Context: an optimization exercise on an open-source flow, tuned for small area. The choices shown serve that exercise and are no tape-out recipe. The RTL was checked by simulation tests, not by an equivalence proof against the original design. Not every run is shown, and edits may drop behaviour that the tests do not exercise.

==> run_1/logic_types.png <==
Bar = 50 um.
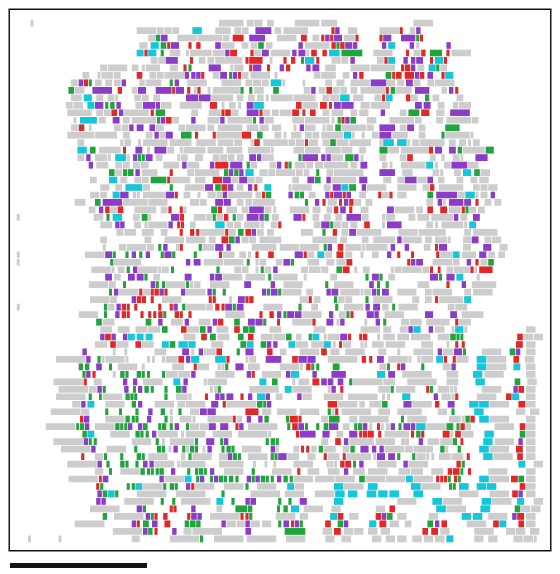
==> run_1/worst_path.png <==
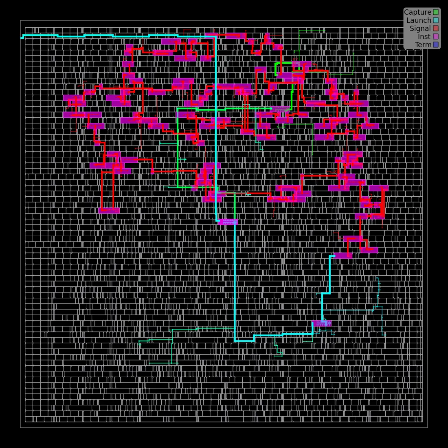
==> run_1/io_fan.png <==
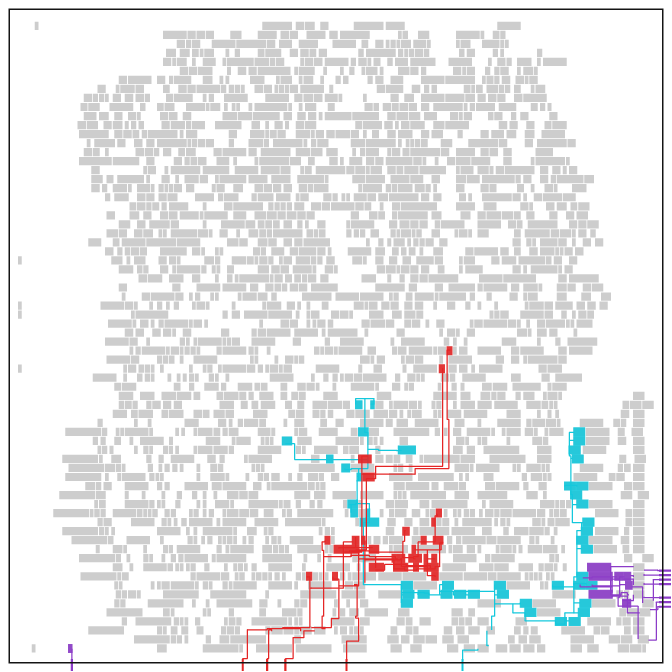
==> flow/design.v <==
module display(
    input  logic [3:0] data,
    output logic a, b, c, d, e, f, g, dp
);
    wire cb = data[3], cd = data[2], cf = data[1], cx = data[0];
    assign b  = cb;
    assign d  = cd;
    assign f  = cf;
    assign a  = cd | !cx;
    assign c  = !(cd & !cf & cx);
    assign e  = cd & (cx | (cb & cf));
    assign g  = !((!cd & !cf) | (cb & cd & cf & cx));
    assign dp = 1'b0;
endmodule
module Display_Ctrl(
  input  logic clock,
  input  logic reset,
  input  logic [3:0] dig,    
  input  logic [3:0] pos,    
  output logic [7:0] a,
  output logic [7:0] b,
  output logic [7:0] c,
  output logic [7:0] d,
  output logic [7:0] e,
  output logic [7:0] f,
  output logic [7:0] g,
  output logic [7:0] dp
);
  logic [7:0][3:0] data;
  genvar k;
  generate
    for (k = 0; k < 8; k++) begin : disp
      display u (.data(data[k]), .a(a[k]), .b(b[k]), .c(c[k]), .d(d[k]), .e(e[k]), .f(f[k]), .g(g[k]), .dp(dp[k]));
    end
  endgenerate
  always_ff @(posedge clock) begin
    if (reset) begin
      for (int i = 0; i < 8; i++) data[i] <= 4'b1111;    
    end else if (!pos[3]) begin
      data[pos[2:0]] <= dig;
    end
  end
endmodule
module Calculadora(
    input  logic [3:0] cmd,
    input  logic       reset,
    input  logic       clock,
    output logic [3:0] dig,
    output logic [3:0] pos
);
    localparam logic [1:0] OP_ADD = 2'b10, OP_SUB = 2'b11, OP_MUL = 2'b00, OP_BAD = 2'b01;
    logic        err, busy, exib, set_op, flag, ovf, neg;
    logic [1:0]  op, cy;
    logic [3:0]  dcnt;
    logic [31:0] r1, r2, cnt, acc;
    logic [5:0]  acc_hi;
    function automatic logic [4:0] bcd_add(input logic [3:0] a, input logic [3:0] b, input logic c);
        logic [4:0] t;
        t = a + b + c;
        if (t >= 10) bcd_add = {1'b1, 4'(t - 10)};
        else         bcd_add = {1'b0, t[3:0]};
    endfunction
    function automatic logic [3:0] enc(input logic [3:0] v);
        case (v)
            4'd0: enc = 4'b1111;
            4'd1: enc = 4'b1001;
            4'd2: enc = 4'b1101;
            4'd3: enc = 4'b1100;
            4'd4: enc = 4'b1011;
            4'd5: enc = 4'b0110;
            4'd6: enc = 4'b0111;
            4'd7: enc = 4'b1000;
            4'd8: enc = 4'b1110;
            default: enc = 4'b1010;
        endcase
    endfunction
    wire rdy    = !err && !busy;
    wire act    = rdy && !exib;
    wire is_dig = !cmd[3] || (cmd[2:1] == 2'b00);
    wire is_opr = cmd[3] && (cmd[2] ^ cmd[1]);
    wire is_eq  = (cmd == 4'd14);
    wire is_bs  = (cmd == 4'd15);
    wire recov  = err && is_bs;
    wire clr    = reset || recov;
    wire disp   = rdy && exib && !dcnt[3];
    wire fin    = rdy && exib && dcnt[3];
    wire r1z = (r1 == 32'd0);
    wire cz  = (cnt == 32'd0);             
    wire eq_go   = act && is_eq;
    wire eq_show = eq_go && (op[1] || (op == OP_MUL && (r1z || cz)));
    wire eq_busy = eq_go && op == OP_MUL && !r1z && !cz;
    wire done    = busy && cz;
    wire [31:0] ed = set_op ? r2 : r1;
    wire big = (ed[31:28] != 4'd0);
    logic [31:0] r1_n, r2_n;
    always_comb begin
        r1_n = r1;
        r2_n = r2;
        if (clr) begin
            r1_n = 32'd0;
            r2_n = 32'd0;
        end else if (act && is_dig) begin
            if (set_op) r2_n = {r2[27:0], cmd};
            else        r1_n = {r1[27:0], cmd};
        end else if (act && is_bs) begin
            if (set_op) r2_n = {4'd0, r2[31:4]};
            else        r1_n = {4'd0, r1[31:4]};
        end else if (disp) begin
            r1_n = {r1[3:0], r1[31:4]};
            r2_n = {r2[3:0], r2[31:4]};
        end
    end
    logic [31:0] sum, sumw;
    logic [8:0]  c1, c2;
    logic [5:0]  hi_s;
    logic        wrap;
    localparam logic [31:0] T_LO = 32'h94967296;    
    localparam logic [31:0] T_NEG = 32'h05032704;   
    always_comb begin
        c1[0] = 1'b0;
        for (int i = 0; i < 8; i++)
            {c1[i+1], sum[4*i +: 4]} = bcd_add(acc[4*i +: 4], r1[4*i +: 4], c1[i]);
        hi_s = acc_hi + 6'(c1[8]);
        wrap = (hi_s > 6'd42) || (hi_s == 6'd42 && sum >= T_LO);
        c2[0] = 1'b0;
        for (int i = 0; i < 8; i++)
            {c2[i+1], sumw[4*i +: 4]} = bcd_add(sum[4*i +: 4], wrap ? T_NEG[4*i +: 4] : 4'd0, c2[i]);
    end
    logic [3:0] kd, bq, rd;
    logic [4:0] s5;
    always_comb begin
        case (dcnt[2:0])           
            3'd0: kd = 4'd6;
            3'd1: kd = 4'd9;
            3'd2: kd = 4'd2;
            3'd3: kd = 4'd7;
            3'd4: kd = 4'd6;
            3'd5: kd = 4'd9;
            3'd6: kd = 4'd4;
            default: kd = 4'd9;
        endcase
        if (!(op[0] && neg)) kd = 4'd0;
        bq = op[0] ? 4'd9 - r2[3:0] : r2[3:0];
        s5 = r1[3:0] + bq + kd + cy;
        if (op == OP_MUL) rd = acc[3:0];
        else if (s5 >= 20) rd = 4'(s5 - 20);
        else if (s5 >= 10) rd = 4'(s5 - 10);
        else rd = s5[3:0];
    end
    always_ff @(posedge clock) begin
        r1 <= r1_n;
        r2 <= r2_n;
        cnt <= (busy && !reset) ? cnt_dec(cnt) : r2_n;
        if (reset || err) begin
            acc <= 32'd0;
            acc_hi <= 6'd0;
        end else if (busy && !cz) begin
            acc <= sumw;
            acc_hi <= wrap ? 6'd0 : hi_s;
        end else if (disp) begin
            acc <= {4'd0, acc[31:4]};
        end
        if (reset) begin
            err <= 1'b0; busy <= 1'b0; exib <= 1'b0; set_op <= 1'b0; flag <= 1'b0;
            ovf <= 1'b0; op <= OP_ADD; dig <= enc(4'd0); pos <= 4'd0;
        end else begin
            ovf <= act && is_dig && big;
            if (recov) begin
                err <= 1'b0; exib <= 1'b0; set_op <= 1'b0; op <= OP_BAD;
                dig <= enc(4'd0); pos <= 4'd0;
            end else if (done) begin
                busy <= 1'b0;
                if (acc_hi != 6'd0) err <= 1'b1;
                else begin
                    exib <= 1'b1; dcnt <= 4'd0;
                end
            end else if (disp) begin
                dig <= enc(rd);
                pos <= {1'b0, dcnt[2:0]};
                dcnt <= dcnt + 4'd1;
                if (s5 >= 20) cy <= 2'd2;
                else if (s5 >= 10) cy <= 2'd1;
                else cy <= 2'd0;
            end else if (fin) begin
                exib <= 1'b0;
            end else if (act) begin
                if (is_dig) begin
                    dig <= enc(cmd);
                    if (flag) pos <= pos + 4'd1;
                    flag <= 1'b1;
                end else if (is_opr) begin
                    op <= cmd[1:0];
                    set_op <= 1'b1;
                end else if (is_bs) begin
                    pos <= pos - 4'd1;
                end
                if (eq_show) begin
                    exib <= 1'b1; dcnt <= 4'd0;
                    cy <= {1'b0, op[0]};
                    neg <= (r1 < r2);
                end
                if (eq_busy) busy <= 1'b1;
                if (eq_go && op == OP_BAD) err <= 1'b1;
            end
            if (rdy && ovf) begin
                err <= 1'b1;
                busy <= 1'b0;
            end
        end
    end
    function automatic logic [31:0] cnt_dec(input logic [31:0] v);
        logic b;
        b = 1'b1;
        for (int i = 0; i < 8; i++) begin
            if (b) begin
                if (v[4*i +: 4] == 4'd0) cnt_dec[4*i +: 4] = 4'd9;
                else begin
                    cnt_dec[4*i +: 4] = v[4*i +: 4] - 4'd1;
                    b = 1'b0;
                end
            end else cnt_dec[4*i +: 4] = v[4*i +: 4];
        end
    endfunction
endmodule
module Calculadora_Top(
    input logic [3:0] cmd,
    input logic reset, clock,
    output logic [7:0] d0, d1, d2, d3, d4, d5, d6, d7
);
    logic [3:0] dig, pos;
    logic [7:0] a, b, c, d, e, f, g, dp;
    Calculadora calculo (.clock(clock), .reset(reset), .cmd(cmd), .dig(dig), .pos(pos));
    Display_Ctrl controlador (.clock(clock), .reset(reset), .dig(dig), .pos(pos),
        .a(a), .b(b), .c(c), .d(d), .e(e), .f(f), .g(g), .dp(dp));
    assign d0 = {a[0], b[0], c[0], d[0], e[0], f[0], g[0], dp[0]};
    assign d1 = {a[1], b[1], c[1], d[1], e[1], f[1], g[1], dp[1]};
    assign d2 = {a[2], b[2], c[2], d[2], e[2], f[2], g[2], dp[2]};
    assign d3 = {a[3], b[3], c[3], d[3], e[3], f[3], g[3], dp[3]};
    assign d4 = {a[4], b[4], c[4], d[4], e[4], f[4], g[4], dp[4]};
    assign d5 = {a[5], b[5], c[5], d[5], e[5], f[5], g[5], dp[5]};
    assign d6 = {a[6], b[6], c[6], d[6], e[6], f[6], g[6], dp[6]};
    assign d7 = {a[7], b[7], c[7], d[7], e[7], f[7], g[7], dp[7]};
endmodule
==> flow/run.sh <==
#!/bin/bash
# synth_recipe.tcl (not shown) runs the flow's synth.tcl, then flattens the netlist and writes it again
# the make line also repeats each setting of config.mk as NAME=value (left out here)
make -C /OpenROAD-flow-scripts/flow DESIGN_CONFIG=/design/flow/config.mk WORK_HOME=/design/flow/orfs CLKGATE_MAP_FILE= SYNTH_SCRIPT=/design/flow/synth_recipe.tcl finish
==> flow/config.mk <==
export PLATFORM = sky130hd
export DESIGN_NAME = Calculadora_Top
export DESIGN_NICKNAME = Calculadora_Top
export VERILOG_FILES = /design/flow/design.v
export SDC_FILE = /design/flow/constraint.sdc
export NUM_CORES = 4
export LEC_CHECK = 0
export CAP_MARGIN = 20
export CORE_MARGIN = 2
export CORE_UTILIZATION = 40
export SLEW_MARGIN = 20
==> flow/constraint.sdc <==
create_clock -name core_clock -period 15.0 [get_ports {clock}]
set_input_delay 3.0000 -clock core_clock [delete_from_list [all_inputs] [get_ports {clock}]]
set_output_delay 3.0000 -clock core_clock [all_outputs]
set_load 0.01 [all_outputs]
==> reports/metrics.yaml, run 1 <==
run_status:
  status: "failed layout checks"
  so_faults: "setup timing"
worst_setup_path:
  r2r_end: "calculo.acc[29]"
  critPathLaunch: "calculo.r1[0]"
  crit_top_cell: "ha_4"
  cp.arrival_ns: 24.51
  cp-end-kind: "flip-flop"
  crit_fanout: 4
  reg2reg_slack_ns: -9.14
timing:
  period_share_pct: 161
  rsz0062_at_grt: "true"
  max-slew-margin-rel_pct: 30.7
  postLayoutSetupSlackWorst_ns: -9.14
  hold_viol_final: 0
  skew_ns: 0.0187
  setup_viol: 31
  max_clock_freq_mhz: 41.4
global_route:
  gr-usage-met3_pct: 2.41
  grt_pass1_vias: 13200
  use_met1_pct: 28.7
  grtUsageTotal_pct: 21.6
clock_tree:
  cts.sinks: 189
  cts_max_path_buffers: 2
  cts_tree: "done"
  cts-buffers-inserted: 17
logic_synthesis:
  yosys-top-cells-area: "dfxtp_1 21%, ha_1 10%, edfxtp_1 7.1%, nor2_1 5.3%, nand2_1 4.2%"
  avgSynthCellArea_um2: 7.99
  synthTopCellsByCount: "211 x nor2_1, 165 x nand2_1, 154 x dfxtp_1"
  synth_simple_gate_area_share_pct: 21.2
  yosysWarnings: 2
  yosys.area.top_type_share_pct: 20.8
  yosys.area.top_type: "dfxtp_1"
route:
  drt_iter0_drc: 1022
  antenna_left: 0
  wl_per_cell_um: 16.7
  vias: 14000
  drc: 0
  wl_met1_mm: 19.9
finish:
  seq_cell_count: 189
  buffer_area_share_pct: 14.3
  dominant_cells: "multi-input combinational cells"
  inv_count: 141
  fill_cells: 3423
  clk_share_pct: 3.08
floorplanning:
  rows: 70
  n_tap_cell: 468
  core_mm2: 0.0365
place:
  placed_cell_area_mm2: 0.0177
  dp_slack_ns: -9.18
About logic_types.png:
nand cells: drawn in red, cells 293, most used nand2_1. nor cells: drawn in green, cells 329, most used nor2_1. non-inverting ao/oa cells: drawn in cyan, cells 111, where widely spread. aoi and oai cells: drawn in purple, cells 369, most used a21oi_1.
fraction of area in multi-input gates: 55.0%
commonest non-fill, non-tap cell in the layout: buf_4
final cell count without fillers: 2552

About worst_path.png:
utilization after layout: 52.0%
min Tclk post-route: 24.14 ns
setup TNS: -164.71 ns
Worst Slack Setup Final: -9.14 ns

About io_fan.png:
d3: drawn in purple, bits 8, direction output, end cells 8, wire 173 um. cmd: drawn in red, bits 4, direction input, end cells 30, wire 597 um. reset: drawn in cyan, bits 1, direction input, end cells 44, wire 333 um.
port bufs: 61
num ports: 70

[run 1: how the worst min path moves through the flow]
stage / slack, ns / from / cells after the start / to
floorplan: 0.44 / calculo.flag / 2 / calculo.flag
global placement: 0.45 / calculo.flag / 2 / calculo.flag
detailed placement: 0.47 / calculo.acc[24] / 2 / calculo.acc[24]
CTS: 0.48 / calculo.acc[24] / 2 / calculo.acc[24]
global route: 0.52 / calculo.flag / 2 / calculo.flag
finish: 0.49 / calculo.acc[24] / 2 / calculo.acc[24]
[run 1: sequential cells by signal, summed over array words and instances (netlist names)]
register,cells
calculo.acc,32
calculo.acc_hi,6
calculo.busy,1
calculo.cnt,32
calculo.cy,2
calculo.dcnt,4
calculo.dig,4
calculo.err,1
calculo.exib,1
calculo.flag,1
calculo.neg,1
calculo.op,2
calculo.ovf,1
calculo.pos,4
calculo.r1,32
calculo.r2,32
calculo.set_op,1
controlador.data,32
[run 1: worst max-delay path: cells and delay by family, from the launching register on]
family	cells	cell delay, ns
AO/OA/AOI/OAI	32	4.58
AND/OR/NAND/NOR	16	2.00
multiplexers	1	0.17
buffers and inverters	23	1.41
flip-flops	1	0.36
adder cells (fa/ha/maj)	47	13.15
XOR/XNOR	12	2.31
==> run_1/wires.png <==
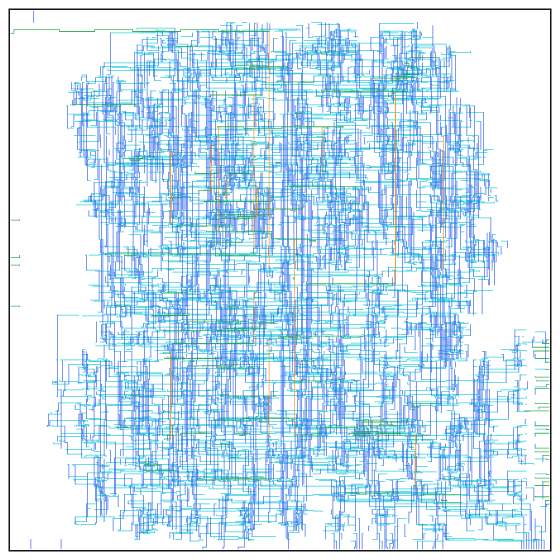

--- run 2 (changed files replaced; the others as in run 1) ---
==> flow/design.v <==
module display(
    input  logic [3:0] data,
    output logic a, b, c, d, e, f, g, dp
);
    wire cb = data[3], cd = data[2], cf = data[1], cx = data[0];
    assign b  = cb;
    assign d  = cd;
    assign f  = cf;
    assign a  = cd | !cx;
    assign c  = !(cd & !cf & cx);
    assign e  = cd & (cx | (cb & cf));
    assign g  = !((!cd & !cf) | (cb & cd & cf & cx));
    assign dp = 1'b0;
endmodule
module Display_Ctrl(
  input  logic clock,
  input  logic reset,
  input  logic [3:0] dig,    
  input  logic [3:0] pos,    
  output logic [7:0] a,
  output logic [7:0] b,
  output logic [7:0] c,
  output logic [7:0] d,
  output logic [7:0] e,
  output logic [7:0] f,
  output logic [7:0] g,
  output logic [7:0] dp
);
  logic [7:0][3:0] data;
  genvar k;
  generate
    for (k = 0; k < 8; k++) begin : disp
      display u (.data(data[k]), .a(a[k]), .b(b[k]), .c(c[k]), .d(d[k]), .e(e[k]), .f(f[k]), .g(g[k]), .dp(dp[k]));
    end
  endgenerate
  always_ff @(posedge clock) begin
    if (reset) begin
      for (int i = 0; i < 8; i++) data[i] <= 4'b1111;    
    end else if (!pos[3]) begin
      data[pos[2:0]] <= dig;
    end
  end
endmodule
module Calculadora(
    input  logic [3:0] cmd,
    input  logic       reset,
    input  logic       clock,
    output logic [3:0] dig,
    output logic [3:0] pos
);
    localparam logic [1:0] OP_ADD = 2'b10, OP_SUB = 2'b11, OP_MUL = 2'b00, OP_BAD = 2'b01;
    localparam logic [31:0] T_LO  = 32'h94967296;    
    localparam logic [31:0] T_NEG = 32'h05032704;    
    logic        err, busy, exib, set_op, flag, ovf;
    logic [1:0]  op;
    logic [3:0]  dcnt;
    logic [31:0] r1, r2, cnt, acc;
    logic [5:0]  acc_hi;
    function automatic logic [32:0] bcd_add8(input logic [31:0] a, input logic [31:0] b, input logic cin);
        logic [4:0] t [8];
        logic [8:0] c;
        logic [4:0] v;
        logic k;
        for (int i = 0; i < 8; i++) begin
            k = 1'b0;
            for (int j = 0; j < 4; j++) begin
                t[i][j] = a[4*i+j] ^ b[4*i+j] ^ k;
                k = (a[4*i+j] & b[4*i+j]) | (k & (a[4*i+j] ^ b[4*i+j]));
            end
            t[i][4] = k;
        end
        c[0] = cin;
        for (int i = 0; i < 8; i++)
            c[i+1] = t[i][4] | (t[i][3] & (t[i][2] | t[i][1])) |
                     (t[i][3] & !t[i][2] & !t[i][1] & t[i][0] & c[i]);
        for (int i = 0; i < 8; i++) begin
            v[0] = t[i][0] ^ c[i];
            k    = t[i][0] & c[i];
            v[1] = t[i][1] ^ k;
            k    = t[i][1] & k;
            v[2] = t[i][2] ^ k;
            k    = t[i][2] & k;
            v[3] = t[i][3] ^ k;
            bcd_add8[4*i +: 4] = {v[3] ^ (c[i+1] & (v[2] | v[1])), v[2] ^ (c[i+1] & !v[1]), v[1] ^ c[i+1], v[0]};
        end
        bcd_add8[32] = c[8];
    endfunction
    function automatic logic [3:0] enc(input logic [3:0] v);
        case (v)
            4'd0: enc = 4'b1111;
            4'd1: enc = 4'b1001;
            4'd2: enc = 4'b1101;
            4'd3: enc = 4'b1100;
            4'd4: enc = 4'b1011;
            4'd5: enc = 4'b0110;
            4'd6: enc = 4'b0111;
            4'd7: enc = 4'b1000;
            4'd8: enc = 4'b1110;
            default: enc = 4'b1010;
        endcase
    endfunction
    function automatic logic [31:0] cnt_dec(input logic [31:0] v);
        logic b, z;
        logic [3:0] d;
        b = 1'b1;
        for (int i = 0; i < 8; i++) begin
            d = v[4*i +: 4];
            z = (d == 4'd0);
            if (b) cnt_dec[4*i +: 4] = {d[3] ^ (!d[0] & !d[1] & !d[2]),
                                        !z & (d[2] ^ (!d[0] & !d[1])),
                                        !z & (d[1] ^ !d[0]),
                                        !d[0]};
            else   cnt_dec[4*i +: 4] = d;
            b = b & z;
        end
    endfunction
    function automatic logic [5:0] inc6(input logic [5:0] v, input logic c);
        logic k;
        k = c;
        for (int i = 0; i < 6; i++) begin
            inc6[i] = v[i] ^ k;
            k = k & v[i];
        end
    endfunction
    wire rdy    = !err && !busy;
    wire act    = rdy && !exib;
    wire is_dig = !cmd[3] || (cmd[2:1] == 2'b00);
    wire is_opr = cmd[3] && (cmd[2] ^ cmd[1]);
    wire is_eq  = (cmd == 4'd14);
    wire is_bs  = (cmd == 4'd15);
    wire recov  = err && is_bs;
    wire clr    = reset || recov;
    wire disp   = rdy && exib && !dcnt[3];
    wire fin    = rdy && exib && dcnt[3];
    wire r1z = (r1 == 32'd0);
    wire cz  = (cnt == 32'd0);             
    wire eq_go   = act && is_eq;
    wire eq_mul  = eq_go && op == OP_MUL;
    wire eq_show = eq_go && (op[1] || r1z || cz);
    wire eq_busy = eq_mul && !r1z && !cz;
    wire done    = busy && cz;
    wire [31:0] ed = set_op ? r2 : r1;
    wire big = (ed[31:28] != 4'd0);
    logic [31:0] r1_n, r2_n;
    always_comb begin
        r1_n = r1;
        r2_n = r2;
        if (clr) begin
            r1_n = 32'd0;
            r2_n = 32'd0;
        end else if (act && is_dig) begin
            if (set_op) r2_n = {r2[27:0], cmd};
            else        r1_n = {r1[27:0], cmd};
        end else if (act && is_bs) begin
            if (set_op) r2_n = {4'd0, r2[31:4]};
            else        r1_n = {4'd0, r1[31:4]};
        end
    end
    wire cpl = !busy && op[0];
    logic [31:0] a_in, sum, sumw, kc;
    logic        co1, co2;
    logic [5:0]  hi_s;
    logic        wrap, ge, sneg;
    always_comb begin
        for (int i = 0; i < 8; i++) begin
            logic [3:0] d;
            d = acc[4*i +: 4];
            a_in[4*i +: 4] = cpl ? {!(d[3] | d[2] | d[1]), d[2] ^ d[1], d[1], !d[0]} : d;
        end
        {co1, sum} = bcd_add8(a_in, r1, cpl);
        hi_s = inc6(acc_hi, co1);
        ge = (sum >= T_LO);
        wrap = busy && ((hi_s == 6'd43) || (hi_s == 6'd42 && ge));
        sneg = cpl && !co1;                           
        for (int i = 0; i < 32; i++)
            kc[i] = (wrap && T_NEG[i]) || (sneg && T_LO[i]);
        {co2, sumw} = bcd_add8(sum, kc, 1'b0);
    end
    always_ff @(posedge clock) begin
        r1 <= r1_n;
        r2 <= r2_n;
        cnt <= (busy && !reset) ? cnt_dec(cnt) : r2_n;
        if (busy) begin
            if (!cz) begin
                acc <= sumw;
                acc_hi <= wrap ? 6'd0 : hi_s;
            end
        end else begin
            acc_hi <= 6'd0;
            if (disp)               acc <= {4'd0, acc[31:4]};
            else if (eq_mul)        acc <= 32'd0;
            else if (eq_go && op[1]) acc <= sumw;
            else                    acc <= r2_n;
        end
        if (reset) begin
            acc <= 32'd0;
            acc_hi <= 6'd0;
        end
        if (reset) begin
            err <= 1'b0; busy <= 1'b0; exib <= 1'b0; set_op <= 1'b0; flag <= 1'b0;
            ovf <= 1'b0; op <= OP_ADD; dig <= enc(4'd0); pos <= 4'd0;
        end else begin
            ovf <= act && is_dig && big;
            if (recov) begin
                err <= 1'b0; exib <= 1'b0; set_op <= 1'b0; op <= OP_BAD;
                dig <= enc(4'd0); pos <= 4'd0;
            end else if (done) begin
                busy <= 1'b0;
                if (acc_hi != 6'd0) err <= 1'b1;
                else begin
                    exib <= 1'b1; dcnt <= 4'd0;
                end
            end else if (disp) begin
                dig <= enc(acc[3:0]);
                pos <= {1'b0, dcnt[2:0]};
                dcnt <= dcnt + 4'd1;
            end else if (fin) begin
                exib <= 1'b0;
            end else if (act) begin
                if (is_dig) begin
                    dig <= enc(cmd);
                    if (flag) pos <= pos + 4'd1;
                    flag <= 1'b1;
                end else if (is_opr) begin
                    op <= cmd[1:0];
                    set_op <= 1'b1;
                end else if (is_bs) begin
                    pos <= pos - 4'd1;
                end
                if (eq_show) begin
                    exib <= 1'b1; dcnt <= 4'd0;
                end
                if (eq_busy) busy <= 1'b1;
                if (eq_go && op == OP_BAD) err <= 1'b1;
            end
            if (rdy && ovf) begin
                err <= 1'b1;
                busy <= 1'b0;
            end
        end
    end
endmodule
module Calculadora_Top(
    input logic [3:0] cmd,
    input logic reset, clock,
    output logic [7:0] d0, d1, d2, d3, d4, d5, d6, d7
);
    logic [3:0] dig, pos;
    logic [7:0] a, b, c, d, e, f, g, dp;
    Calculadora calculo (.clock(clock), .reset(reset), .cmd(cmd), .dig(dig), .pos(pos));
    Display_Ctrl controlador (.clock(clock), .reset(reset), .dig(dig), .pos(pos),
        .a(a), .b(b), .c(c), .d(d), .e(e), .f(f), .g(g), .dp(dp));
    assign d0 = {a[0], b[0], c[0], d[0], e[0], f[0], g[0], dp[0]};
    assign d1 = {a[1], b[1], c[1], d[1], e[1], f[1], g[1], dp[1]};
    assign d2 = {a[2], b[2], c[2], d[2], e[2], f[2], g[2], dp[2]};
    assign d3 = {a[3], b[3], c[3], d[3], e[3], f[3], g[3], dp[3]};
    assign d4 = {a[4], b[4], c[4], d[4], e[4], f[4], g[4], dp[4]};
    assign d5 = {a[5], b[5], c[5], d[5], e[5], f[5], g[5], dp[5]};
    assign d6 = {a[6], b[6], c[6], d[6], e[6], f[6], g[6], dp[6]};
    assign d7 = {a[7], b[7], c[7], d[7], e[7], f[7], g[7], dp[7]};
endmodule
==> flow/config.mk <==
export PLATFORM = sky130hd
export DESIGN_NAME = Calculadora_Top
export DESIGN_NICKNAME = Calculadora_Top
export VERILOG_FILES = /design/flow/design.v
export SDC_FILE = /design/flow/constraint.sdc
export NUM_CORES = 4
export LEC_CHECK = 0
export CAP_MARGIN = 20
export CORE_MARGIN = 2
export CORE_UTILIZATION = 60
export CTS_BUF_LIST = sky130_fd_sc_hd__clkbuf_8
export SLEW_MARGIN = 20
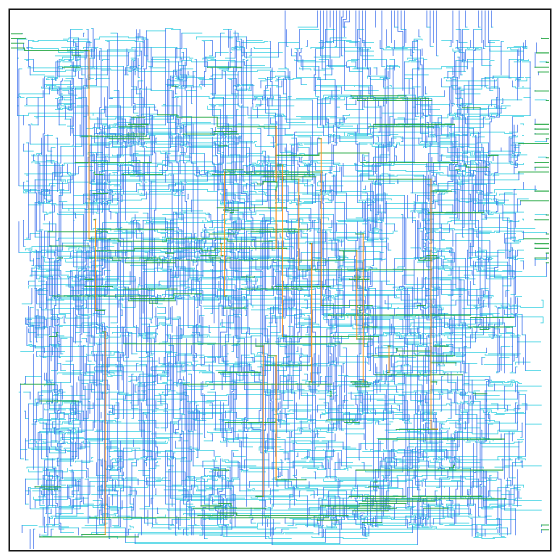
(run_2/wires.png)
metal 1: drawn in cyan, wire length 15600 um. metal 4: drawn in orange, wire length 596 um. metal 3: drawn in green, wire length 2020 um. metal 2: drawn in blue, wire length 16800 um.

==> run 2 against run 1 <==
Against the previous run: maximum frequency rose by 110%; non-clock buffer count fell by 261; final area fell by 25%; first-iteration DRC count fell by 10%; the run now finishes clean; area after synthesis fell by 8.9%; final cell count fell by 28%.
==> reports/metrics.yaml, run 2 <==
logic_synthesis:
  yosys.area.top_type: "dfxtp_1"
  yosysWarnings: 4  # +2
  synth_simple_gate_area_share_pct: 17.8  # -3.4 points
  synthTopCellsByCount: "184 x nor2_1, 158 x dfxtp_1, 136 x inv_1"
  avgSynthCellArea_um2: 8.49  # +6.2%
finish:
  fill_cells: 1874  # -45%
timing:
  postLayoutSetupSlackWorst_ns: 3.59  # +12.74 ns
  max-slew-margin-rel_pct: 28.3  # -2.4 points
  max_clock_freq_mhz: 87.7  # +110%
  rsz0062_at_grt: "false"
  period_share_pct: 76.0  # -85 points
  fin_setup_tns_ns: 0  # +164.71 ns
worst_hold_path:
  hold_depth: 2  # unchanged
  min_from: "calculo.acc_hi[1]"
clock_tree:
  cts_tree: "done"
  cts-buffers-inserted: 17  # unchanged
  cts_max_path_buffers: 2  # unchanged
worst_setup_path:
  r2r_end: "calculo.acc[31]"
  critPathLaunch: "calculo.busy"
  reg2reg_slack_ns: 3.59  # +12.74 ns
  cp-end-kind: "flip-flop"
  crit_fanout: 31  # +27
place:
  dp_slack_ns: 3.79  # +12.97 ns
  io_buffers: 61  # unchanged
  placed_cell_area_mm2: 0.0138  # -22%
run_status:
  status: "no timing/DRC/antenna violations"
global_route:
  gr-usage-met3_pct: 4.43  # +2.0 points
  grt_pass1_vias: 10700  # -19%
floorplanning:
  rows: 54  # -23%
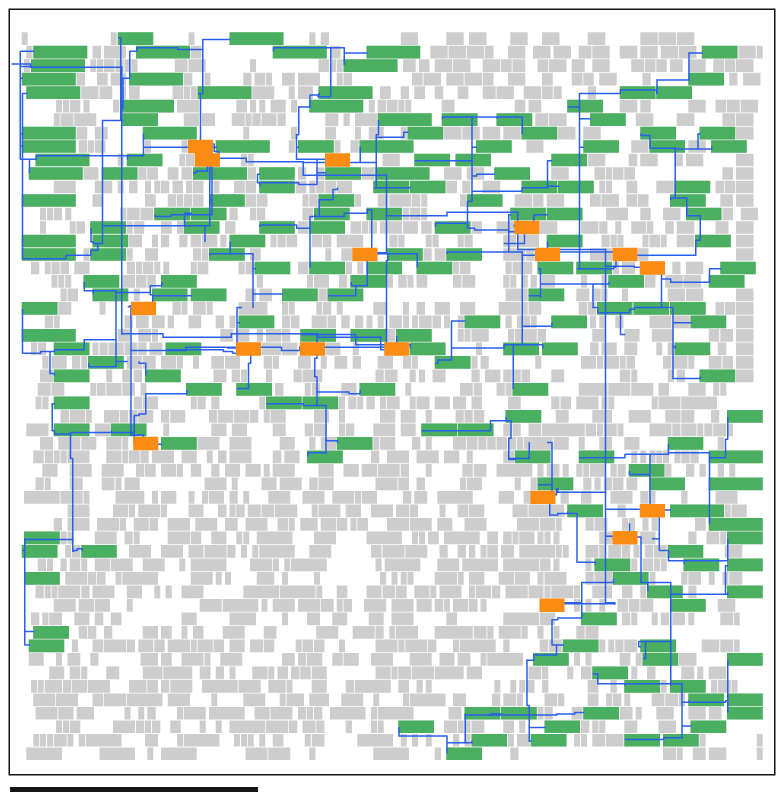
(run_2/clk_routes.png)
Bar = 50 um.
flip-flops: drawn in green, count 190. clock wires: drawn in blue, length 2310 um. clock drivers: drawn in orange, count 17.
There are 18 routed clock nets.
skew final: 0.0171 ns
Clock Latency Late Sink: 0.49 ns

[run 2: metrics by stage]
stage                     utilization [%]  cells
after global routing                 64.6   1848
after CTS                            64.6   1848
final                                64.7   1849
after floorplan                         -   1597
after detailed placement             63.0   1816
after global placement               63.0   1816
[run 2: routing by layer]
| metal | up-vias | routed length (um) |
|---|---|---|
| met3 | 40 | 2020 |
| met2 | 351 | 16800 |
| met1 | 5438 | 15600 |
| met4 | 0 | 596 |
| li1 | 5554 | - |
| met5 | - | 0 |
[run 2: critical path, delay by kind of cell (launching register included)]
family	cells	cell delay [ns]
xor gates and xnor gates	1	0.10
DFF	1	0.49
and+or+nand+nor	9	2.16
adders and majority gates	11	3.33
buffers and inverters	4	1.26
AOI/OAI and AO/OA	17	3.93
[run 2: final cells by class]
cell class | count | area [um^2] | area share, %
multi-input cells | 1135 | 8130 | 57.3
diodes | 1 | 2.50 | 0.0176
flip-flops and latches | 190 | 4120 | 29.0
well taps | 280 | 350 | 2.47
clock buffers | 17 | 234 | 1.65
inverters | 137 | 514 | 3.62
repair buffers | 74 | 703 | 4.95
clock inverters | 15 | 136 | 0.961
==> run_2/logic_types.png <==
Bar = 50 um.
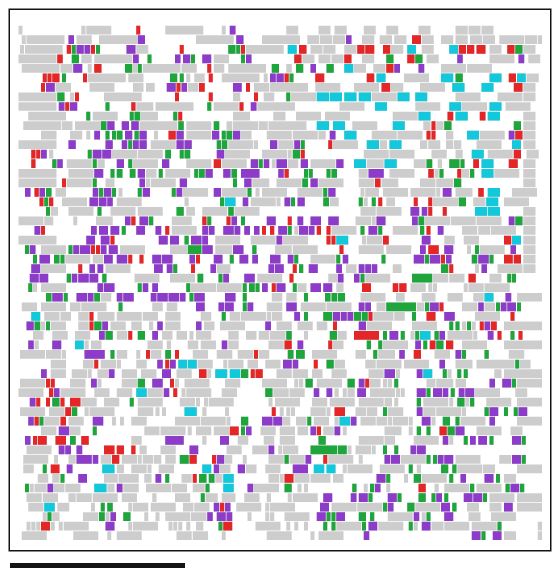

## Run 3: what changed since run 2
--- a/flow/config.mk
+++ b/flow/config.mk
@@ -7,6 +7,5 @@
 export LEC_CHECK = 0
 export CAP_MARGIN = 20
 export CORE_MARGIN = 2
-export CORE_UTILIZATION = 60
-export CTS_BUF_LIST = sky130_fd_sc_hd__clkbuf_8
+export CORE_UTILIZATION = 40
 export SLEW_MARGIN = 20
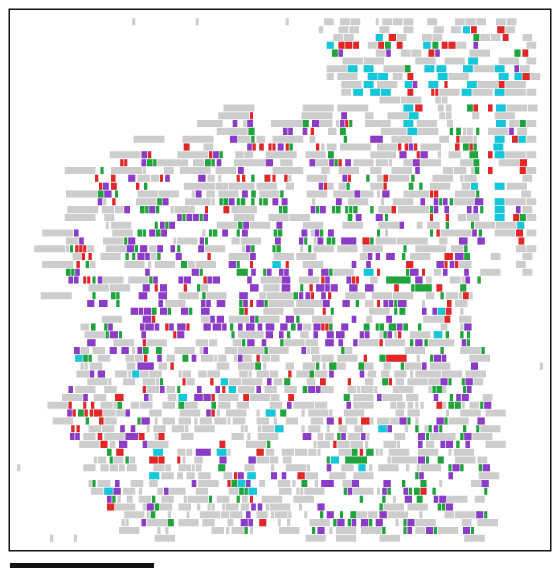
(run_3/logic_types.png)
Bar = 50 um.
aoi and oai cells: drawn in purple, cells 333, most used a21oi_1. nand cells: drawn in red, cells 173, most used nand2_1, where widely spread. nor cells: drawn in green, cells 277, most used nor2_1, where widely spread. non-inverting ao/oa cells: drawn in cyan, cells 62, most used a221o_1.

==> run 3 against run 2 <==
Against the previous run: largest cell class unchanged; worst setup slack improved by 0.38 ns; sequential share of layout area fell by 0.87 points; still clean; register-to-register slack better by 0.38 ns; flip-flop and latch count did not move.
==> reports/metrics.yaml, run 3 <==
finish:
  regArea_mm2: 0.00412  # unchanged
  clockBufferCount: 18  # +1
  dominant_cells: "multi-input combinational cells"
  antennaDiodeCount: 0  # -1
  seqAreaFraction_pct: 28.2  # -0.87 points
  seq_cell_count: 190  # unchanged
  multi_input_area_share_pct: 55.6  # -1.7 points
  multi_input_cells: 1135  # unchanged
  inv_count: 137  # unchanged
  buffer_area_share_pct: 4.86  # -0.096 points
  clk_share_pct: 4.04  # +1.4 points
  utilization_pct: 43.9  # -21 points
  fill_cells: 3343  # +78%
logic_synthesis:
  synthTopCellsByCount: "184 x nor2_1, 158 x dfxtp_1, 136 x inv_1"
  yosys.area.top_type: "dfxtp_1"
place:
  io_buffers: 61  # unchanged
  dp_cells: 1985  # +9.3%
  dp_slack_ns: 4.03  # +0.248 ns
  placed_cell_area_mm2: 0.0140  # +1.6%
worst_hold_path:
  hold_depth: 2  # unchanged
  min_from: "calculo.acc_hi[1]"
clock_tree:
  cts_tree: "done"
  cts_max_path_buffers: 2  # unchanged
  insertion_delay_ns: 0.45  # -0.04 ns
  cts-buffers-inserted: 17  # unchanged
worst_setup_path:
  r2r_end: "calculo.acc[31]"
  critPathLaunch: "calculo.busy"
timing:
  max-slew-margin-rel_pct: 29.9  # +1.7 points
  skew_ns: 0.0169  # -0.000170 ns
  postLayoutSetupSlackWorst_ns: 3.98  # +0.384 ns
  period_share_pct: 73.5  # -2.6 points
  fin_setup_tns_ns: 0  # unchanged
  max_clock_freq_mhz: 90.7  # +3.5%
  rsz0062_at_grt: "false"
route:
  wl_met3_mm: 1.34  # -34%
  highest_layer: "met4"
  wl_met1_mm: 16.4  # +5.3%
  wl_met2_mm: 17.0  # +0.90%
run_status:
  status: "no timing/DRC/antenna violations"
floorplanning:
  n_tap_cell: 448  # +60%
  rows: 67  # +24%
global_route:
  gr-usage-met3_pct: 2.56  # -1.9 points
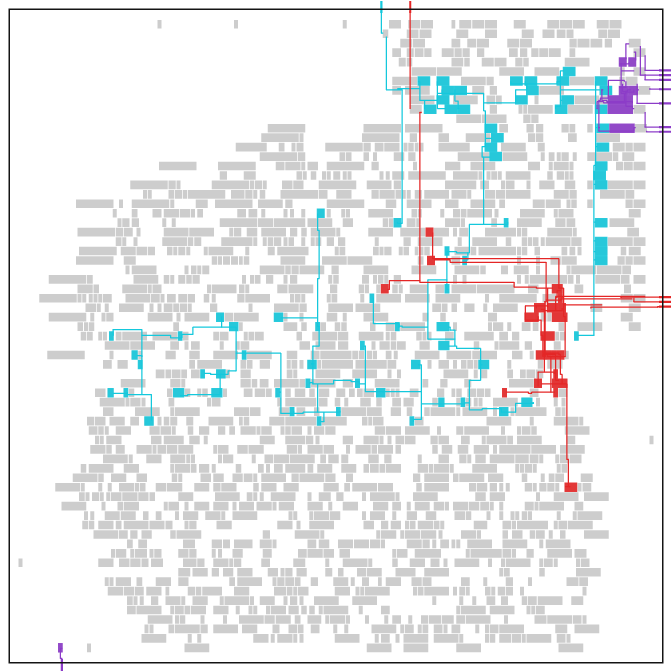
(run_3/io_fan.png)
reset: drawn in cyan, bits 1, direction input, end cells 75, wire 791 um. cmd: drawn in red, bits 4, direction input, end cells 21, wire 538 um. d3: drawn in purple, bits 8, direction output, end cells 8, wire 165 um.

[run 3: changes by cell type in the layout (fill, tap and decap cells not counted)]
cell | previous run | this run
clkinv_2 | 1 | 0
clkbuf_8 | 17 | 0
clkbuf_1 | 0 | 1
inv_12 | 0 | 2
inv_8 | 2 | 4
diode_2 | 1 | 0
clkinv_4 | 3 | 2
buf_4 | 13 | 14
clkinv_1 | 3 | 1
clkinvlp_4 | 1 | 0
clkbuf_16 | 0 | 17
[run 3: logic make-up (layout without fill, tap and decap cells)]
group	Yosys count	in the layout	share of synthesized area [%]
simple gates	490	490	17.8
other cells	1	8	0.0278
mux	18	18	1.34
buf+inv	272	244	9.51
xor+xnor	71	71	4.72
fa+ha+maj	153	153	16.2
compound gates	395	395	19.9
flops	190	190	30.5
[run 3: critical path: cells and delay by family (launching register included)]
family	cells	cell delay (ns)
buffers and inverters	3	0.88
xor gates and xnor gates	1	0.09
and+or+nand+nor	9	2.12
DFF	1	0.59
AOI/OAI and AO/OA	17	3.88
adders and majority gates	11	3.29
==> run_3/clk_routes.png <==
Bar = 50 um.
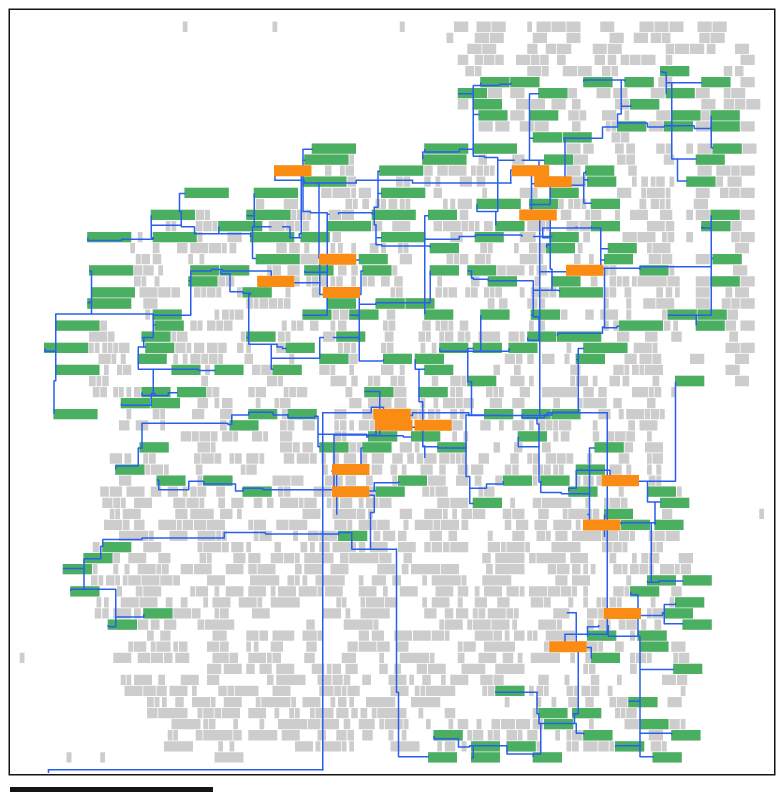

## Run 4: what changed since run 3
==> flow/flow/run.sh (new file) <==
#!/bin/bash
# Standard synthesis, then an area-oriented re-mapping of its combinational
# cells (flip-flops and full adders untouched, so the registers are exactly the
# standard synthesis's), then the standard ORFS layout steps.
set -euo pipefail
HERE=$(pwd)
LIB=$FLOW_HOME/platforms/sky130hd/lib/sky130_fd_sc_hd__tt_025C_1v80.lib
R=$HERE/orfs/results/sky130hd/Calculadora_Top/base
YOSYS=$(command -v yosys || echo /OpenROAD-flow-scripts/tools/install/yosys/bin/yosys)
PY=$(command -v python3 || command -v python)

bash standard.sh synth > synth.log 2>&1
cp $R/1_2_yosys.v $R/1_2_yosys_std.v

$YOSYS -q -p "read_liberty -ignore_miss_func $LIB; write_verilog -noattr cells_all.v" > cells.log 2>&1
$PY flow/comb_models.py cells_all.v comb_models.v > models.log 2>&1
sed -e "s#@LIB@#$LIB#g; s#@IN@#$R/1_2_yosys_std.v#; s#@OUT@#$R/1_2_yosys.v#; s#@TOP@#$FLOW_TOP#; s#@DIR@#$HERE/flow#" flow/remap.ys > remap_run.ys
$YOSYS -s remap_run.ys > remap.log 2>&1

rm -f $R/1_synth.odb $R/1_synth.sdc
bash standard.sh finish BUFFER_PORTS_ARGS="-buffer_cell sky130_fd_sc_hd__buf_1" > finish.log 2>&1
==> flow/flow/area.abc (new file) <==
&get -n
&st
&syn2
&syn2
&dch -f
&nf -R 1000
&put
&get -n
&st
&dch -f
&nf -R 1000
&put
==> flow/flow/comb_models.py (new file) <==
#!/usr/bin/env python3
# Keep the combinational cell models (no flip-flops, latches, full adders,
# tie cells or special cells) from a write_verilog of the liberty file.
import re, sys
t = open(sys.argv[1]).read()
out = []
for body, name in re.findall(r'(module (\S+)\(.*?endmodule)', t, re.S):
    if 'always' in body or 'reg ' in body:
        continue
    if re.search(r'__(fa|fah|conb|tap|fill|decap|diode|lpflow|probe|macro)', name):
        continue
    out.append(body)
open(sys.argv[2], 'w').write('\n'.join(out) + '\n')
print(len(out), 'combinational cell models')
==> flow/flow/remap.ys (new file) <==
# Re-map the combinational logic of the standard synthesis for area.
# Flip-flops and full adders stay as the standard synthesis made them.
read_liberty -lib @LIB@
read_verilog -noblackbox @IN@
hierarchy -top @TOP@
techmap -map comb_models.v
techmap
opt -purge
abc -script @DIR@/area.abc -liberty @LIB@ -dont_use sky130_fd_sc_hd__probe_p_8 -dont_use sky130_fd_sc_hd__probec_p_8 -dont_use sky130_fd_sc_hd__lpflow_*
opt_clean -purge
hilomap -singleton -hicell sky130_fd_sc_hd__conb_1 HI -locell sky130_fd_sc_hd__conb_1 LO
splitnets
opt_clean -purge
tee -o remap_stat.txt stat -liberty @LIB@
write_verilog -noattr -noexpr -nohex -nodec @OUT@
==> flow/standard.sh (new file) <==
#!/bin/bash
# synth_recipe.tcl (not shown) runs the flow's synth.tcl, then flattens the netlist and writes it again
# the make line also repeats each setting of config.mk as NAME=value (left out here)
make -C /OpenROAD-flow-scripts/flow DESIGN_CONFIG=/design/flow/config.mk WORK_HOME=/design/flow/orfs CLKGATE_MAP_FILE= SYNTH_SCRIPT=/design/flow/synth_recipe.tcl "${@:-finish}"
--- a/flow/config.mk
+++ b/flow/config.mk
@@ -7,5 +7,6 @@
 export LEC_CHECK = 0
 export CAP_MARGIN = 20
 export CORE_MARGIN = 2
-export CORE_UTILIZATION = 40
+export CORE_UTILIZATION = 60
+export CTS_BUF_LIST = sky130_fd_sc_hd__clkbuf_8
 export SLEW_MARGIN = 20
removed: flow/run.sh
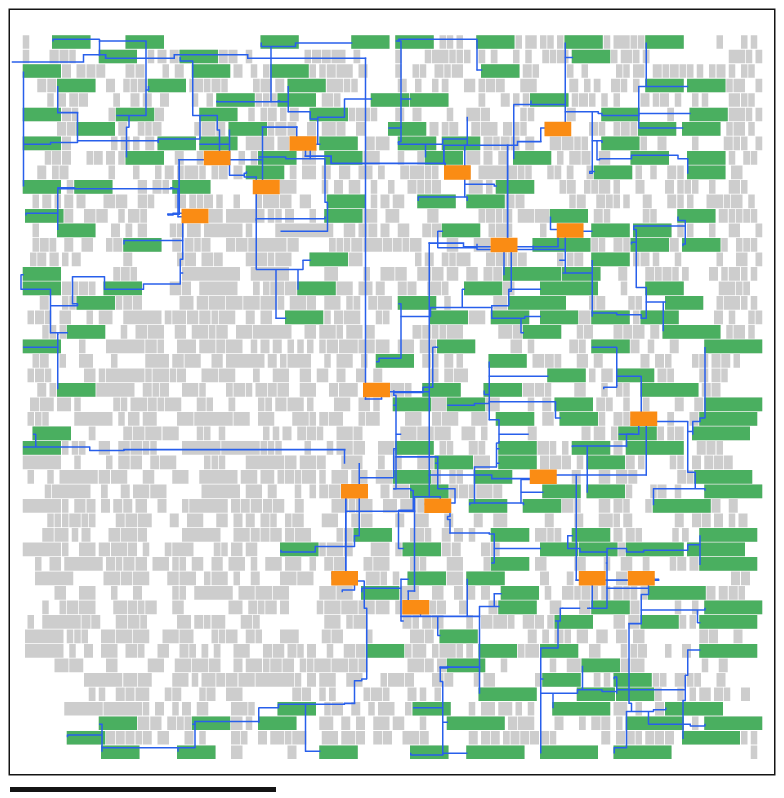
(run_4/clk_routes.png)
Bar = 50 um.
clock drivers: drawn in orange, count 17. flip-flops: drawn in green, count 190. clock wires: drawn in blue, length 2350 um.
There are 18 routed clock nets.

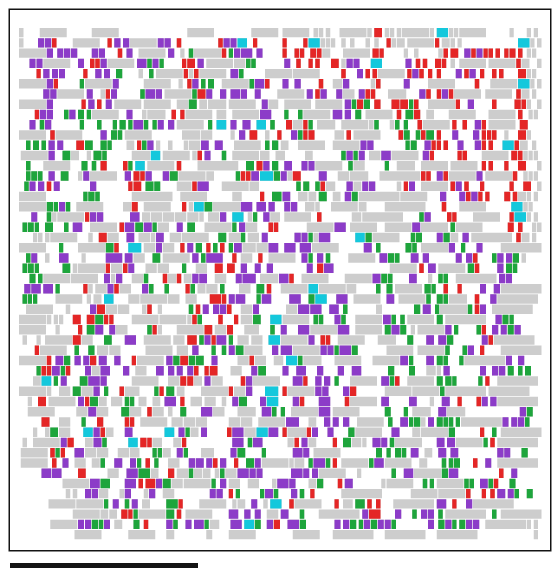
(run_4/logic_types.png)
Bar = 50 um.
aoi and oai cells: drawn in purple, cells 430, most used a21oi_1, where widely spread. nand cells: drawn in red, cells 301, most used nand2_1, where widely spread. non-inverting ao/oa cells: drawn in cyan, cells 33, most used a21o_1, where widely spread. nor cells: drawn in green, cells 329, most used nor2_1, where widely spread.

==> run 4 against run 3 <==
Against the previous run: core utilization rose by 24 points; flip-flop and latch count unchanged; clock skew decreased by 0.00078 ns; area after synthesis decreased by 14%.
==> reports/metrics.yaml, run 4 <==
finish:
  utilization_pct: 67.8  # +24 points
  fin_area_mm2: 0.0128
  fill_cells: 1730  # -48%
  antennaDiodeCount: 0  # unchanged
place:
  dp_cells: 1882  # -5.2%
  dp_slack_ns: 1.16  # -2.88 ns
  place_hpwl_mm: 24.5
  io_buffers: 61  # unchanged
  placed_cell_area_mm2: 0.0124  # -12%
timing:
  max-slew-margin-rel_pct: 31.1  # +1.2 points
  fin_setup_tns_ns: 0  # unchanged
  skew_ns: 0.0162  # -0.000777 ns
  period_share_pct: 90.9  # +17 points
  rsz0062_at_grt: "false"
  setup_viol: 0
  worstMarginPinSlew_ns: 1.03
  max_clock_freq_mhz: 73.3  # -19%
  hold_slack_ns: 0.463
  postLayoutSetupSlackWorst_ns: 1.36  # -2.62 ns
worst_setup_path:
  r2r_end: "calculo.acc[29]"
  critPathLaunch: "calculo.op[0]"
  rr_worst_depth: 56
  cp-end-kind: "flip-flop"
  reg2reg_slack_ns: 1.36
floorplanning:
  rows: 50  # -25%
  num_io_pins: 70
global_route:
  antenna_found_initial: 0
  grt_pass1_wl_mm: 52.5
clock_tree:
  cts-buffers-inserted: 17  # unchanged
  insertion_delay_ns: 0.50  # +0.05 ns
  postCtsHoldBufs: 0
  path_clk_slew_ns: 0.10
  ctsResizeCount: 0
  cts_tree: "done"
  cts_max_path_buffers: 2  # unchanged
route:
  dr.pass1.iters: 5
  drc: 0
  antenna_left: 0
logic_synthesis:
  yosysWarnings: 4
worst_hold_path:
  min_from: "controlador.data[4]"
  hold_depth: 2  # unchanged
run_status:
  status: "no timing/DRC/antenna violations"
run 4: cell count changes in the layout (fill, tap and decap cells not counted), sizes merged, moves of 42 or more:
cell,change
nor3,+42
buf,+68
a21oi,+84
nand2,+134
ha,-117
o21ai,+49
inv,-138
clkinv,+66
clkdlybuf4s50,-60
run 4: worst max-delay path: cells and delay by family, from the launching register on:
kind | cells | cell delay [ns]
adder cells (fa/ha/maj) | 5 | 2.40
AND/OR/NAND/NOR | 25 | 5.07
AO/OA/AOI/OAI | 21 | 4.51
flip-flops | 1 | 0.42
buffers and inverters | 4 | 0.91
XOR/XNOR | 1 | 0.15
run 4: layout make-up:
type / instances / area (um^2) / area share, %
flip-flops and latches: 190 / 4120 / 32.2
clock buffers: 17 / 234 / 1.83
repair buffers: 84 / 403 / 3.14
inverters: 68 / 255 / 1.99
clock inverters: 14 / 144 / 1.12
multi-input cells: 1280 / 7330 / 57.2
well taps: 260 / 325 / 2.54
run 4: routing by layer:
layer  vias to the layer above  GRT usage, %  share of wire [%]
li1                       5679             -                  -
met2                       502          49.6                 44
met5                         -             0                  0
met3                        60          4.77                7.5
met4                         0          9.49                2.3
met1                      5332          47.1                 46
==> run_4/io_fan.png <==
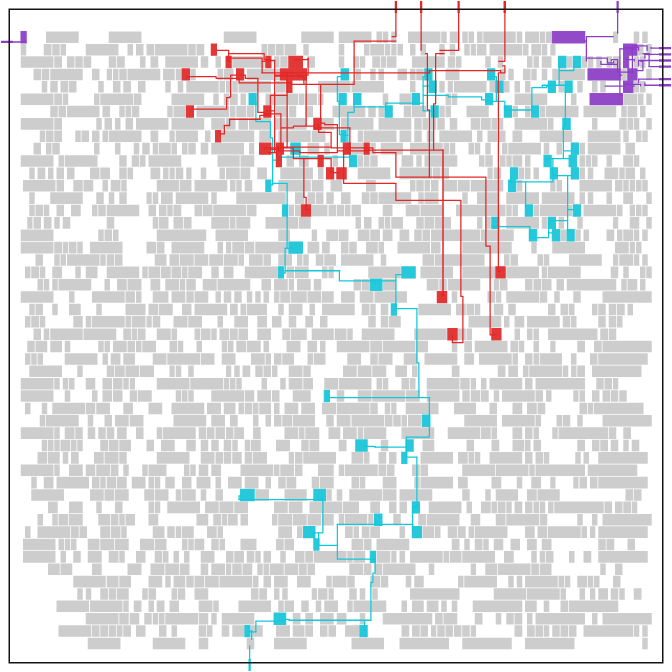

## Run 5: what changed since run 4
--- a/flow/design.v
+++ b/flow/design.v
@@ -54,7 +54,10 @@
     logic        err, busy, exib, set_op, flag, ovf;
     logic [1:0]  op;
     logic [3:0]  dcnt;
-    logic [31:0] r1, r2, cnt, acc;
+    logic [31:0] r1, r2, acc;
+    logic [3:0]  cu;                
+    logic [27:0] ch;                
+    logic        pend, pb;          
     logic [5:0]  acc_hi;
     function automatic logic [32:0] bcd_add8(input logic [31:0] a, input logic [31:0] b, input logic cin);
         logic [4:0] t [8];
@@ -99,20 +102,10 @@
             default: enc = 4'b1010;
         endcase
     endfunction
-    function automatic logic [31:0] cnt_dec(input logic [31:0] v);
-        logic b, z;
-        logic [3:0] d;
-        b = 1'b1;
-        for (int i = 0; i < 8; i++) begin
-            d = v[4*i +: 4];
-            z = (d == 4'd0);
-            if (b) cnt_dec[4*i +: 4] = {d[3] ^ (!d[0] & !d[1] & !d[2]),
-                                        !z & (d[2] ^ (!d[0] & !d[1])),
-                                        !z & (d[1] ^ !d[0]),
-                                        !d[0]};
-            else   cnt_dec[4*i +: 4] = d;
-            b = b & z;
-        end
+    function automatic logic [3:0] dec_d(input logic [3:0] d);
+        logic z;
+        z = (d == 4'd0);
+        dec_d = {d[3] ^ (!d[0] & !d[1] & !d[2]), !z & (d[2] ^ (!d[0] & !d[1])), !z & (d[1] ^ !d[0]), !d[0]};
     endfunction
     function automatic logic [5:0] inc6(input logic [5:0] v, input logic c);
         logic k;
@@ -133,12 +126,14 @@
     wire disp   = rdy && exib && !dcnt[3];
     wire fin    = rdy && exib && dcnt[3];
     wire r1z = (r1 == 32'd0);
-    wire cz  = (cnt == 32'd0);             
+    wire cz  = (cu == 4'd0) && (ch == 28'd0);   
     wire eq_go   = act && is_eq;
     wire eq_mul  = eq_go && op == OP_MUL;
     wire eq_show = eq_go && (op[1] || r1z || cz);
     wire eq_busy = eq_mul && !r1z && !cz;
     wire done    = busy && cz;
+    wire ph0 = (dcnt[2:0] == 3'd0);
+    wire bin = ph0 ? (pend || (cu == 4'd0)) : pb;
     wire [31:0] ed = set_op ? r2 : r1;
     wire big = (ed[31:28] != 4'd0);
     logic [31:0] r1_n, r2_n;
@@ -179,7 +174,22 @@
     always_ff @(posedge clock) begin
         r1 <= r1_n;
         r2 <= r2_n;
-        cnt <= (busy && !reset) ? cnt_dec(cnt) : r2_n;
+        if (busy && !reset) begin
+            cu <= dec_d(cu);
+            ch <= {bin ? dec_d(ch[3:0]) : ch[3:0], ch[27:4]};
+            if (ph0) begin
+                pend <= 1'b0;
+                pb <= bin && (ch[3:0] == 4'd0);
+            end else begin
+                pend <= pend || (cu == 4'd0);
+                pb <= pb && (ch[3:0] == 4'd0);
+            end
+        end else begin
+            cu <= r2_n[3:0];
+            ch <= r2_n[31:4];
+            pend <= 1'b0;
+            pb <= 1'b0;
+        end
         if (busy) begin
             if (!cz) begin
                 acc <= sumw;
@@ -210,6 +220,8 @@
                 else begin
                     exib <= 1'b1; dcnt <= 4'd0;
                 end
+            end else if (busy) begin
+                dcnt <= (dcnt[2:0] == 3'd6) ? 4'd0 : dcnt + 4'd1;
             end else if (disp) begin
                 dig <= enc(acc[3:0]);
                 pos <= {1'b0, dcnt[2:0]};
@@ -230,7 +242,9 @@
                 if (eq_show) begin
                     exib <= 1'b1; dcnt <= 4'd0;
                 end
-                if (eq_busy) busy <= 1'b1;
+                if (eq_busy) begin
+                    busy <= 1'b1; dcnt <= 4'd0;
+                end
                 if (eq_go && op == OP_BAD) err <= 1'b1;
             end
             if (rdy && ovf) begin
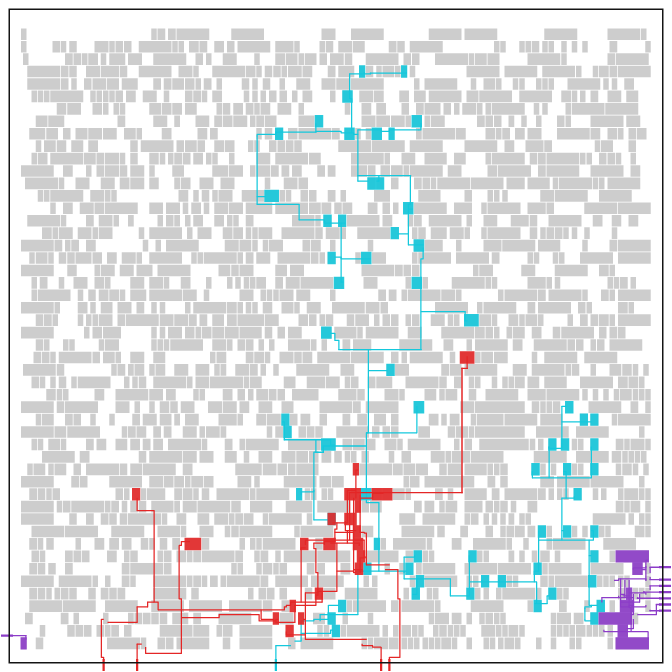
(run_5/io_fan.png)
d3: drawn in purple, bits 8, direction output, end cells 8, wire 116 um. reset: drawn in cyan, bits 1, direction input, end cells 64, wire 604 um. cmd: drawn in red, bits 4, direction input, end cells 22, wire 469 um.

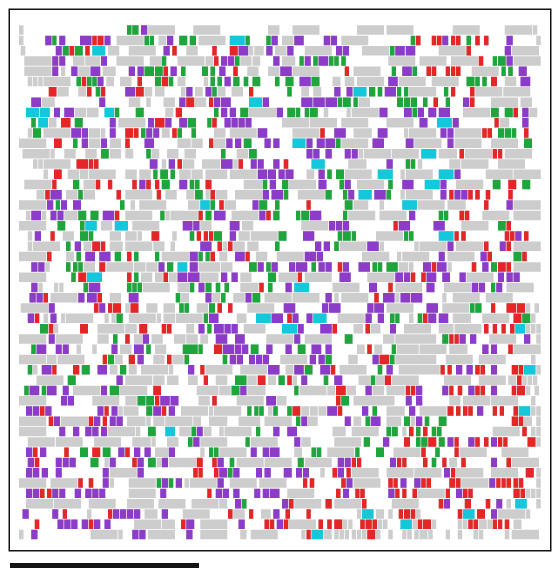
(run_5/logic_types.png)
Bar = 50 um.
non-inverting ao/oa cells: drawn in cyan, cells 36, most used o221a_1, where widely spread. aoi and oai cells: drawn in purple, cells 435, most used a21oi_1, where widely spread. nor cells: drawn in green, cells 273, most used nor2_1, where widely spread. nand cells: drawn in red, cells 315, most used nand2_1, where widely spread.

==> run 5 against run 4 <==
Against the previous run: final area fell by 1.2%; critical path depth shrank 6; synthesized cell count down 0.59%; first-iteration DRC count down 6.8%; area after synthesis is 1.0% lower; via count fell by 0.53%; register-to-register slack better by 0.04 ns; still clean.
==> reports/metrics.yaml, run 5 <==
timing:
  postLayoutSetupSlackWorst_ns: 1.40  # +0.0442 ns
  fin_setup_tns_ns: 0  # unchanged
  period_share_pct: 90.6  # -0.29 points
  setup_viol: 0  # unchanged
  hold_slack_ns: 0.454  # -0.00843 ns
  max_clock_freq_mhz: 73.6  # +0.33%
  worstMarginPinSlew_ns: 0.928  # -0.103 ns
run_status:
  status: "no timing/DRC/antenna violations"
finish:
  fill_cells: 1670  # -3.5%
  clk_share_pct: 3.41  # +0.46 points
  multi_input_area_mm2: 0.00742  # +1.2%
  inv_count: 74  # +8.8%
  seqAreaFraction_pct: 30.7  # -1.5 points
  multi_input_cells: 1263  # -1.3%
  regArea_mm2: 0.00388  # -5.8%
  n_all_buffers: 77  # -8.3%
  seq_cell_count: 192  # +1.1%
  dominant_cells: "multi-input combinational cells"
  utilization_pct: 67.4  # -0.39 points
  multi_input_area_share_pct: 58.6  # +1.4 points
  fin_area_mm2: 0.0127  # -1.2%
  buffer_area_share_pct: 2.77  # -0.38 points
  clockBufferCount: 17  # unchanged
clock_tree:
  cts-buffers-inserted: 17  # unchanged
  insertion_delay_ns: 0.49  # about the same
  postCtsHoldBufs: 0  # unchanged
  path_clk_slew_ns: 0.12  # +0.02 ns
  cts_max_path_buffers: 2  # unchanged
  ctsResizeCount: 0  # unchanged
route:
  wl_met3_mm: 2.50  # +1.6%
  wl_met1_mm: 15.1  # about the same
  antenna_left: 0  # unchanged
  wl_met2_mm: 15.0  # +2.1%
  drc: 0  # unchanged
floorplanning:
  rows: 50  # unchanged
  n_tap_cell: 234  # -10%
  num_io_pins: 70  # unchanged
logic_synthesis:
  yosysWarnings: 4  # unchanged
global_route:
  met2_usage_pct: 51.4  # +1.8 points
  gr-usage-met3_pct: 4.33  # -0.44 points
  top_usage_layer: "met2"
  antenna_found_initial: 0  # unchanged
  grt_pass1_wl_mm: 53.8  # +2.5%
  use_met1_pct: 48.5  # +1.4 points
place:
  placed_cell_area_mm2: 0.0122  # -1.6%
  io_buffers: 61  # unchanged
  place_hpwl_mm: 25.2  # +3.3%
worst_setup_path:
  cp-end-kind: "flip-flop"
worst_hold_path:
  hp-class: "reg2reg"
## run 5: changes by cell type in the layout (fill, tap and decap cells not counted), sizes merged, moves of 20 or more
cell | before | now
nor4 | 18 | 38
edfxtp | 32 | 4
dfxtp | 158 | 188
nor3 | 81 | 36
o22ai | 45 | 20
nor2 | 207 | 173
## run 5: path summary, 6_finish.rpt
kind / from / end / slack, ns / cells past startpoint
max: calculo.busy / calculo.acc[29] / 1.40 / 50
min: calculo.ch[14] / calculo.ch[10] / 0.45 / 2
max reg2reg: calculo.busy / calculo.acc[29] / 1.40 / 50
min reg2reg: calculo.ch[14] / calculo.ch[10] / 0.45 / 2
## run 5: worst max-delay path: cells and delay by family, from the launching register on
kind	cells	cell delay, ns
compound gates	13	3.85
xor+xnor	3	0.53
fa+ha+maj	4	1.93
buf+inv	3	0.76
flops	1	0.35
simple gates	27	6.05
==> run_5/flops_by_reg.png <==
Other sequential cells in the stronger grey, the rest of the logic in the fainter grey.
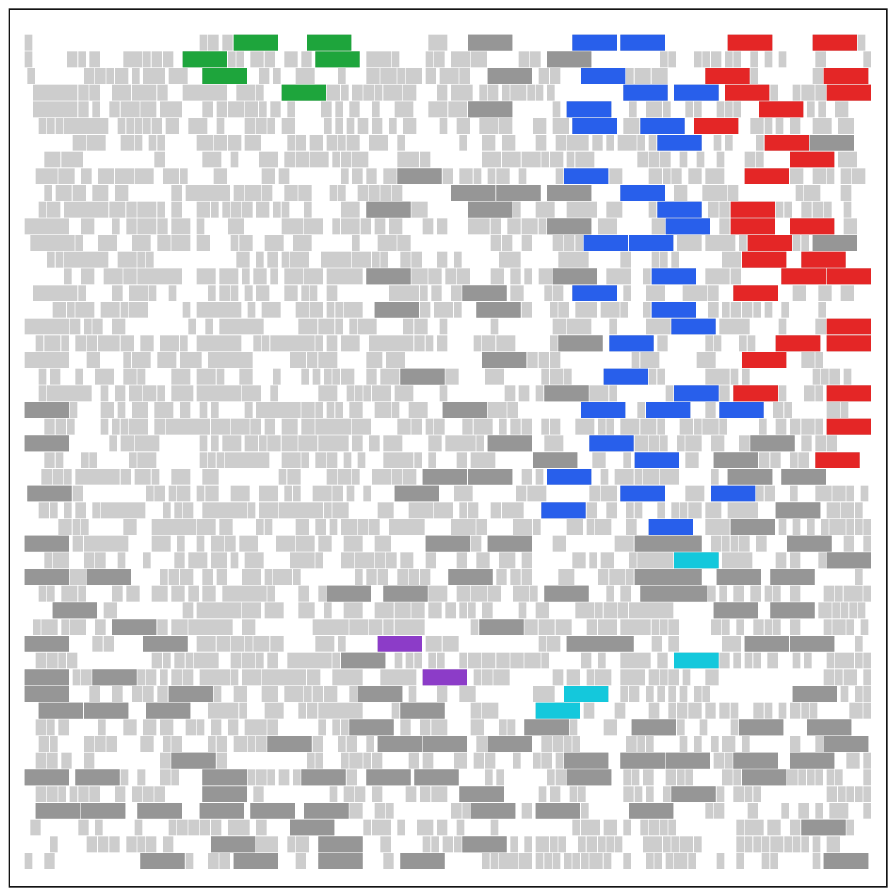

## Run 6: what changed since run 5
==> flow/flow/run.sh (replaced) <==
#!/bin/bash
# Standard synthesis, then an area-oriented re-mapping of its combinational
# cells (flip-flops and full adders untouched, so the registers are exactly the
# standard synthesis's), proven equal to the standard netlist, then the
# standard ORFS layout steps. Every tool's output goes to a log file here.
set -euo pipefail
HERE=$(pwd)
LIB=$FLOW_HOME/platforms/sky130hd/lib/sky130_fd_sc_hd__tt_025C_1v80.lib
R=$HERE/orfs/results/sky130hd/Calculadora_Top/base
YOSYS=$(command -v yosys || echo /OpenROAD-flow-scripts/tools/install/yosys/bin/yosys)
STA=$(command -v sta || echo /OpenROAD-flow-scripts/tools/install/OpenROAD/bin/sta)
PY=$(command -v python3 || command -v python)

bash standard.sh synth > synth.log 2>&1
cp $R/1_2_yosys.v $R/1_2_yosys_std.v

$YOSYS -q -p "read_liberty -ignore_miss_func $LIB; write_verilog -noattr cells_all.v" > cells.log 2>&1
$PY flow/comb_models.py cells_all.v comb_models.v > models.log 2>&1

# candidates: a plain area script and deep synthesis with a few seeds
remap() {  # name abc-script
  sed -e "s#@SEED@#${3:-1}#" $2 > abc_$1.script
  sed -e "s#@LIB@#$LIB#g; s#@IN@#$R/1_2_yosys_std.v#; s#@OUT@#net_$1.v#; s#@TOP@#$FLOW_TOP#; s#@ABC@#$HERE/abc_$1.script#; s#@STAT@#stat_$1.txt#" flow/remap.ys > remap_$1.ys
  $YOSYS -s remap_$1.ys > remap_$1.log 2>&1 || return 0
  sed -e "s#@STD@#$R/1_2_yosys_std.v#; s#@NEW@#net_$1.v#; s#@TOP@#$FLOW_TOP#" flow/equiv.ys > equiv_$1.ys
  if $YOSYS -s equiv_$1.ys > equiv_$1.log 2>&1; then
    sed -e "s#@LIB@#$LIB#; s#@NET@#net_$1.v#; s#@TOP@#$FLOW_TOP#; s#@SDC@#$FLOW_SDC#" flow/sta.tcl > sta_$1.tcl
    $STA -no_init -exit sta_$1.tcl > sta_$1.log 2>&1 || true
    echo "$1 $(awk "/Chip area/{print \$NF}" stat_$1.txt) $(awk "/worst slack/{print \$NF}" sta_$1.log)" >> candidates.txt
  fi
}
: > candidates.txt
remap std flow/area_std.abc &
remap d7 flow/area_deep.abc 7 &
remap d1 flow/area_deep.abc 1 &
remap d13 flow/area_deep.abc 13 &
wait
# smallest area among proven candidates with unplaced slack >= -0.6 ns, else the
# plain script's, else the standard netlist
BEST=$(awk '$3 != "" && $3 >= -0.6 {print $2, $1}' candidates.txt | sort -n | head -1 | awk '{print $2}')
[ -z "$BEST" ] && BEST=$(awk '$1 == "std" {print $1}' candidates.txt)
echo "chosen: ${BEST:-standard}" >> candidates.txt
if [ -n "$BEST" ]; then cp net_$BEST.v $R/1_2_yosys.v; fi

rm -f $R/1_synth.odb $R/1_synth.sdc
bash standard.sh finish BUFFER_PORTS_ARGS="-buffer_cell sky130_fd_sc_hd__buf_1" > finish.log 2>&1
==> flow/flow/area_deep.abc (new file) <==
&get -n
&st
&deepsyn -T 60 -S @SEED@
&dch -f
&nf -R 1000
&put
&get -n
&st
&dch -f
&nf -R 1000
&put
==> flow/flow/area_std.abc (new file) <==
&get -n
&st
&syn2
&syn2
&dch -f
&nf -R 1000
&put
&get -n
&st
&dch -f
&nf -R 1000
&put
==> flow/flow/equiv.ys (new file) <==
# Prove the re-mapped netlist equal to the standard synthesis (same registers).
read_verilog cells_all.v
read_verilog -noblackbox @STD@
rename @TOP@ std_top
read_verilog -noblackbox @NEW@
rename @TOP@ new_top
hierarchy -check
flatten std_top new_top
proc
opt_clean
equiv_make std_top new_top eq
hierarchy -top eq
equiv_simple -seq 2
equiv_status -assert
==> flow/flow/remap.ys (replaced) <==
# Re-map the combinational logic of the standard synthesis for area.
# Flip-flops and full adders stay exactly as the standard synthesis made them.
read_liberty -lib @LIB@
read_verilog -noblackbox @IN@
hierarchy -top @TOP@
techmap -map comb_models.v
techmap
opt -purge
abc -script @ABC@ -liberty @LIB@ -dont_use sky130_fd_sc_hd__probe_p_8 -dont_use sky130_fd_sc_hd__probec_p_8 -dont_use sky130_fd_sc_hd__lpflow_*
opt_clean -purge
hilomap -singleton -hicell sky130_fd_sc_hd__conb_1 HI -locell sky130_fd_sc_hd__conb_1 LO
splitnets
opt_clean -purge
tee -o @STAT@ stat -liberty @LIB@
write_verilog -noattr -noexpr -nohex -nodec @OUT@
==> flow/flow/sta.tcl (new file) <==
read_liberty @LIB@
read_verilog @NET@
link_design @TOP@
read_sdc @SDC@
report_worst_slack -max
--- a/flow/config.mk
+++ b/flow/config.mk
@@ -9,4 +9,5 @@
 export CORE_MARGIN = 2
 export CORE_UTILIZATION = 60
 export CTS_BUF_LIST = sky130_fd_sc_hd__clkbuf_8
+export CTS_CLUSTER_SIZE = 12
 export SLEW_MARGIN = 20
removed: flow/flow/area.abc
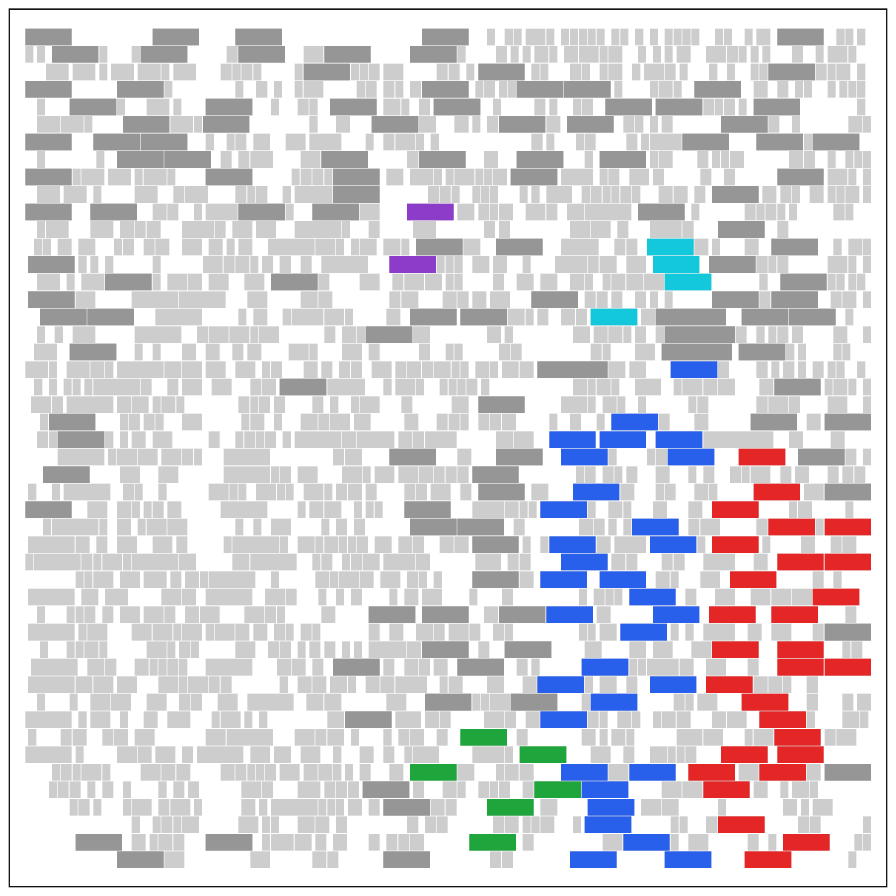
(run_6/flops_by_reg.png)
Other sequential cells in the stronger grey, the rest of the logic in the fainter grey.
calculo.r2: drawn in blue, placed flops 32. calculo.ch: drawn in red, placed flops 28. calculo.acc_hi: drawn in green, placed flops 6, where bottom centre. calculo.pos: drawn in cyan, placed flops 4. calculo.op: drawn in purple, placed flops 2.
Another 120 sequential cells are not coloured.
Reg area: 0.00388 mm^2
sequential share of cell area: 33.4%
utilization after layout: 67.7%

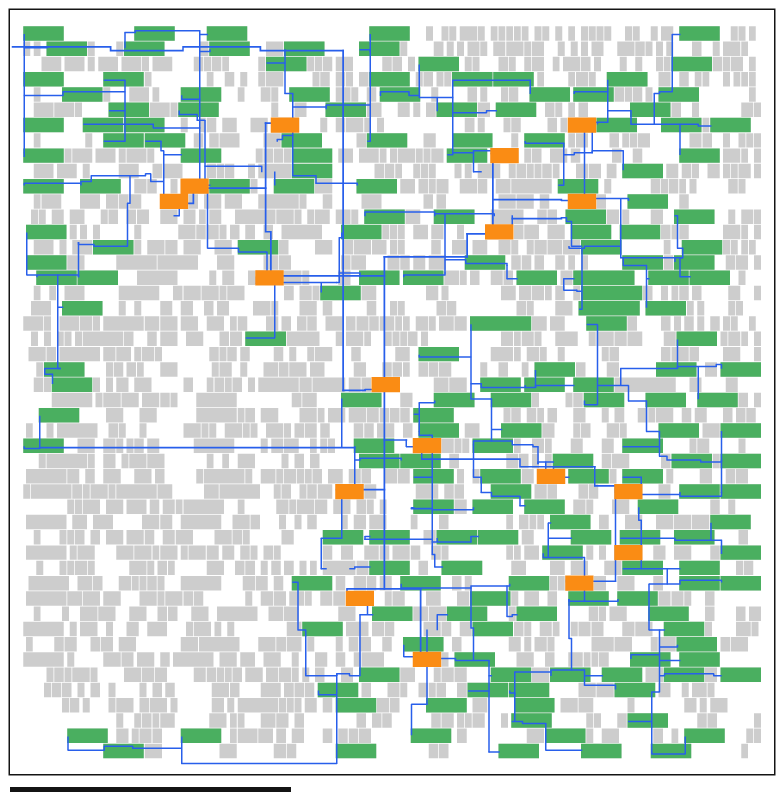
(run_6/clk_routes.png)
Bar = 50 um.
clock drivers: drawn in orange, count 17. clock wires: drawn in blue, length 2150 um. flip-flops: drawn in green, count 192.
There are 18 routed clock nets.

==> run 6 against run 5 <==
Against the previous run: non-clock buffer count up 5; final cell count down 13%; critical endpoint is now calculo.acc[31]; clock skew down 0.0075 ns; flip-flop and latch count unchanged; hold slack better by 0.0097 ns.
==> reports/metrics.yaml, run 6 <==
place:
  placed_cell_area_mm2: 0.0112  # -8.5%
  place_hpwl_mm: 23.1  # -8.6%
  io_buffers: 61  # unchanged
worst_setup_path:
  cp-end-kind: "flip-flop"
  rr_worst_depth: 76  # +52%
  crit_family: "simple AND/OR/NAND/NOR gates"
  r2r_start: "calculo.op[0]"
  r2r_end: "calculo.acc[31]"
  cp-endpoint: "calculo.acc[31]"
  cp.buffers_inverters: 4  # +1
  critPathLaunch: "calculo.op[0]"
  reg2reg_slack_ns: 1.21  # -0.19 ns
global_route:
  grt_max_degree: 34
  grt_pass1_wl_mm: 47.2  # -12%
  grt_pass1_vias: 8775
  antenna_found_initial: 0  # unchanged
  overflow: 0
clock_tree:
  path_clk_slew_ns: 0.11  # about the same
  cts_max_path_buffers: 2  # unchanged
  insertion_delay_ns: 0.48  # about the same
  postCtsHoldBufs: 0  # unchanged
timing:
  period_share_pct: 91.9  # +1.3 points
  worstMarginPinSlew_ns: 1.02  # +0.0911 ns
  max_clock_freq_mhz: 72.5  # -1.4%
  setup_viol: 0  # unchanged
  hold_viol_final: 0
worst_hold_path:
  hp-class: "reg2reg"
  min_from: "calculo.ch[25]"
  hold_path_end: "calculo.ch[21]"
route:
  antenna_left: 0  # unchanged
run_status:
  status: "no timing/DRC/antenna violations"
logic_synthesis:
  yosysWarnings: 4  # unchanged
floorplanning:
  num_io_pins: 70  # unchanged
==> run 6: metrics by stage <==
step                hold WS (ns)  setup WS, ns  TNS (ns)  utilization [%]
floorplan                  0.420         0.173         0                -
global placement           0.436          1.08         0             65.1
detailed placement         0.443         0.458         0             65.1
CTS                        0.462         0.364         0             67.5
global route               0.494       -0.0390   -0.0390             67.7
finish                     0.464          1.21         0             67.7
==> run 6: final cells by class <==
type	count	area, um^2
multi-input combinational	999	6270
fill	1539	5550
sequential	192	3880
inverter	107	402
timing repair buffer	82	387
tap	225	282
clock buffer	17	234
clock inverter	15	176
==> run 6: metal layers <==
layer,GRT usage (%),routed length (um)
met3,5.56,2490
met4,10.0,719
met2,52.0,13700
met5,0,0
met1,46.8,13300
==> run_6/io_fan.png <==
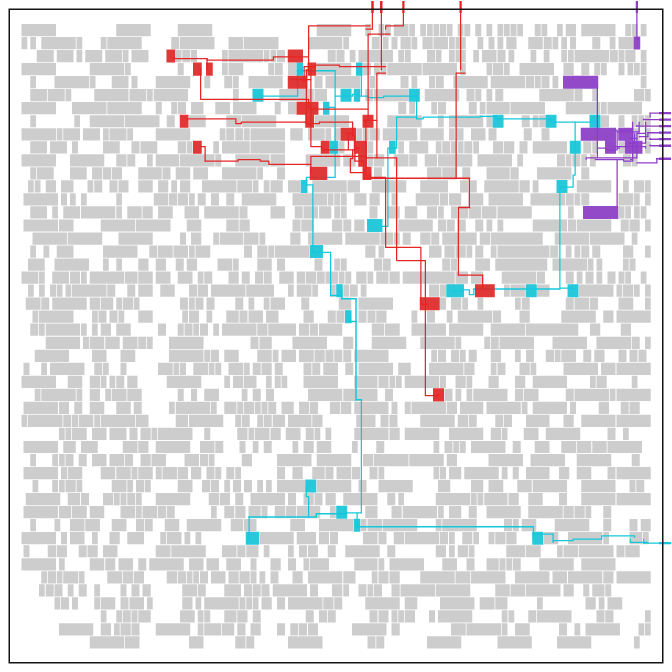

## Run 7: what changed since run 6
--- a/flow/flow/run.sh
+++ b/flow/flow/run.sh
@@ -43,4 +43,8 @@
 if [ -n "$BEST" ]; then cp net_$BEST.v $R/1_2_yosys.v; fi
 
 rm -f $R/1_synth.odb $R/1_synth.sdc
-bash standard.sh finish BUFFER_PORTS_ARGS="-buffer_cell sky130_fd_sc_hd__buf_1" > finish.log 2>&1
+# port buffers: the smallest buffer; clock tree: clkbuf_16 clusters of at most
+# 24 sinks, without CTS's dummy balancing loads
+bash standard.sh finish BUFFER_PORTS_ARGS="-buffer_cell sky130_fd_sc_hd__buf_1" \
+  "CTS_ARGS=-sink_clustering_enable -repair_clock_nets -dont_use_dummy_load -buf_list sky130_fd_sc_hd__clkbuf_16 -sink_clustering_size 24" \
+  > finish.log 2>&1
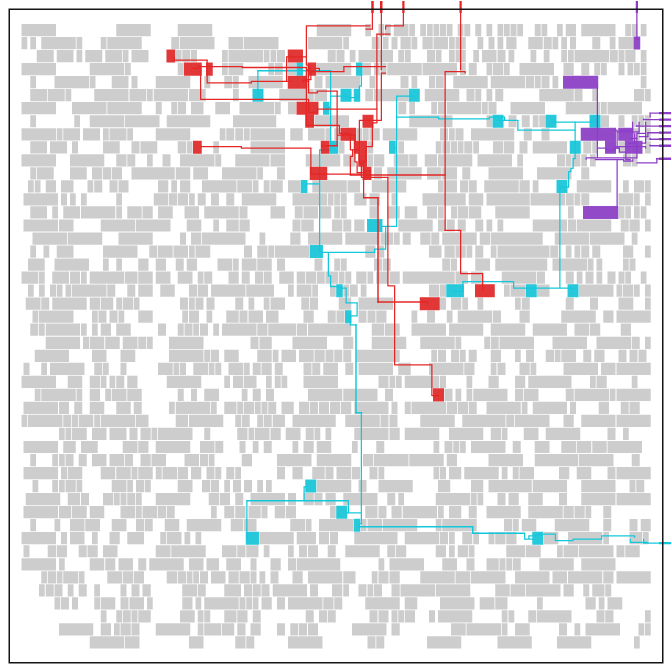
(run_7/io_fan.png)
d3: drawn in purple, bits 8, direction output, end cells 8, wire 128 um. cmd: drawn in red, bits 4, direction input, end cells 23, wire 554 um. reset: drawn in cyan, bits 1, direction input, end cells 28, wire 429 um.

==> run 7 against run 6 <==
Against the previous run: via count barely moved; critical path depth did not move; first-iteration DRC count rose by 0.43%; highest routed layer unchanged; final cell count fell by 0.92%.
==> reports/metrics.yaml, run 7 <==
run_status:
  status: "no timing/DRC/antenna violations"
route:
  highest_layer: "met4"
  antenna_left: 0  # unchanged
  wl_met2_mm: 13.9  # +1.3%
  wl_met1_mm: 13.2  # -0.74%
  wirelength_mm: 30.3
  drc: 0
clock_tree:
  post-cts-setup-buffer-count: 0
  insertion_delay_ns: 0.44  # -0.04 ns
  cts_max_path_buffers: 2  # unchanged
  postCtsHoldBufs: 0  # unchanged
  path_clk_slew_ns: 0.08  # -0.03 ns
timing:
  max_clock_freq_mhz: 72.5  # about the same
  hold_slack_ns: 0.444  # -0.0194 ns
  hold_viol_final: 0  # unchanged
  period_share_pct: 92.0  # about the same
  setup_viol: 0  # unchanged
  fin_setup_tns_ns: 0  # unchanged
  max-slew-margin-rel_pct: 30.2
  postLayoutSetupSlackWorst_ns: 1.20  # -0.0137 ns
place:
  placed_cell_area_mm2: 0.0112  # unchanged
  io_buffers: 61  # unchanged
  place_hpwl_mm: 23.1  # unchanged
  dp_slack_ns: 0.458  # unchanged
worst_setup_path:
  cp-end-kind: "flip-flop"
  reg2reg_slack_ns: 1.20  # about the same
  rr_worst_depth: 76  # unchanged
  r2r_end: "calculo.acc[31]"
  crit_top_cell: "nor2_1"
  critPathLaunch: "calculo.op[0]"
  cp-endpoint: "calculo.acc[31]"
  r2r_start: "calculo.op[0]"
global_route:
  grt_pass1_vias: 8785  # +0.11%
  grt_pass1_wl_mm: 47.3  # +0.19%
  met2_usage_pct: 52.4  # +0.42 points
  overflow: 0  # unchanged
  gr-usage-met3_pct: 6.15  # +0.60 points
  use_met1_pct: 46.5  # -0.35 points
  grt_max_degree: 34  # unchanged
  antenna_found_initial: 0  # unchanged
  top_usage_layer: "met2"
finish:
  utilization_pct: 67.8  # +0.087 points
worst_hold_path:
  hold_path_end: "calculo.ch[21]"
  hp-class: "reg2reg"
  min_from: "calculo.ch[25]"
logic_synthesis:
  yosysWarnings: 4  # unchanged
floorplanning:
  num_io_pins: 70  # unchanged
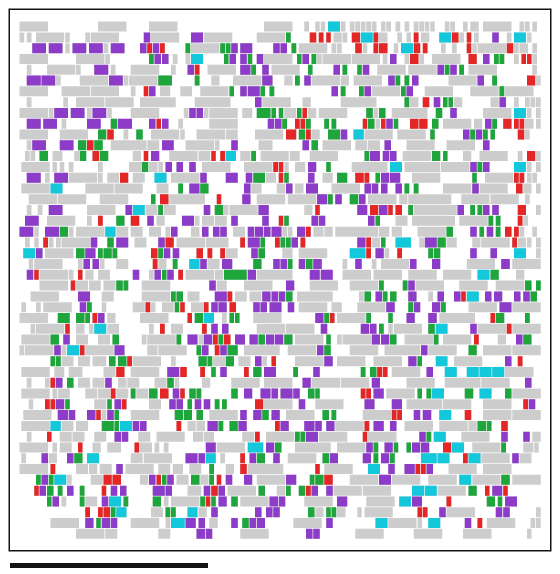
(run_7/logic_types.png)
Bar = 50 um.
aoi and oai cells: drawn in purple, cells 344, most used a21oi_1, where widely spread. nor cells: drawn in green, cells 252, most used nor2_1, where widely spread. nand cells: drawn in red, cells 166, most used nand2_1, where widely spread. non-inverting ao/oa cells: drawn in cyan, cells 56, most used a22o_1, where widely spread.
fraction of area in multi-input gates: 53.8%
commonest non-fill, non-tap cell in the layout: dfxtp_1
final cell count without fillers: 1622

## run 7: timing repair
action,CTS,global route
resized for setup,0,16
setup endpoints to repair,0,11
hold endpoints to repair,0,0
## run 7: final cells by class
| type | instances | area [um^2] |
|---|---|---|
| Timing Repair Buffer | 82 | 387 |
| Sequential cell | 192 | 3880 |
| Inverter | 107 | 402 |
| Clock buffer | 17 | 425 |
| Fill cell | 1546 | 5530 |
| Multi-Input combinational cell | 999 | 6270 |
| Tap cell | 225 | 282 |
## run 7: worst max-delay path: cells and delay by family (launching register included)
| kind | cells | cell delay [ns] |
|---|---|---|
| flip-flops | 1 | 0.39 |
| multiplexers | 1 | 0.29 |
| XOR/XNOR | 1 | 0.21 |
| buffers and inverters | 4 | 0.65 |
| adder cells (fa/ha/maj) | 4 | 1.92 |
| AO/OA/AOI/OAI | 25 | 4.49 |
| AND/OR/NAND/NOR | 41 | 5.73 |
==> run_7/worst_path.png <==
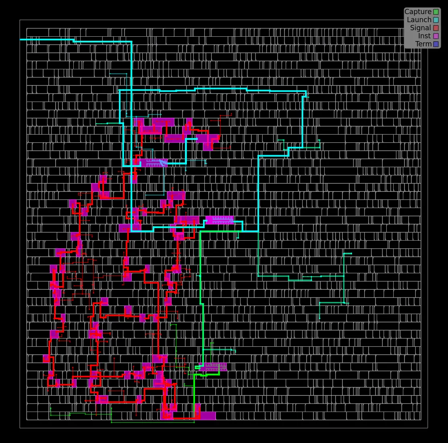

## Run 8: what changed since run 7
--- a/flow/flow/run.sh
+++ b/flow/flow/run.sh
@@ -43,8 +43,8 @@
 if [ -n "$BEST" ]; then cp net_$BEST.v $R/1_2_yosys.v; fi
 
 rm -f $R/1_synth.odb $R/1_synth.sdc
-# port buffers: the smallest buffer; clock tree: clkbuf_16 clusters of at most
-# 24 sinks, without CTS's dummy balancing loads
+# port buffers: the smallest buffer; clock tree: clkbuf_8 clusters of at most
+# 12 sinks, without CTS's dummy balancing loads
 bash standard.sh finish BUFFER_PORTS_ARGS="-buffer_cell sky130_fd_sc_hd__buf_1" \
-  "CTS_ARGS=-sink_clustering_enable -repair_clock_nets -dont_use_dummy_load -buf_list sky130_fd_sc_hd__clkbuf_16 -sink_clustering_size 24" \
+  "CTS_ARGS=-sink_clustering_enable -repair_clock_nets -dont_use_dummy_load -buf_list sky130_fd_sc_hd__clkbuf_8 -sink_clustering_size 12" \
   > finish.log 2>&1
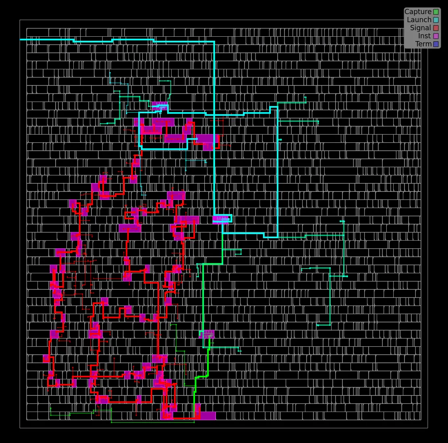
(run_8/worst_path.png)
utilization after layout: 66.7%
setup TNS: 0 ns
Worst Slack Setup Final: 1.24 ns
min Tclk post-route: 13.76 ns

==> run 8 against run 7 <==
Against the previous run: still clean; flip-flop and latch count unchanged; maximum frequency grew 0.28%; first-iteration DRC count fell by 7.6%; global-route usage fell by 0.26 points; register-to-register slack improved by 0.04 ns.
==> reports/metrics.yaml, run 8 <==
finish:
  regArea_mm2: 0.00388  # unchanged
  seqAreaFraction_pct: 33.9  # +0.56 points
  multi_input_cells: 999  # unchanged
  final_cells: 1622  # unchanged
  fill_cells: 1564  # +1.2%
  final_common_cell: "dfxtp_1"
  seq_cell_count: 192  # unchanged
  clk_share_pct: 2.04  # -1.6 points
  clockBufferCount: 17  # unchanged
  buffer_area_share_pct: 3.38  # +0.055 points
  dominant_cells: "multi-input combinational cells"
  multi_input_area_mm2: 0.00627  # unchanged
timing:
  period_share_pct: 91.7  # -0.25 points
  max-slew-margin-rel_pct: 31.1  # +0.95 points
  hold_viol_final: 0  # unchanged
  max_clock_freq_mhz: 72.7  # +0.28%
run_status:
  status: "no timing/DRC/antenna violations"
place:
  io_buffers: 61  # unchanged
  placed_cell_area_mm2: 0.0112  # unchanged
route:
  wl_met1_mm: 13.6  # +2.6%
  drc: 0  # unchanged
  antenna_left: 0  # unchanged
  wl_met2_mm: 13.7  # -1.4%
worst_setup_path:
  cp-end-kind: "flip-flop"
  critPathLaunch: "calculo.op[0]"
global_route:
  antenna_found_initial: 0  # unchanged
  grt_pass1_wl_mm: 47.1  # -0.40%
  overflow: 0  # unchanged
  met2_usage_pct: 51.8  # -0.59 points
  grt_pass1_vias: 8761  # -0.27%
worst_hold_path:
  hp-class: "reg2reg"
floorplanning:
  num_io_pins: 70  # unchanged
  n_tap_cell: 225  # unchanged
clock_tree:
  cts_max_path_buffers: 2  # unchanged
  postCtsHoldBufs: 0  # unchanged
  ctsResizeCount: 0  # unchanged
  insertion_delay_ns: 0.49  # +0.05 ns
logic_synthesis:
  yosysWarnings: 4  # unchanged
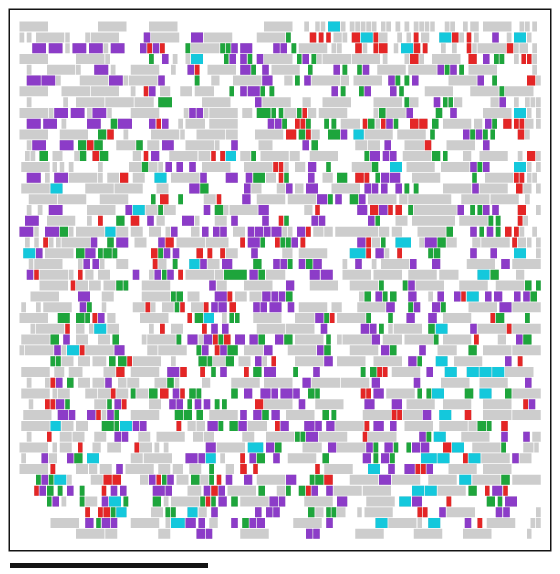
(run_8/logic_types.png)
Bar = 50 um.
nor cells: drawn in green, cells 252, most used nor2_1, where widely spread. nand cells: drawn in red, cells 166, most used nand2_1, where widely spread. aoi and oai cells: drawn in purple, cells 344, most used a21oi_1, where widely spread. non-inverting ao/oa cells: drawn in cyan, cells 56, most used a22o_1, where widely spread.
fraction of area in multi-input gates: 54.7%

run 8: cell count changes in the layout (fill, tap and decap cells not counted):
cell	change
clkbuf_8	+17
clkbuf_16	-17
run 8: worst paths after layout:
path | end | slack, ns | cells after the start
max | calculo.acc[31] | 1.24 | 76
min | calculo.ch[21] | 0.44 | 2
max reg2reg | calculo.acc[31] | 1.24 | 76
min reg2reg | calculo.ch[21] | 0.44 | 2
run 8: worst max-delay path: cells and delay by family, from the launching register on:
| kind | cells | cell delay [ns] |
|---|---|---|
| buf+inv | 4 | 0.65 |
| simple gates | 41 | 5.69 |
| compound gates | 25 | 4.44 |
| flops | 1 | 0.39 |
| xor+xnor | 1 | 0.21 |
| fa+ha+maj | 4 | 1.93 |
| mux | 1 | 0.29 |
run 8: metrics by stage:
step | util (%) | hold WS (ns) | TNS, ns | setup WS [ns]
6_report | 66.7 | 0.440 | 0 | 1.24
3_3_place_gp | 65.1 | 0.436 | 0 | 1.08
3_5_place_dp | 65.1 | 0.443 | 0 | 0.458
4_1_cts | 66.5 | 0.439 | 0 | 0.373
5_1_grt | 66.7 | 0.483 | -0.0339 | -0.0339
2_1_floorplan | - | 0.420 | 0 | 0.173
==> run_8/io_fan.png <==
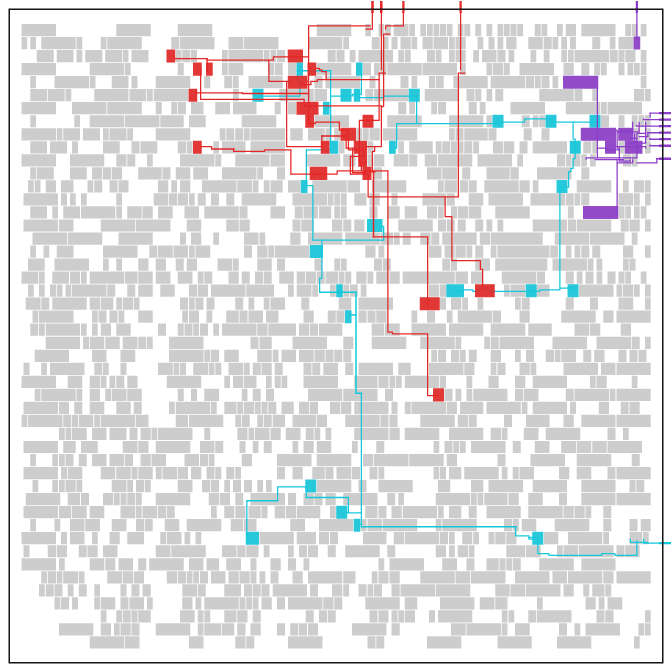

## Run 9: what changed since run 8
--- a/flow/config.mk
+++ b/flow/config.mk
@@ -7,7 +7,5 @@
 export LEC_CHECK = 0
 export CAP_MARGIN = 20
 export CORE_MARGIN = 2
-export CORE_UTILIZATION = 60
-export CTS_BUF_LIST = sky130_fd_sc_hd__clkbuf_8
-export CTS_CLUSTER_SIZE = 12
+export CORE_UTILIZATION = 75
 export SLEW_MARGIN = 20
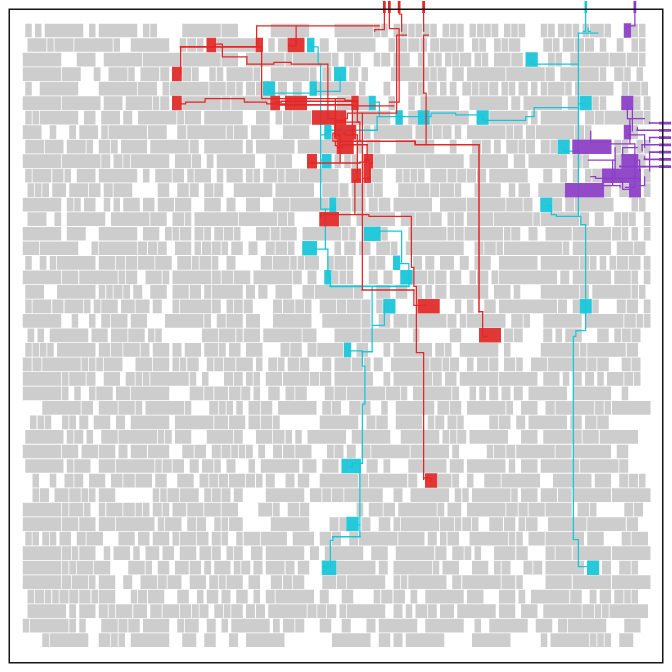
(run_9/io_fan.png)
d3: drawn in purple, bits 8, direction output, end cells 8, wire 119 um. reset: drawn in cyan, bits 1, direction input, end cells 28, wire 379 um. cmd: drawn in red, bits 4, direction input, end cells 23, wire 532 um.

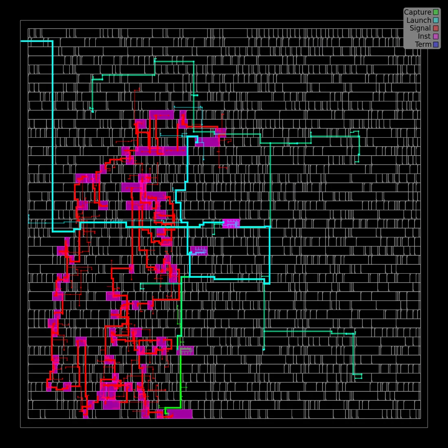
(run_9/worst_path.png)
final cell count without fillers: 1574
min Tclk post-route: 13.90 ns
Worst Slack Setup Final: 1.10 ns
utilization after layout: 82.8%

==> run 9 against run 8 <==
Against the previous run: area after synthesis stayed put; register-to-register slack worse by 0.14 ns; critical endpoint unchanged; highest routed layer unchanged; final cell count is 3.0% lower; clock skew is 0.0021 ns higher; still clean.
==> reports/metrics.yaml, run 9 <==
finish:
  fill_cells: 967  # -38%
  final_common_cell: "dfxtp_1"
  seqAreaFraction_pct: 34.1  # +0.15 points
  buffer_area_share_pct: 3.19  # -0.18 points
  regArea_mm2: 0.00388  # unchanged
  multi_input_area_share_pct: 55.2  # +0.49 points
  clockBufferCount: 17  # unchanged
  clk_share_pct: 2.05  # +0.0092 points
  multi_input_cells: 999  # unchanged
  multi_input_area_mm2: 0.00629  # +0.44%
route:
  drc: 0  # unchanged
  wl_met2_mm: 13.8  # +0.84%
  antenna_left: 0  # unchanged
run_status:
  status: "no timing/DRC/antenna violations"
global_route:
  grt_pass1_vias: 9209  # +5.1%
  grt_pass1_wl_mm: 47.1  # -0.16%
  met2_usage_pct: 64.6  # +13 points
timing:
  hold_slack_ns: 0.453  # +0.0125 ns
  period_share_pct: 92.7  # +0.94 points
clock_tree:
  insertion_delay_ns: 0.49  # about the same
  postCtsHoldBufs: 0  # unchanged
floorplanning:
  n_tap_cell: 180  # -20%
place:
  io_buffers: 61  # unchanged
worst_setup_path:
  cp-end-kind: "flip-flop"
logic_synthesis:
  yosysWarnings: 4  # unchanged
[run 9: repair_timing]
item | 4_1_cts | 5_1_grt
setup buffers | 0 | 1
endpoints found under the setup margin | 3 | 11
pin swaps | 0 | 1
resized for setup | 4 | 23
[run 9: final timing paths]
path,startpoint,end,slack [ns],depth (start not counted)
setup / recovery,calculo.op[0],calculo.acc[31],1.10,75
setup reg to reg,calculo.op[0],calculo.acc[31],1.10,75
hold / removal,calculo.ovf,calculo.busy,0.45,1
hold reg to reg,calculo.ovf,calculo.busy,0.45,1
[run 9: worst max-delay path, delay by kind of cell (launching register included)]
family	cells	cell delay, ns
compound gates	25	4.44
xor+xnor	1	0.22
fa+ha+maj	4	1.99
buf+inv	3	0.56
flops	1	0.40
mux	1	0.29
simple gates	41	5.85
[run 9: metrics by stage]
stage	instances	TNS, ns	area (um^2)	setup WS [ns]
6_report	1574	0	11400	1.10
5_1_grt	1574	-0.0160	11400	-0.0160
4_1_cts	1573	0	11300	0.0695
3_5_place_dp	1556	-0.547	11100	-0.275
3_3_place_gp	1556	0	11100	0.547
2_1_floorplan	1298	0	10500	0.173
==> run_9/logic_types.png <==
Bar = 20 um.
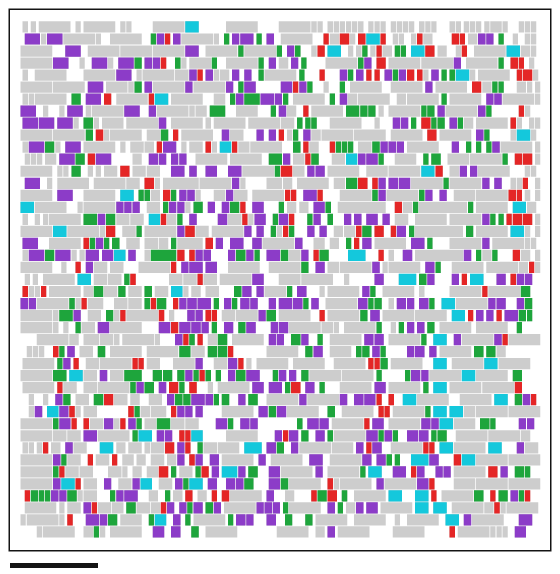

## Run 10: what changed since run 9
--- a/flow/flow/run.sh
+++ b/flow/flow/run.sh
@@ -17,9 +17,9 @@
 $YOSYS -q -p "read_liberty -ignore_miss_func $LIB; write_verilog -noattr cells_all.v" > cells.log 2>&1
 $PY flow/comb_models.py cells_all.v comb_models.v > models.log 2>&1
 
-# candidates: a plain area script and deep synthesis with a few seeds
-remap() {  # name abc-script
-  sed -e "s#@SEED@#${3:-1}#" $2 > abc_$1.script
+# candidates: a plain area script, and deep synthesis (one or two rounds)
+remap() {  # name abc-script [seed [second seed]]
+  sed -e "s#@SEED@#${3:-1}#; s#@SEED2@#${4:-1}#" $2 > abc_$1.script
   sed -e "s#@LIB@#$LIB#g; s#@IN@#$R/1_2_yosys_std.v#; s#@OUT@#net_$1.v#; s#@TOP@#$FLOW_TOP#; s#@ABC@#$HERE/abc_$1.script#; s#@STAT@#stat_$1.txt#" flow/remap.ys > remap_$1.ys
   $YOSYS -s remap_$1.ys > remap_$1.log 2>&1 || return 0
   sed -e "s#@STD@#$R/1_2_yosys_std.v#; s#@NEW@#net_$1.v#; s#@TOP@#$FLOW_TOP#" flow/equiv.ys > equiv_$1.ys
@@ -32,8 +32,8 @@
 : > candidates.txt
 remap std flow/area_std.abc &
 remap d7 flow/area_deep.abc 7 &
-remap d1 flow/area_deep.abc 1 &
-remap d13 flow/area_deep.abc 13 &
+remap c7_16 flow/area_deep2.abc 7 16 &
+remap c7_3 flow/area_deep2.abc 7 3 &
 wait
 # smallest area among proven candidates with unplaced slack >= -0.6 ns, else the
 # plain script's, else the standard netlist
==> flow/flow/area_deep2.abc (new file) <==
&get -n
&st
&deepsyn -T 60 -S @SEED@
&deepsyn -T 60 -S @SEED2@
&dch -f
&nf -R 1000
&put
&get -n
&st
&dch -f
&nf -R 1000
&put
--- a/flow/config.mk
+++ b/flow/config.mk
@@ -7,5 +7,7 @@
 export LEC_CHECK = 0
 export CAP_MARGIN = 20
 export CORE_MARGIN = 2
-export CORE_UTILIZATION = 75
+export CORE_UTILIZATION = 60
+export CTS_BUF_LIST = sky130_fd_sc_hd__clkbuf_8
+export CTS_CLUSTER_SIZE = 12
 export SLEW_MARGIN = 20
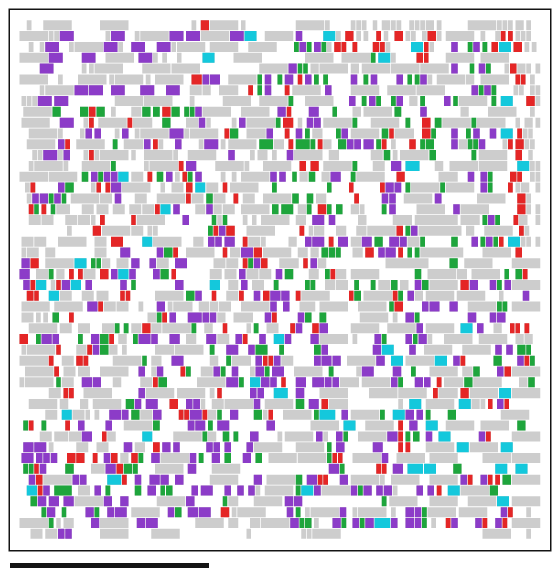
(run_10/logic_types.png)
Bar = 50 um.
aoi and oai cells: drawn in purple, cells 349, most used o21ai_0, where widely spread. nor cells: drawn in green, cells 230, most used nor2_1, where widely spread. non-inverting ao/oa cells: drawn in cyan, cells 50, most used a22o_1, where widely spread. nand cells: drawn in red, cells 191, most used nand2_1, where widely spread.
final cell count without fillers: 1632
fraction of area in multi-input gates: 53.9%

==> run 10 against run 9 <==
Against the previous run: via count fell by 1.4%; critical path depth fell by 1; clock skew rose by 0.011 ns; global-route usage fell by 5.0 points; routed wire length rose by 8.4%; core utilization fell by 16 points; final cell count rose by 3.7%; synthesized cell count fell by 0.15%; maximum frequency rose by 1.6%; largest cell class unchanged; register-to-register slack improved by 0.22 ns; first-iteration DRC count fell by 3.7%; critical endpoint is now calculo.acc[30].
==> reports/metrics.yaml, run 10 <==
finish:
  fill_cells: 1520  # +57%
  multi_input_area_mm2: 0.00619  # -1.7%
  mostFrequentLayoutCells: "188 x dfxtp_1, 153 x nor2_1, 133 x nand2_1, 110 x clkinv_1, 97 x o21ai_0"
  utilization_pct: 67.0  # -16 points
  regArea_mm2: 0.00388  # unchanged
  final_common_cell: "dfxtp_1"
  layout-drive-gt1-share_pct: 4.34
  fin_area_mm2: 0.0115  # +0.64%
place:
  dp_cells: 1614  # +3.7%
  io_buffers: 61  # unchanged
  placed_cell_area_mm2: 0.0112  # +1.0%
  dp_slack_ns: 0.0504  # +0.326 ns
logic_synthesis:
  yosysWarnings: 4  # unchanged
worst_setup_path:
  rr_worst_depth: 74  # -1.3%
  r2r_start: "calculo.op[0]"
  cp-endpoint: "calculo.acc[30]"
  r2r_end: "calculo.acc[30]"
  cp_slowest_cell: "fa_1"
  cp.buffers_inverters: 4  # +1
  critPathLaunch: "calculo.op[0]"
  worstSetupPathDepth: 74  # -1.3%
  crit_family: "simple AND/OR/NAND/NOR gates"
  cp-end-kind: "flip-flop"
  reg2reg_slack_ns: 1.32  # +0.22 ns
  cp.arrival_ns: 14.03
timing:
  fin_setup_tns_ns: 0  # unchanged
  period_share_pct: 91.2  # -1.5 points
  hold_slack_ns: 0.463  # +0.0107 ns
  hold_viol_final: 0
  max_clock_freq_mhz: 73.1
  max-slew-margin-rel_pct: 28.8
route:
  wl_per_cell_um: 19.9
  drc: 0  # unchanged
  antenna_left: 0  # unchanged
floorplanning:
  die_w_um: 136
  die_h_um: 136
  die_area_mm2: 0.0184
  core_mm2: 0.0171
global_route:
  grt_pass1_wl_mm: 50.2  # +6.7%
  met2_usage_pct: 55.5  # -9.1 points
  grt_pass1_vias: 9081  # -1.4%
clock_tree:
  cts_max_path_buffers: 2
  insertion_delay_ns: 0.49  # about the same
  htree_levels: 4
  cts-root-buf: "clkbuf_8"
worst_hold_path:
  min_from: "calculo.ch[22]"
  hp-class: "reg2reg"
  hold_path_end: "calculo.ch[18]"
  hold_depth: 2  # +1
run_status:
  status: "no timing/DRC/antenna violations"
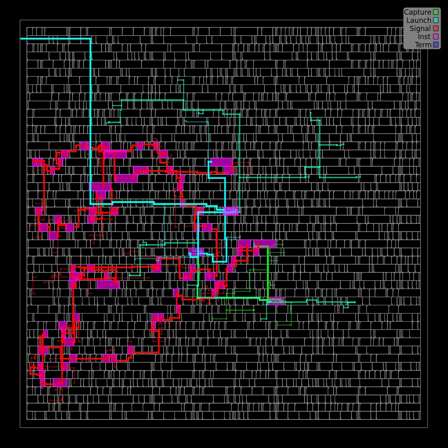
(run_10/worst_path.png)
min Tclk post-route: 13.68 ns
Worst Slack Setup Final: 1.32 ns

-- run 10: cell count changes in the layout (fill, tap and decap cells not counted), sizes merged, moves of 9 or more --
cell / before / now
nor2b: 16 / 7
nor3: 50 / 41
buf: 79 / 94
a21oi: 112 / 96
nand2: 119 / 134
-- run 10: layout make-up --
type	instances	share of cell area (%)
Sequential cell	192	33.8
Multi-Input combinational cell	994	53.9
Timing Repair Buffer	94	4.15
Clock buffer	17	2.04
Inverter	110	3.60
Tap cell	225	2.45
-- run 10: timing repair --
item                                    CTS  global route
endpoints found under the setup margin    1            10
resized for setup                         1            18
hold buffers                              0             0
gates cloned                              0             0
buffers inserted                          0             1
-- run 10: per-layer routing --
metal	share of wire, %	vias up
met5	0	-
met4	4.9	0
met3	8.7	92
met2	45	478
met1	41	4809
li1	-	4867
==> run_10/flops_by_reg.png <==
Other sequential cells in the stronger grey, the rest of the logic in the fainter grey.
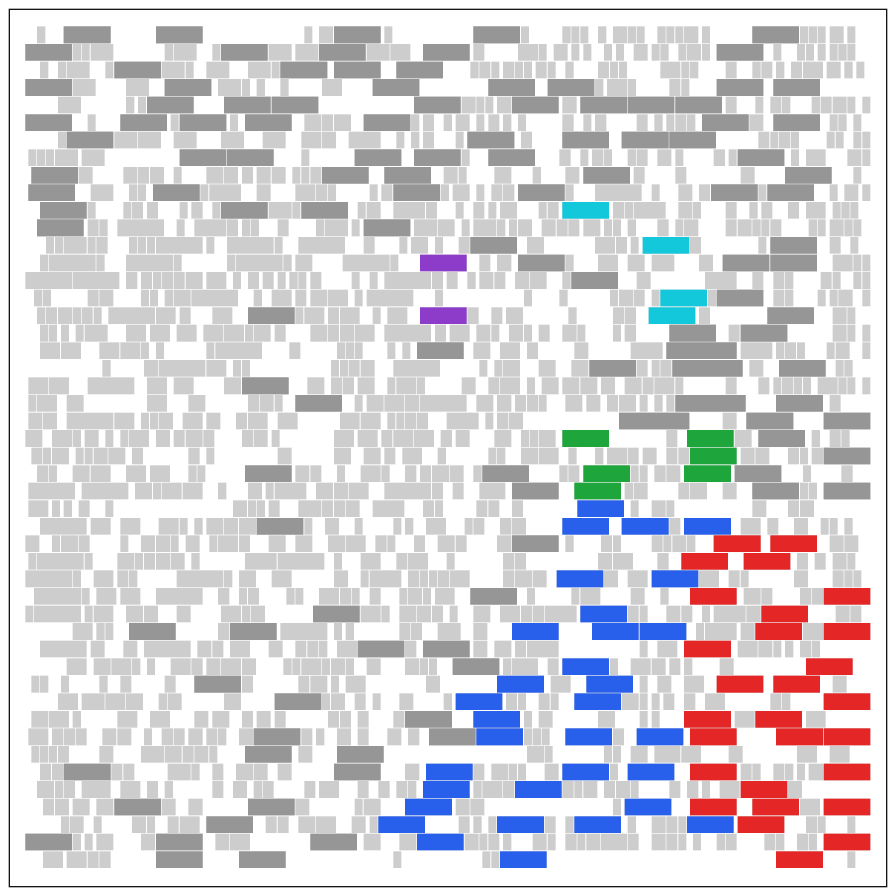

## Run 11: what changed since run 10
--- a/flow/design.v
+++ b/flow/design.v
@@ -51,7 +51,7 @@
     localparam logic [1:0] OP_ADD = 2'b10, OP_SUB = 2'b11, OP_MUL = 2'b00, OP_BAD = 2'b01;
     localparam logic [31:0] T_LO  = 32'h94967296;    
     localparam logic [31:0] T_NEG = 32'h05032704;    
-    logic        err, busy, exib, set_op, flag, ovf;
+    logic        err, busy, exib, set_op, flag, ovf, sn, sc;
     logic [1:0]  op;
     logic [3:0]  dcnt;
     logic [31:0] r1, r2, acc;
@@ -106,6 +106,18 @@
         logic z;
         z = (d == 4'd0);
         dec_d = {d[3] ^ (!d[0] & !d[1] & !d[2]), !z & (d[2] ^ (!d[0] & !d[1])), !z & (d[1] ^ !d[0]), !d[0]};
+    endfunction
+    function automatic logic [4:0] bcd_add1(input logic [3:0] a, input logic [3:0] b, input logic c);
+        logic [4:0] t;
+        logic k, co;
+        k = c;
+        for (int j = 0; j < 4; j++) begin
+            t[j] = a[j] ^ b[j] ^ k;
+            k = (a[j] & b[j]) | (k & (a[j] ^ b[j]));
+        end
+        t[4] = k;
+        co = t[4] | (t[3] & (t[2] | t[1]));
+        bcd_add1 = {co, t[3] ^ (co & (t[2] | t[1])), t[2] ^ (co & !t[1]), t[1] ^ co, t[0]};
     endfunction
     function automatic logic [5:0] inc6(input logic [5:0] v, input logic c);
         logic k;
@@ -168,8 +180,24 @@
         wrap = busy && ((hi_s == 6'd43) || (hi_s == 6'd42 && ge));
         sneg = cpl && !co1;                           
         for (int i = 0; i < 32; i++)
-            kc[i] = (wrap && T_NEG[i]) || (sneg && T_LO[i]);
+            kc[i] = wrap && T_NEG[i];
         {co2, sumw} = bcd_add8(sum, kc, 1'b0);
+    end
+    logic [3:0] kd, sd;
+    logic       sc_n;
+    always_comb begin
+        case (dcnt[2:0])
+            3'd0: kd = 4'd6;
+            3'd1: kd = 4'd9;
+            3'd2: kd = 4'd2;
+            3'd3: kd = 4'd7;
+            3'd4: kd = 4'd6;
+            3'd5: kd = 4'd9;
+            3'd6: kd = 4'd4;
+            default: kd = 4'd9;
+        endcase
+        if (!sn) kd = 4'd0;
+        {sc_n, sd} = bcd_add1(acc[3:0], kd, sc);
     end
     always_ff @(posedge clock) begin
         r1 <= r1_n;
@@ -219,11 +247,13 @@
                 if (acc_hi != 6'd0) err <= 1'b1;
                 else begin
                     exib <= 1'b1; dcnt <= 4'd0;
+                    sn <= 1'b0; sc <= 1'b0;
                 end
             end else if (busy) begin
                 dcnt <= (dcnt[2:0] == 3'd6) ? 4'd0 : dcnt + 4'd1;
             end else if (disp) begin
-                dig <= enc(acc[3:0]);
+                dig <= enc(sd);
+                sc <= sc_n;
                 pos <= {1'b0, dcnt[2:0]};
                 dcnt <= dcnt + 4'd1;
             end else if (fin) begin
@@ -241,6 +271,7 @@
                 end
                 if (eq_show) begin
                     exib <= 1'b1; dcnt <= 4'd0;
+                    sn <= sneg; sc <= 1'b0;
                 end
                 if (eq_busy) begin
                     busy <= 1'b1; dcnt <= 4'd0;
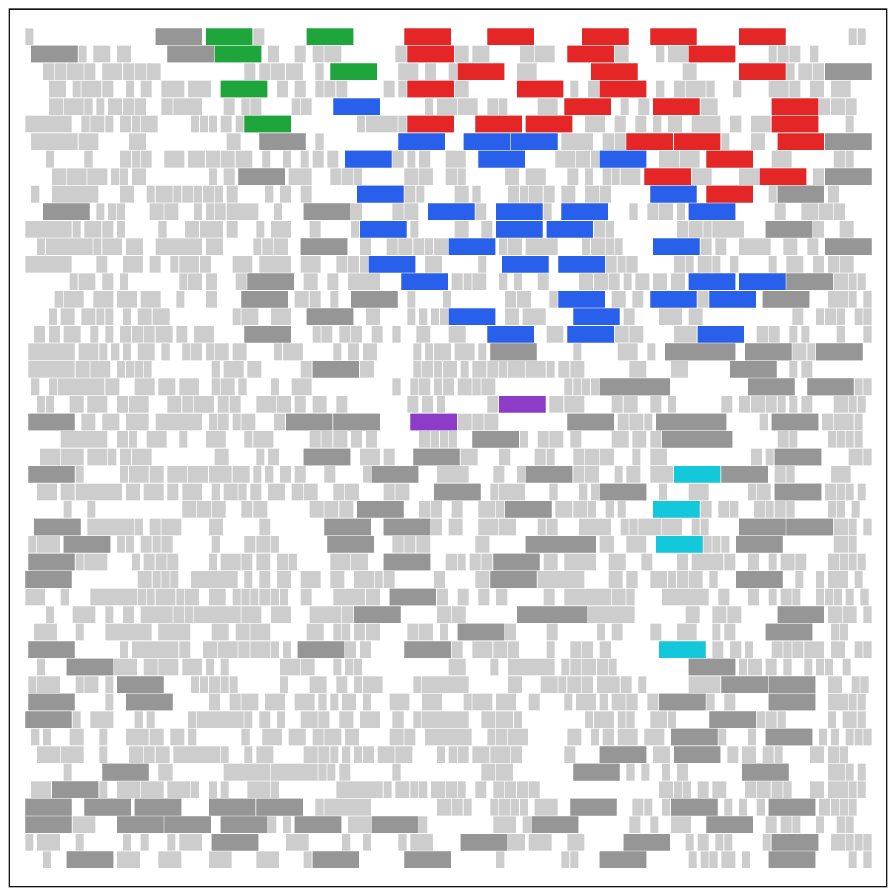
(run_11/flops_by_reg.png)
Other sequential cells in the stronger grey, the rest of the logic in the fainter grey.
calculo.op: drawn in purple, placed flops 2. calculo.r2: drawn in blue, placed flops 32. calculo.acc_hi: drawn in green, placed flops 6, where upper left. calculo.pos: drawn in cyan, placed flops 4, where middle right. calculo.ch: drawn in red, placed flops 28.

==> run 11 against run 10 <==
Against the previous run: still clean on timing, DRC and antenna; routed wire length down 7.7%; area after synthesis up 0.42%; register-to-register slack better by 0.20 ns; highest routed layer unchanged.
==> reports/metrics.yaml, run 11 <==
timing:
  max-slew-margin-rel_pct: 28.3  # -0.44 points
  hold_viol_final: 0  # unchanged
  max_clock_freq_mhz: 74.2  # +1.5%
  fin_crit_ns: 13.48  # -0.197 ns
  period_share_pct: 89.9  # -1.3 points
route:
  wl_met3_mm: 2.31  # -18%
  highest_layer: "met4"
  wl_met1_mm: 13.1  # -1.5%
finish:
  fill_cells: 1606  # +5.7%
  layout-drive-gt1-share_pct: 2.55  # -1.8 points
  mostFrequentLayoutCells: "184 x dfxtp_1, 166 x nor2_1, 125 x nand2_1, 104 x o21ai_0"
  seq_cell_count: 190  # -1.0%
  clk_share_pct: 2.06  # +0.021 points
  inv_count: 102  # -7.3%
  buffer_area_share_pct: 2.88  # -1.3 points
  regArea_mm2: 0.00386  # -0.52%
  seqAreaFraction_pct: 34.0  # +0.17 points
  multi_input_cells: 1027  # +3.3%
  multi_input_area_mm2: 0.00627  # +1.4%
floorplanning:
  core_mm2: 0.0172  # +0.35%
  die_w_um: 136  # +0.21%
  die_area_mm2: 0.0185  # +0.41%
clock_tree:
  ctsResizeCount: 0  # -1
  postCtsHoldBufs: 0  # unchanged
  cts-root-buf: "clkbuf_8"
  post-cts-setup-buffer-count: 0  # unchanged
  insertion_delay_ns: 0.49  # about the same
  htree_levels: 4  # unchanged
worst_setup_path:
  cp_slowest_cell: "nor2b_1"
  cp.arrival_ns: 13.82  # -0.21 ns
  critPathLaunch: "calculo.op[0]"
  reg2reg_slack_ns: 1.52  # +0.20 ns
global_route:
  grt_pass1_vias: 9135  # +0.59%
run_status:
  status: "no timing/DRC/antenna violations"
worst_hold_path:
  hp-class: "reg2reg"
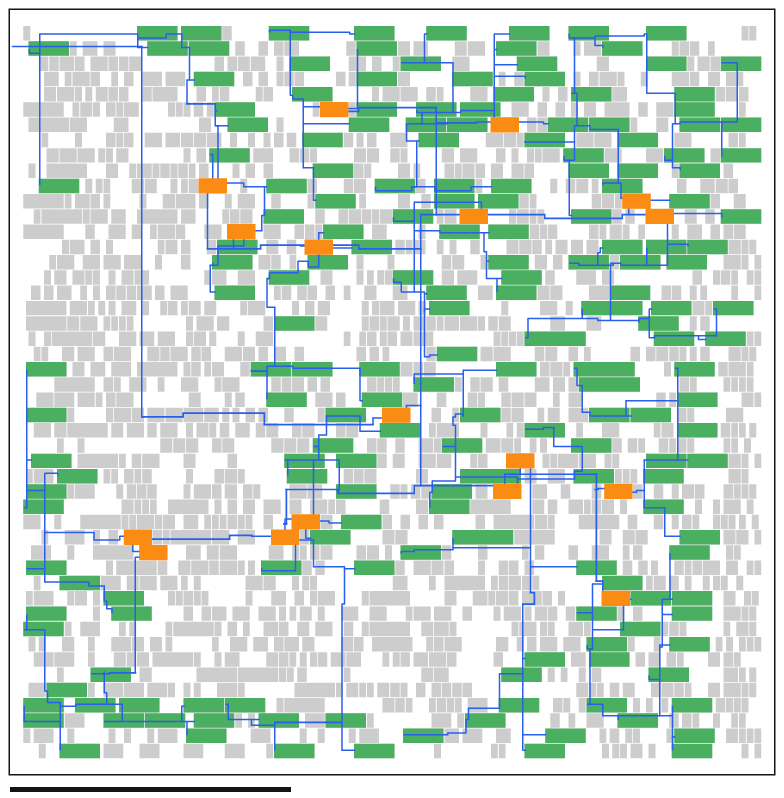
(run_11/clk_routes.png)
Bar = 50 um.
flip-flops: drawn in green, count 190. clock wires: drawn in blue, length 2030 um. clock drivers: drawn in orange, count 17.
There are 18 routed clock nets.

-- run 11: worst max-delay path: cells and delay by family (launching register included) --
kind / cells / cell delay (ns)
buf+inv: 6 / 0.82
simple gates: 25 / 4.94
xor+xnor: 1 / 0.29
flops: 1 / 0.41
compound gates: 27 / 5.75
fa+ha+maj: 3 / 1.14
-- run 11: metrics by stage --
stage	cells	instance area [um^2]	worst slack (ns)	utilization, %
after floorplan	1319	10500	1.63	-
after CTS	1635	11400	1.67	66.1
final	1635	11400	1.52	66.1
after detailed placement	1618	11100	1.73	64.7
after global placement	1618	11100	2.14	64.7
after global routing	1635	11400	0.0994	66.1
-- run 11: worst paths after layout --
path | depth (start not counted) | endpoint
worst max-delay path | 62 | calculo.acc[30]
worst min-delay path | 1 | calculo.ch[17]
worst max register to register | 62 | calculo.acc[30]
worst min register to register | 1 | calculo.ch[17]

==> layout pictures side by side <==
Clock wires, drivers and flops.
shot_01.png
Bar = 50 um.
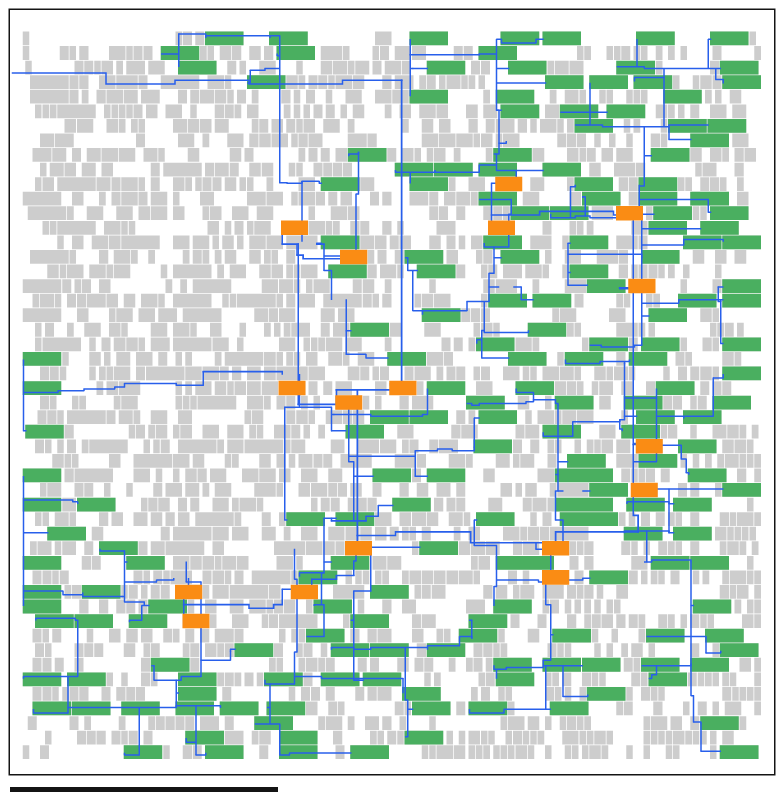
shot_02.png
Bar = 20 um.
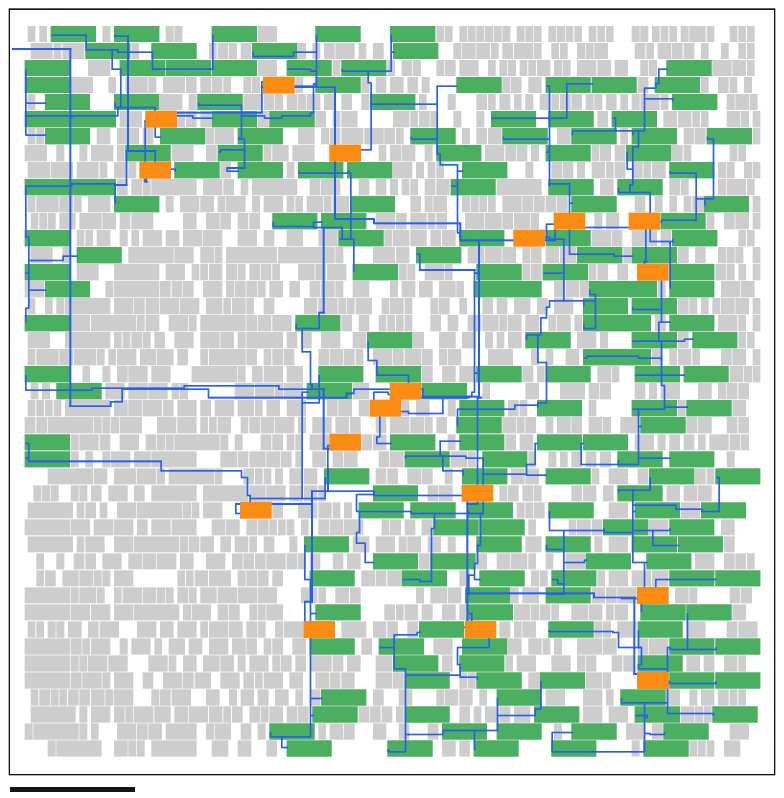
shot_03.png
Bar = 50 um.
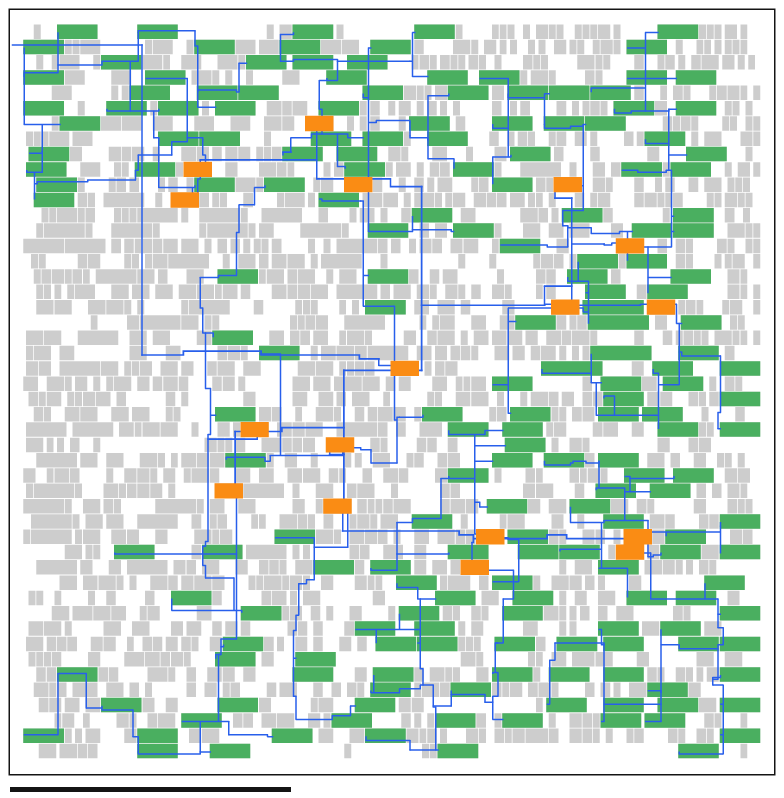
shot_04.png
Bar = 50 um.
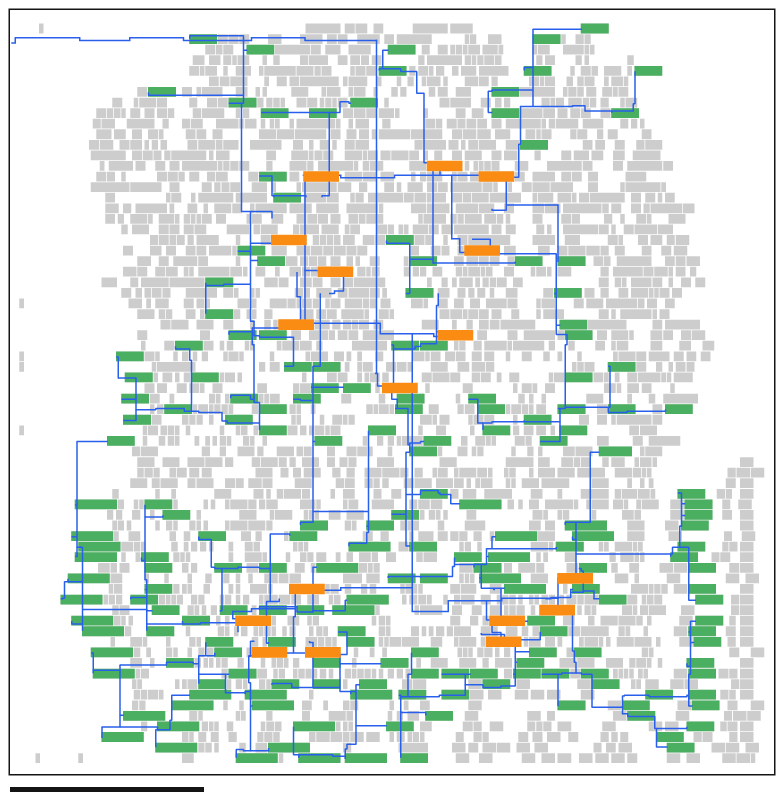
- largest die: shot_04.png
- smallest die: shot_02.png
- shot_02.png = run 9
- shot_04.png = run 1
- shot_03.png = run 10
- shot_01.png = run 5

Key to shot_03.png:
clock wires: drawn in blue, length 2210 um. flip-flops: drawn in green, count 192. clock drivers: drawn in orange, count 17.
There are 18 routed clock nets.

## separate check: timing with driven ports
The flow's constraints put no driver on any port. The routed layouts listed below were extracted and timed again, unchanged, in two steps. Step 1 (the two cells are an assumption about what drives the block):
set clk [get_ports {clock}]
set_driving_cell -lib_cell sky130_fd_sc_hd__clkbuf_16 $clk
set_driving_cell -lib_cell sky130_fd_sc_hd__buf_2 [delete_from_list [all_inputs] $clk]
Step 2 times the ports against the registers' clock, not the clock port: input delays grow and output delays shrink by t, the midpoint of the rising clock arrivals with the driver on. Three values: ideal ports, drivers, drivers and shift; two values: the first two.
run	shift t [ns]	setup WS [ns]	worst hold slack (ns)	worst slew at a driven data input, ns
run 1	0.495	-9.141 / -9.141 / -9.141	0.489 / 0.489 / 0.489	0.04
run 2	0.528	3.594 / 3.594 / 3.594	0.485 / 0.485 / 0.485	0.04
run 3	0.489	3.978 / 3.978 / 3.978	0.485 / 0.485 / 0.485	0.04
run 4	0.534	1.361 / 1.361 / 1.361	0.463 / 0.463 / 0.463	0.03
run 5	0.525	1.405 / 1.405 / 1.405	0.454 / 0.454 / 0.454	0.04
run 6	0.511	1.215 / 1.215 / 1.215	0.464 / 0.464 / 0.464	0.03
run 7	0.476	1.201 / 1.201 / 1.201	0.444 / 0.444 / 0.444	0.03
run 8	0.509	1.239 / 1.239 / 1.239	0.440 / 0.440 / 0.440	0.03
run 9	0.511	1.099 / 1.099 / 1.099	0.453 / 0.453 / 0.453	0.04
run 10	0.504	1.323 / 1.323 / 1.323	0.463 / 0.463 / 0.463	0.04
run 11	0.502	1.520 / 1.520 / 1.520	0.450 / 0.450 / 0.450	0.05
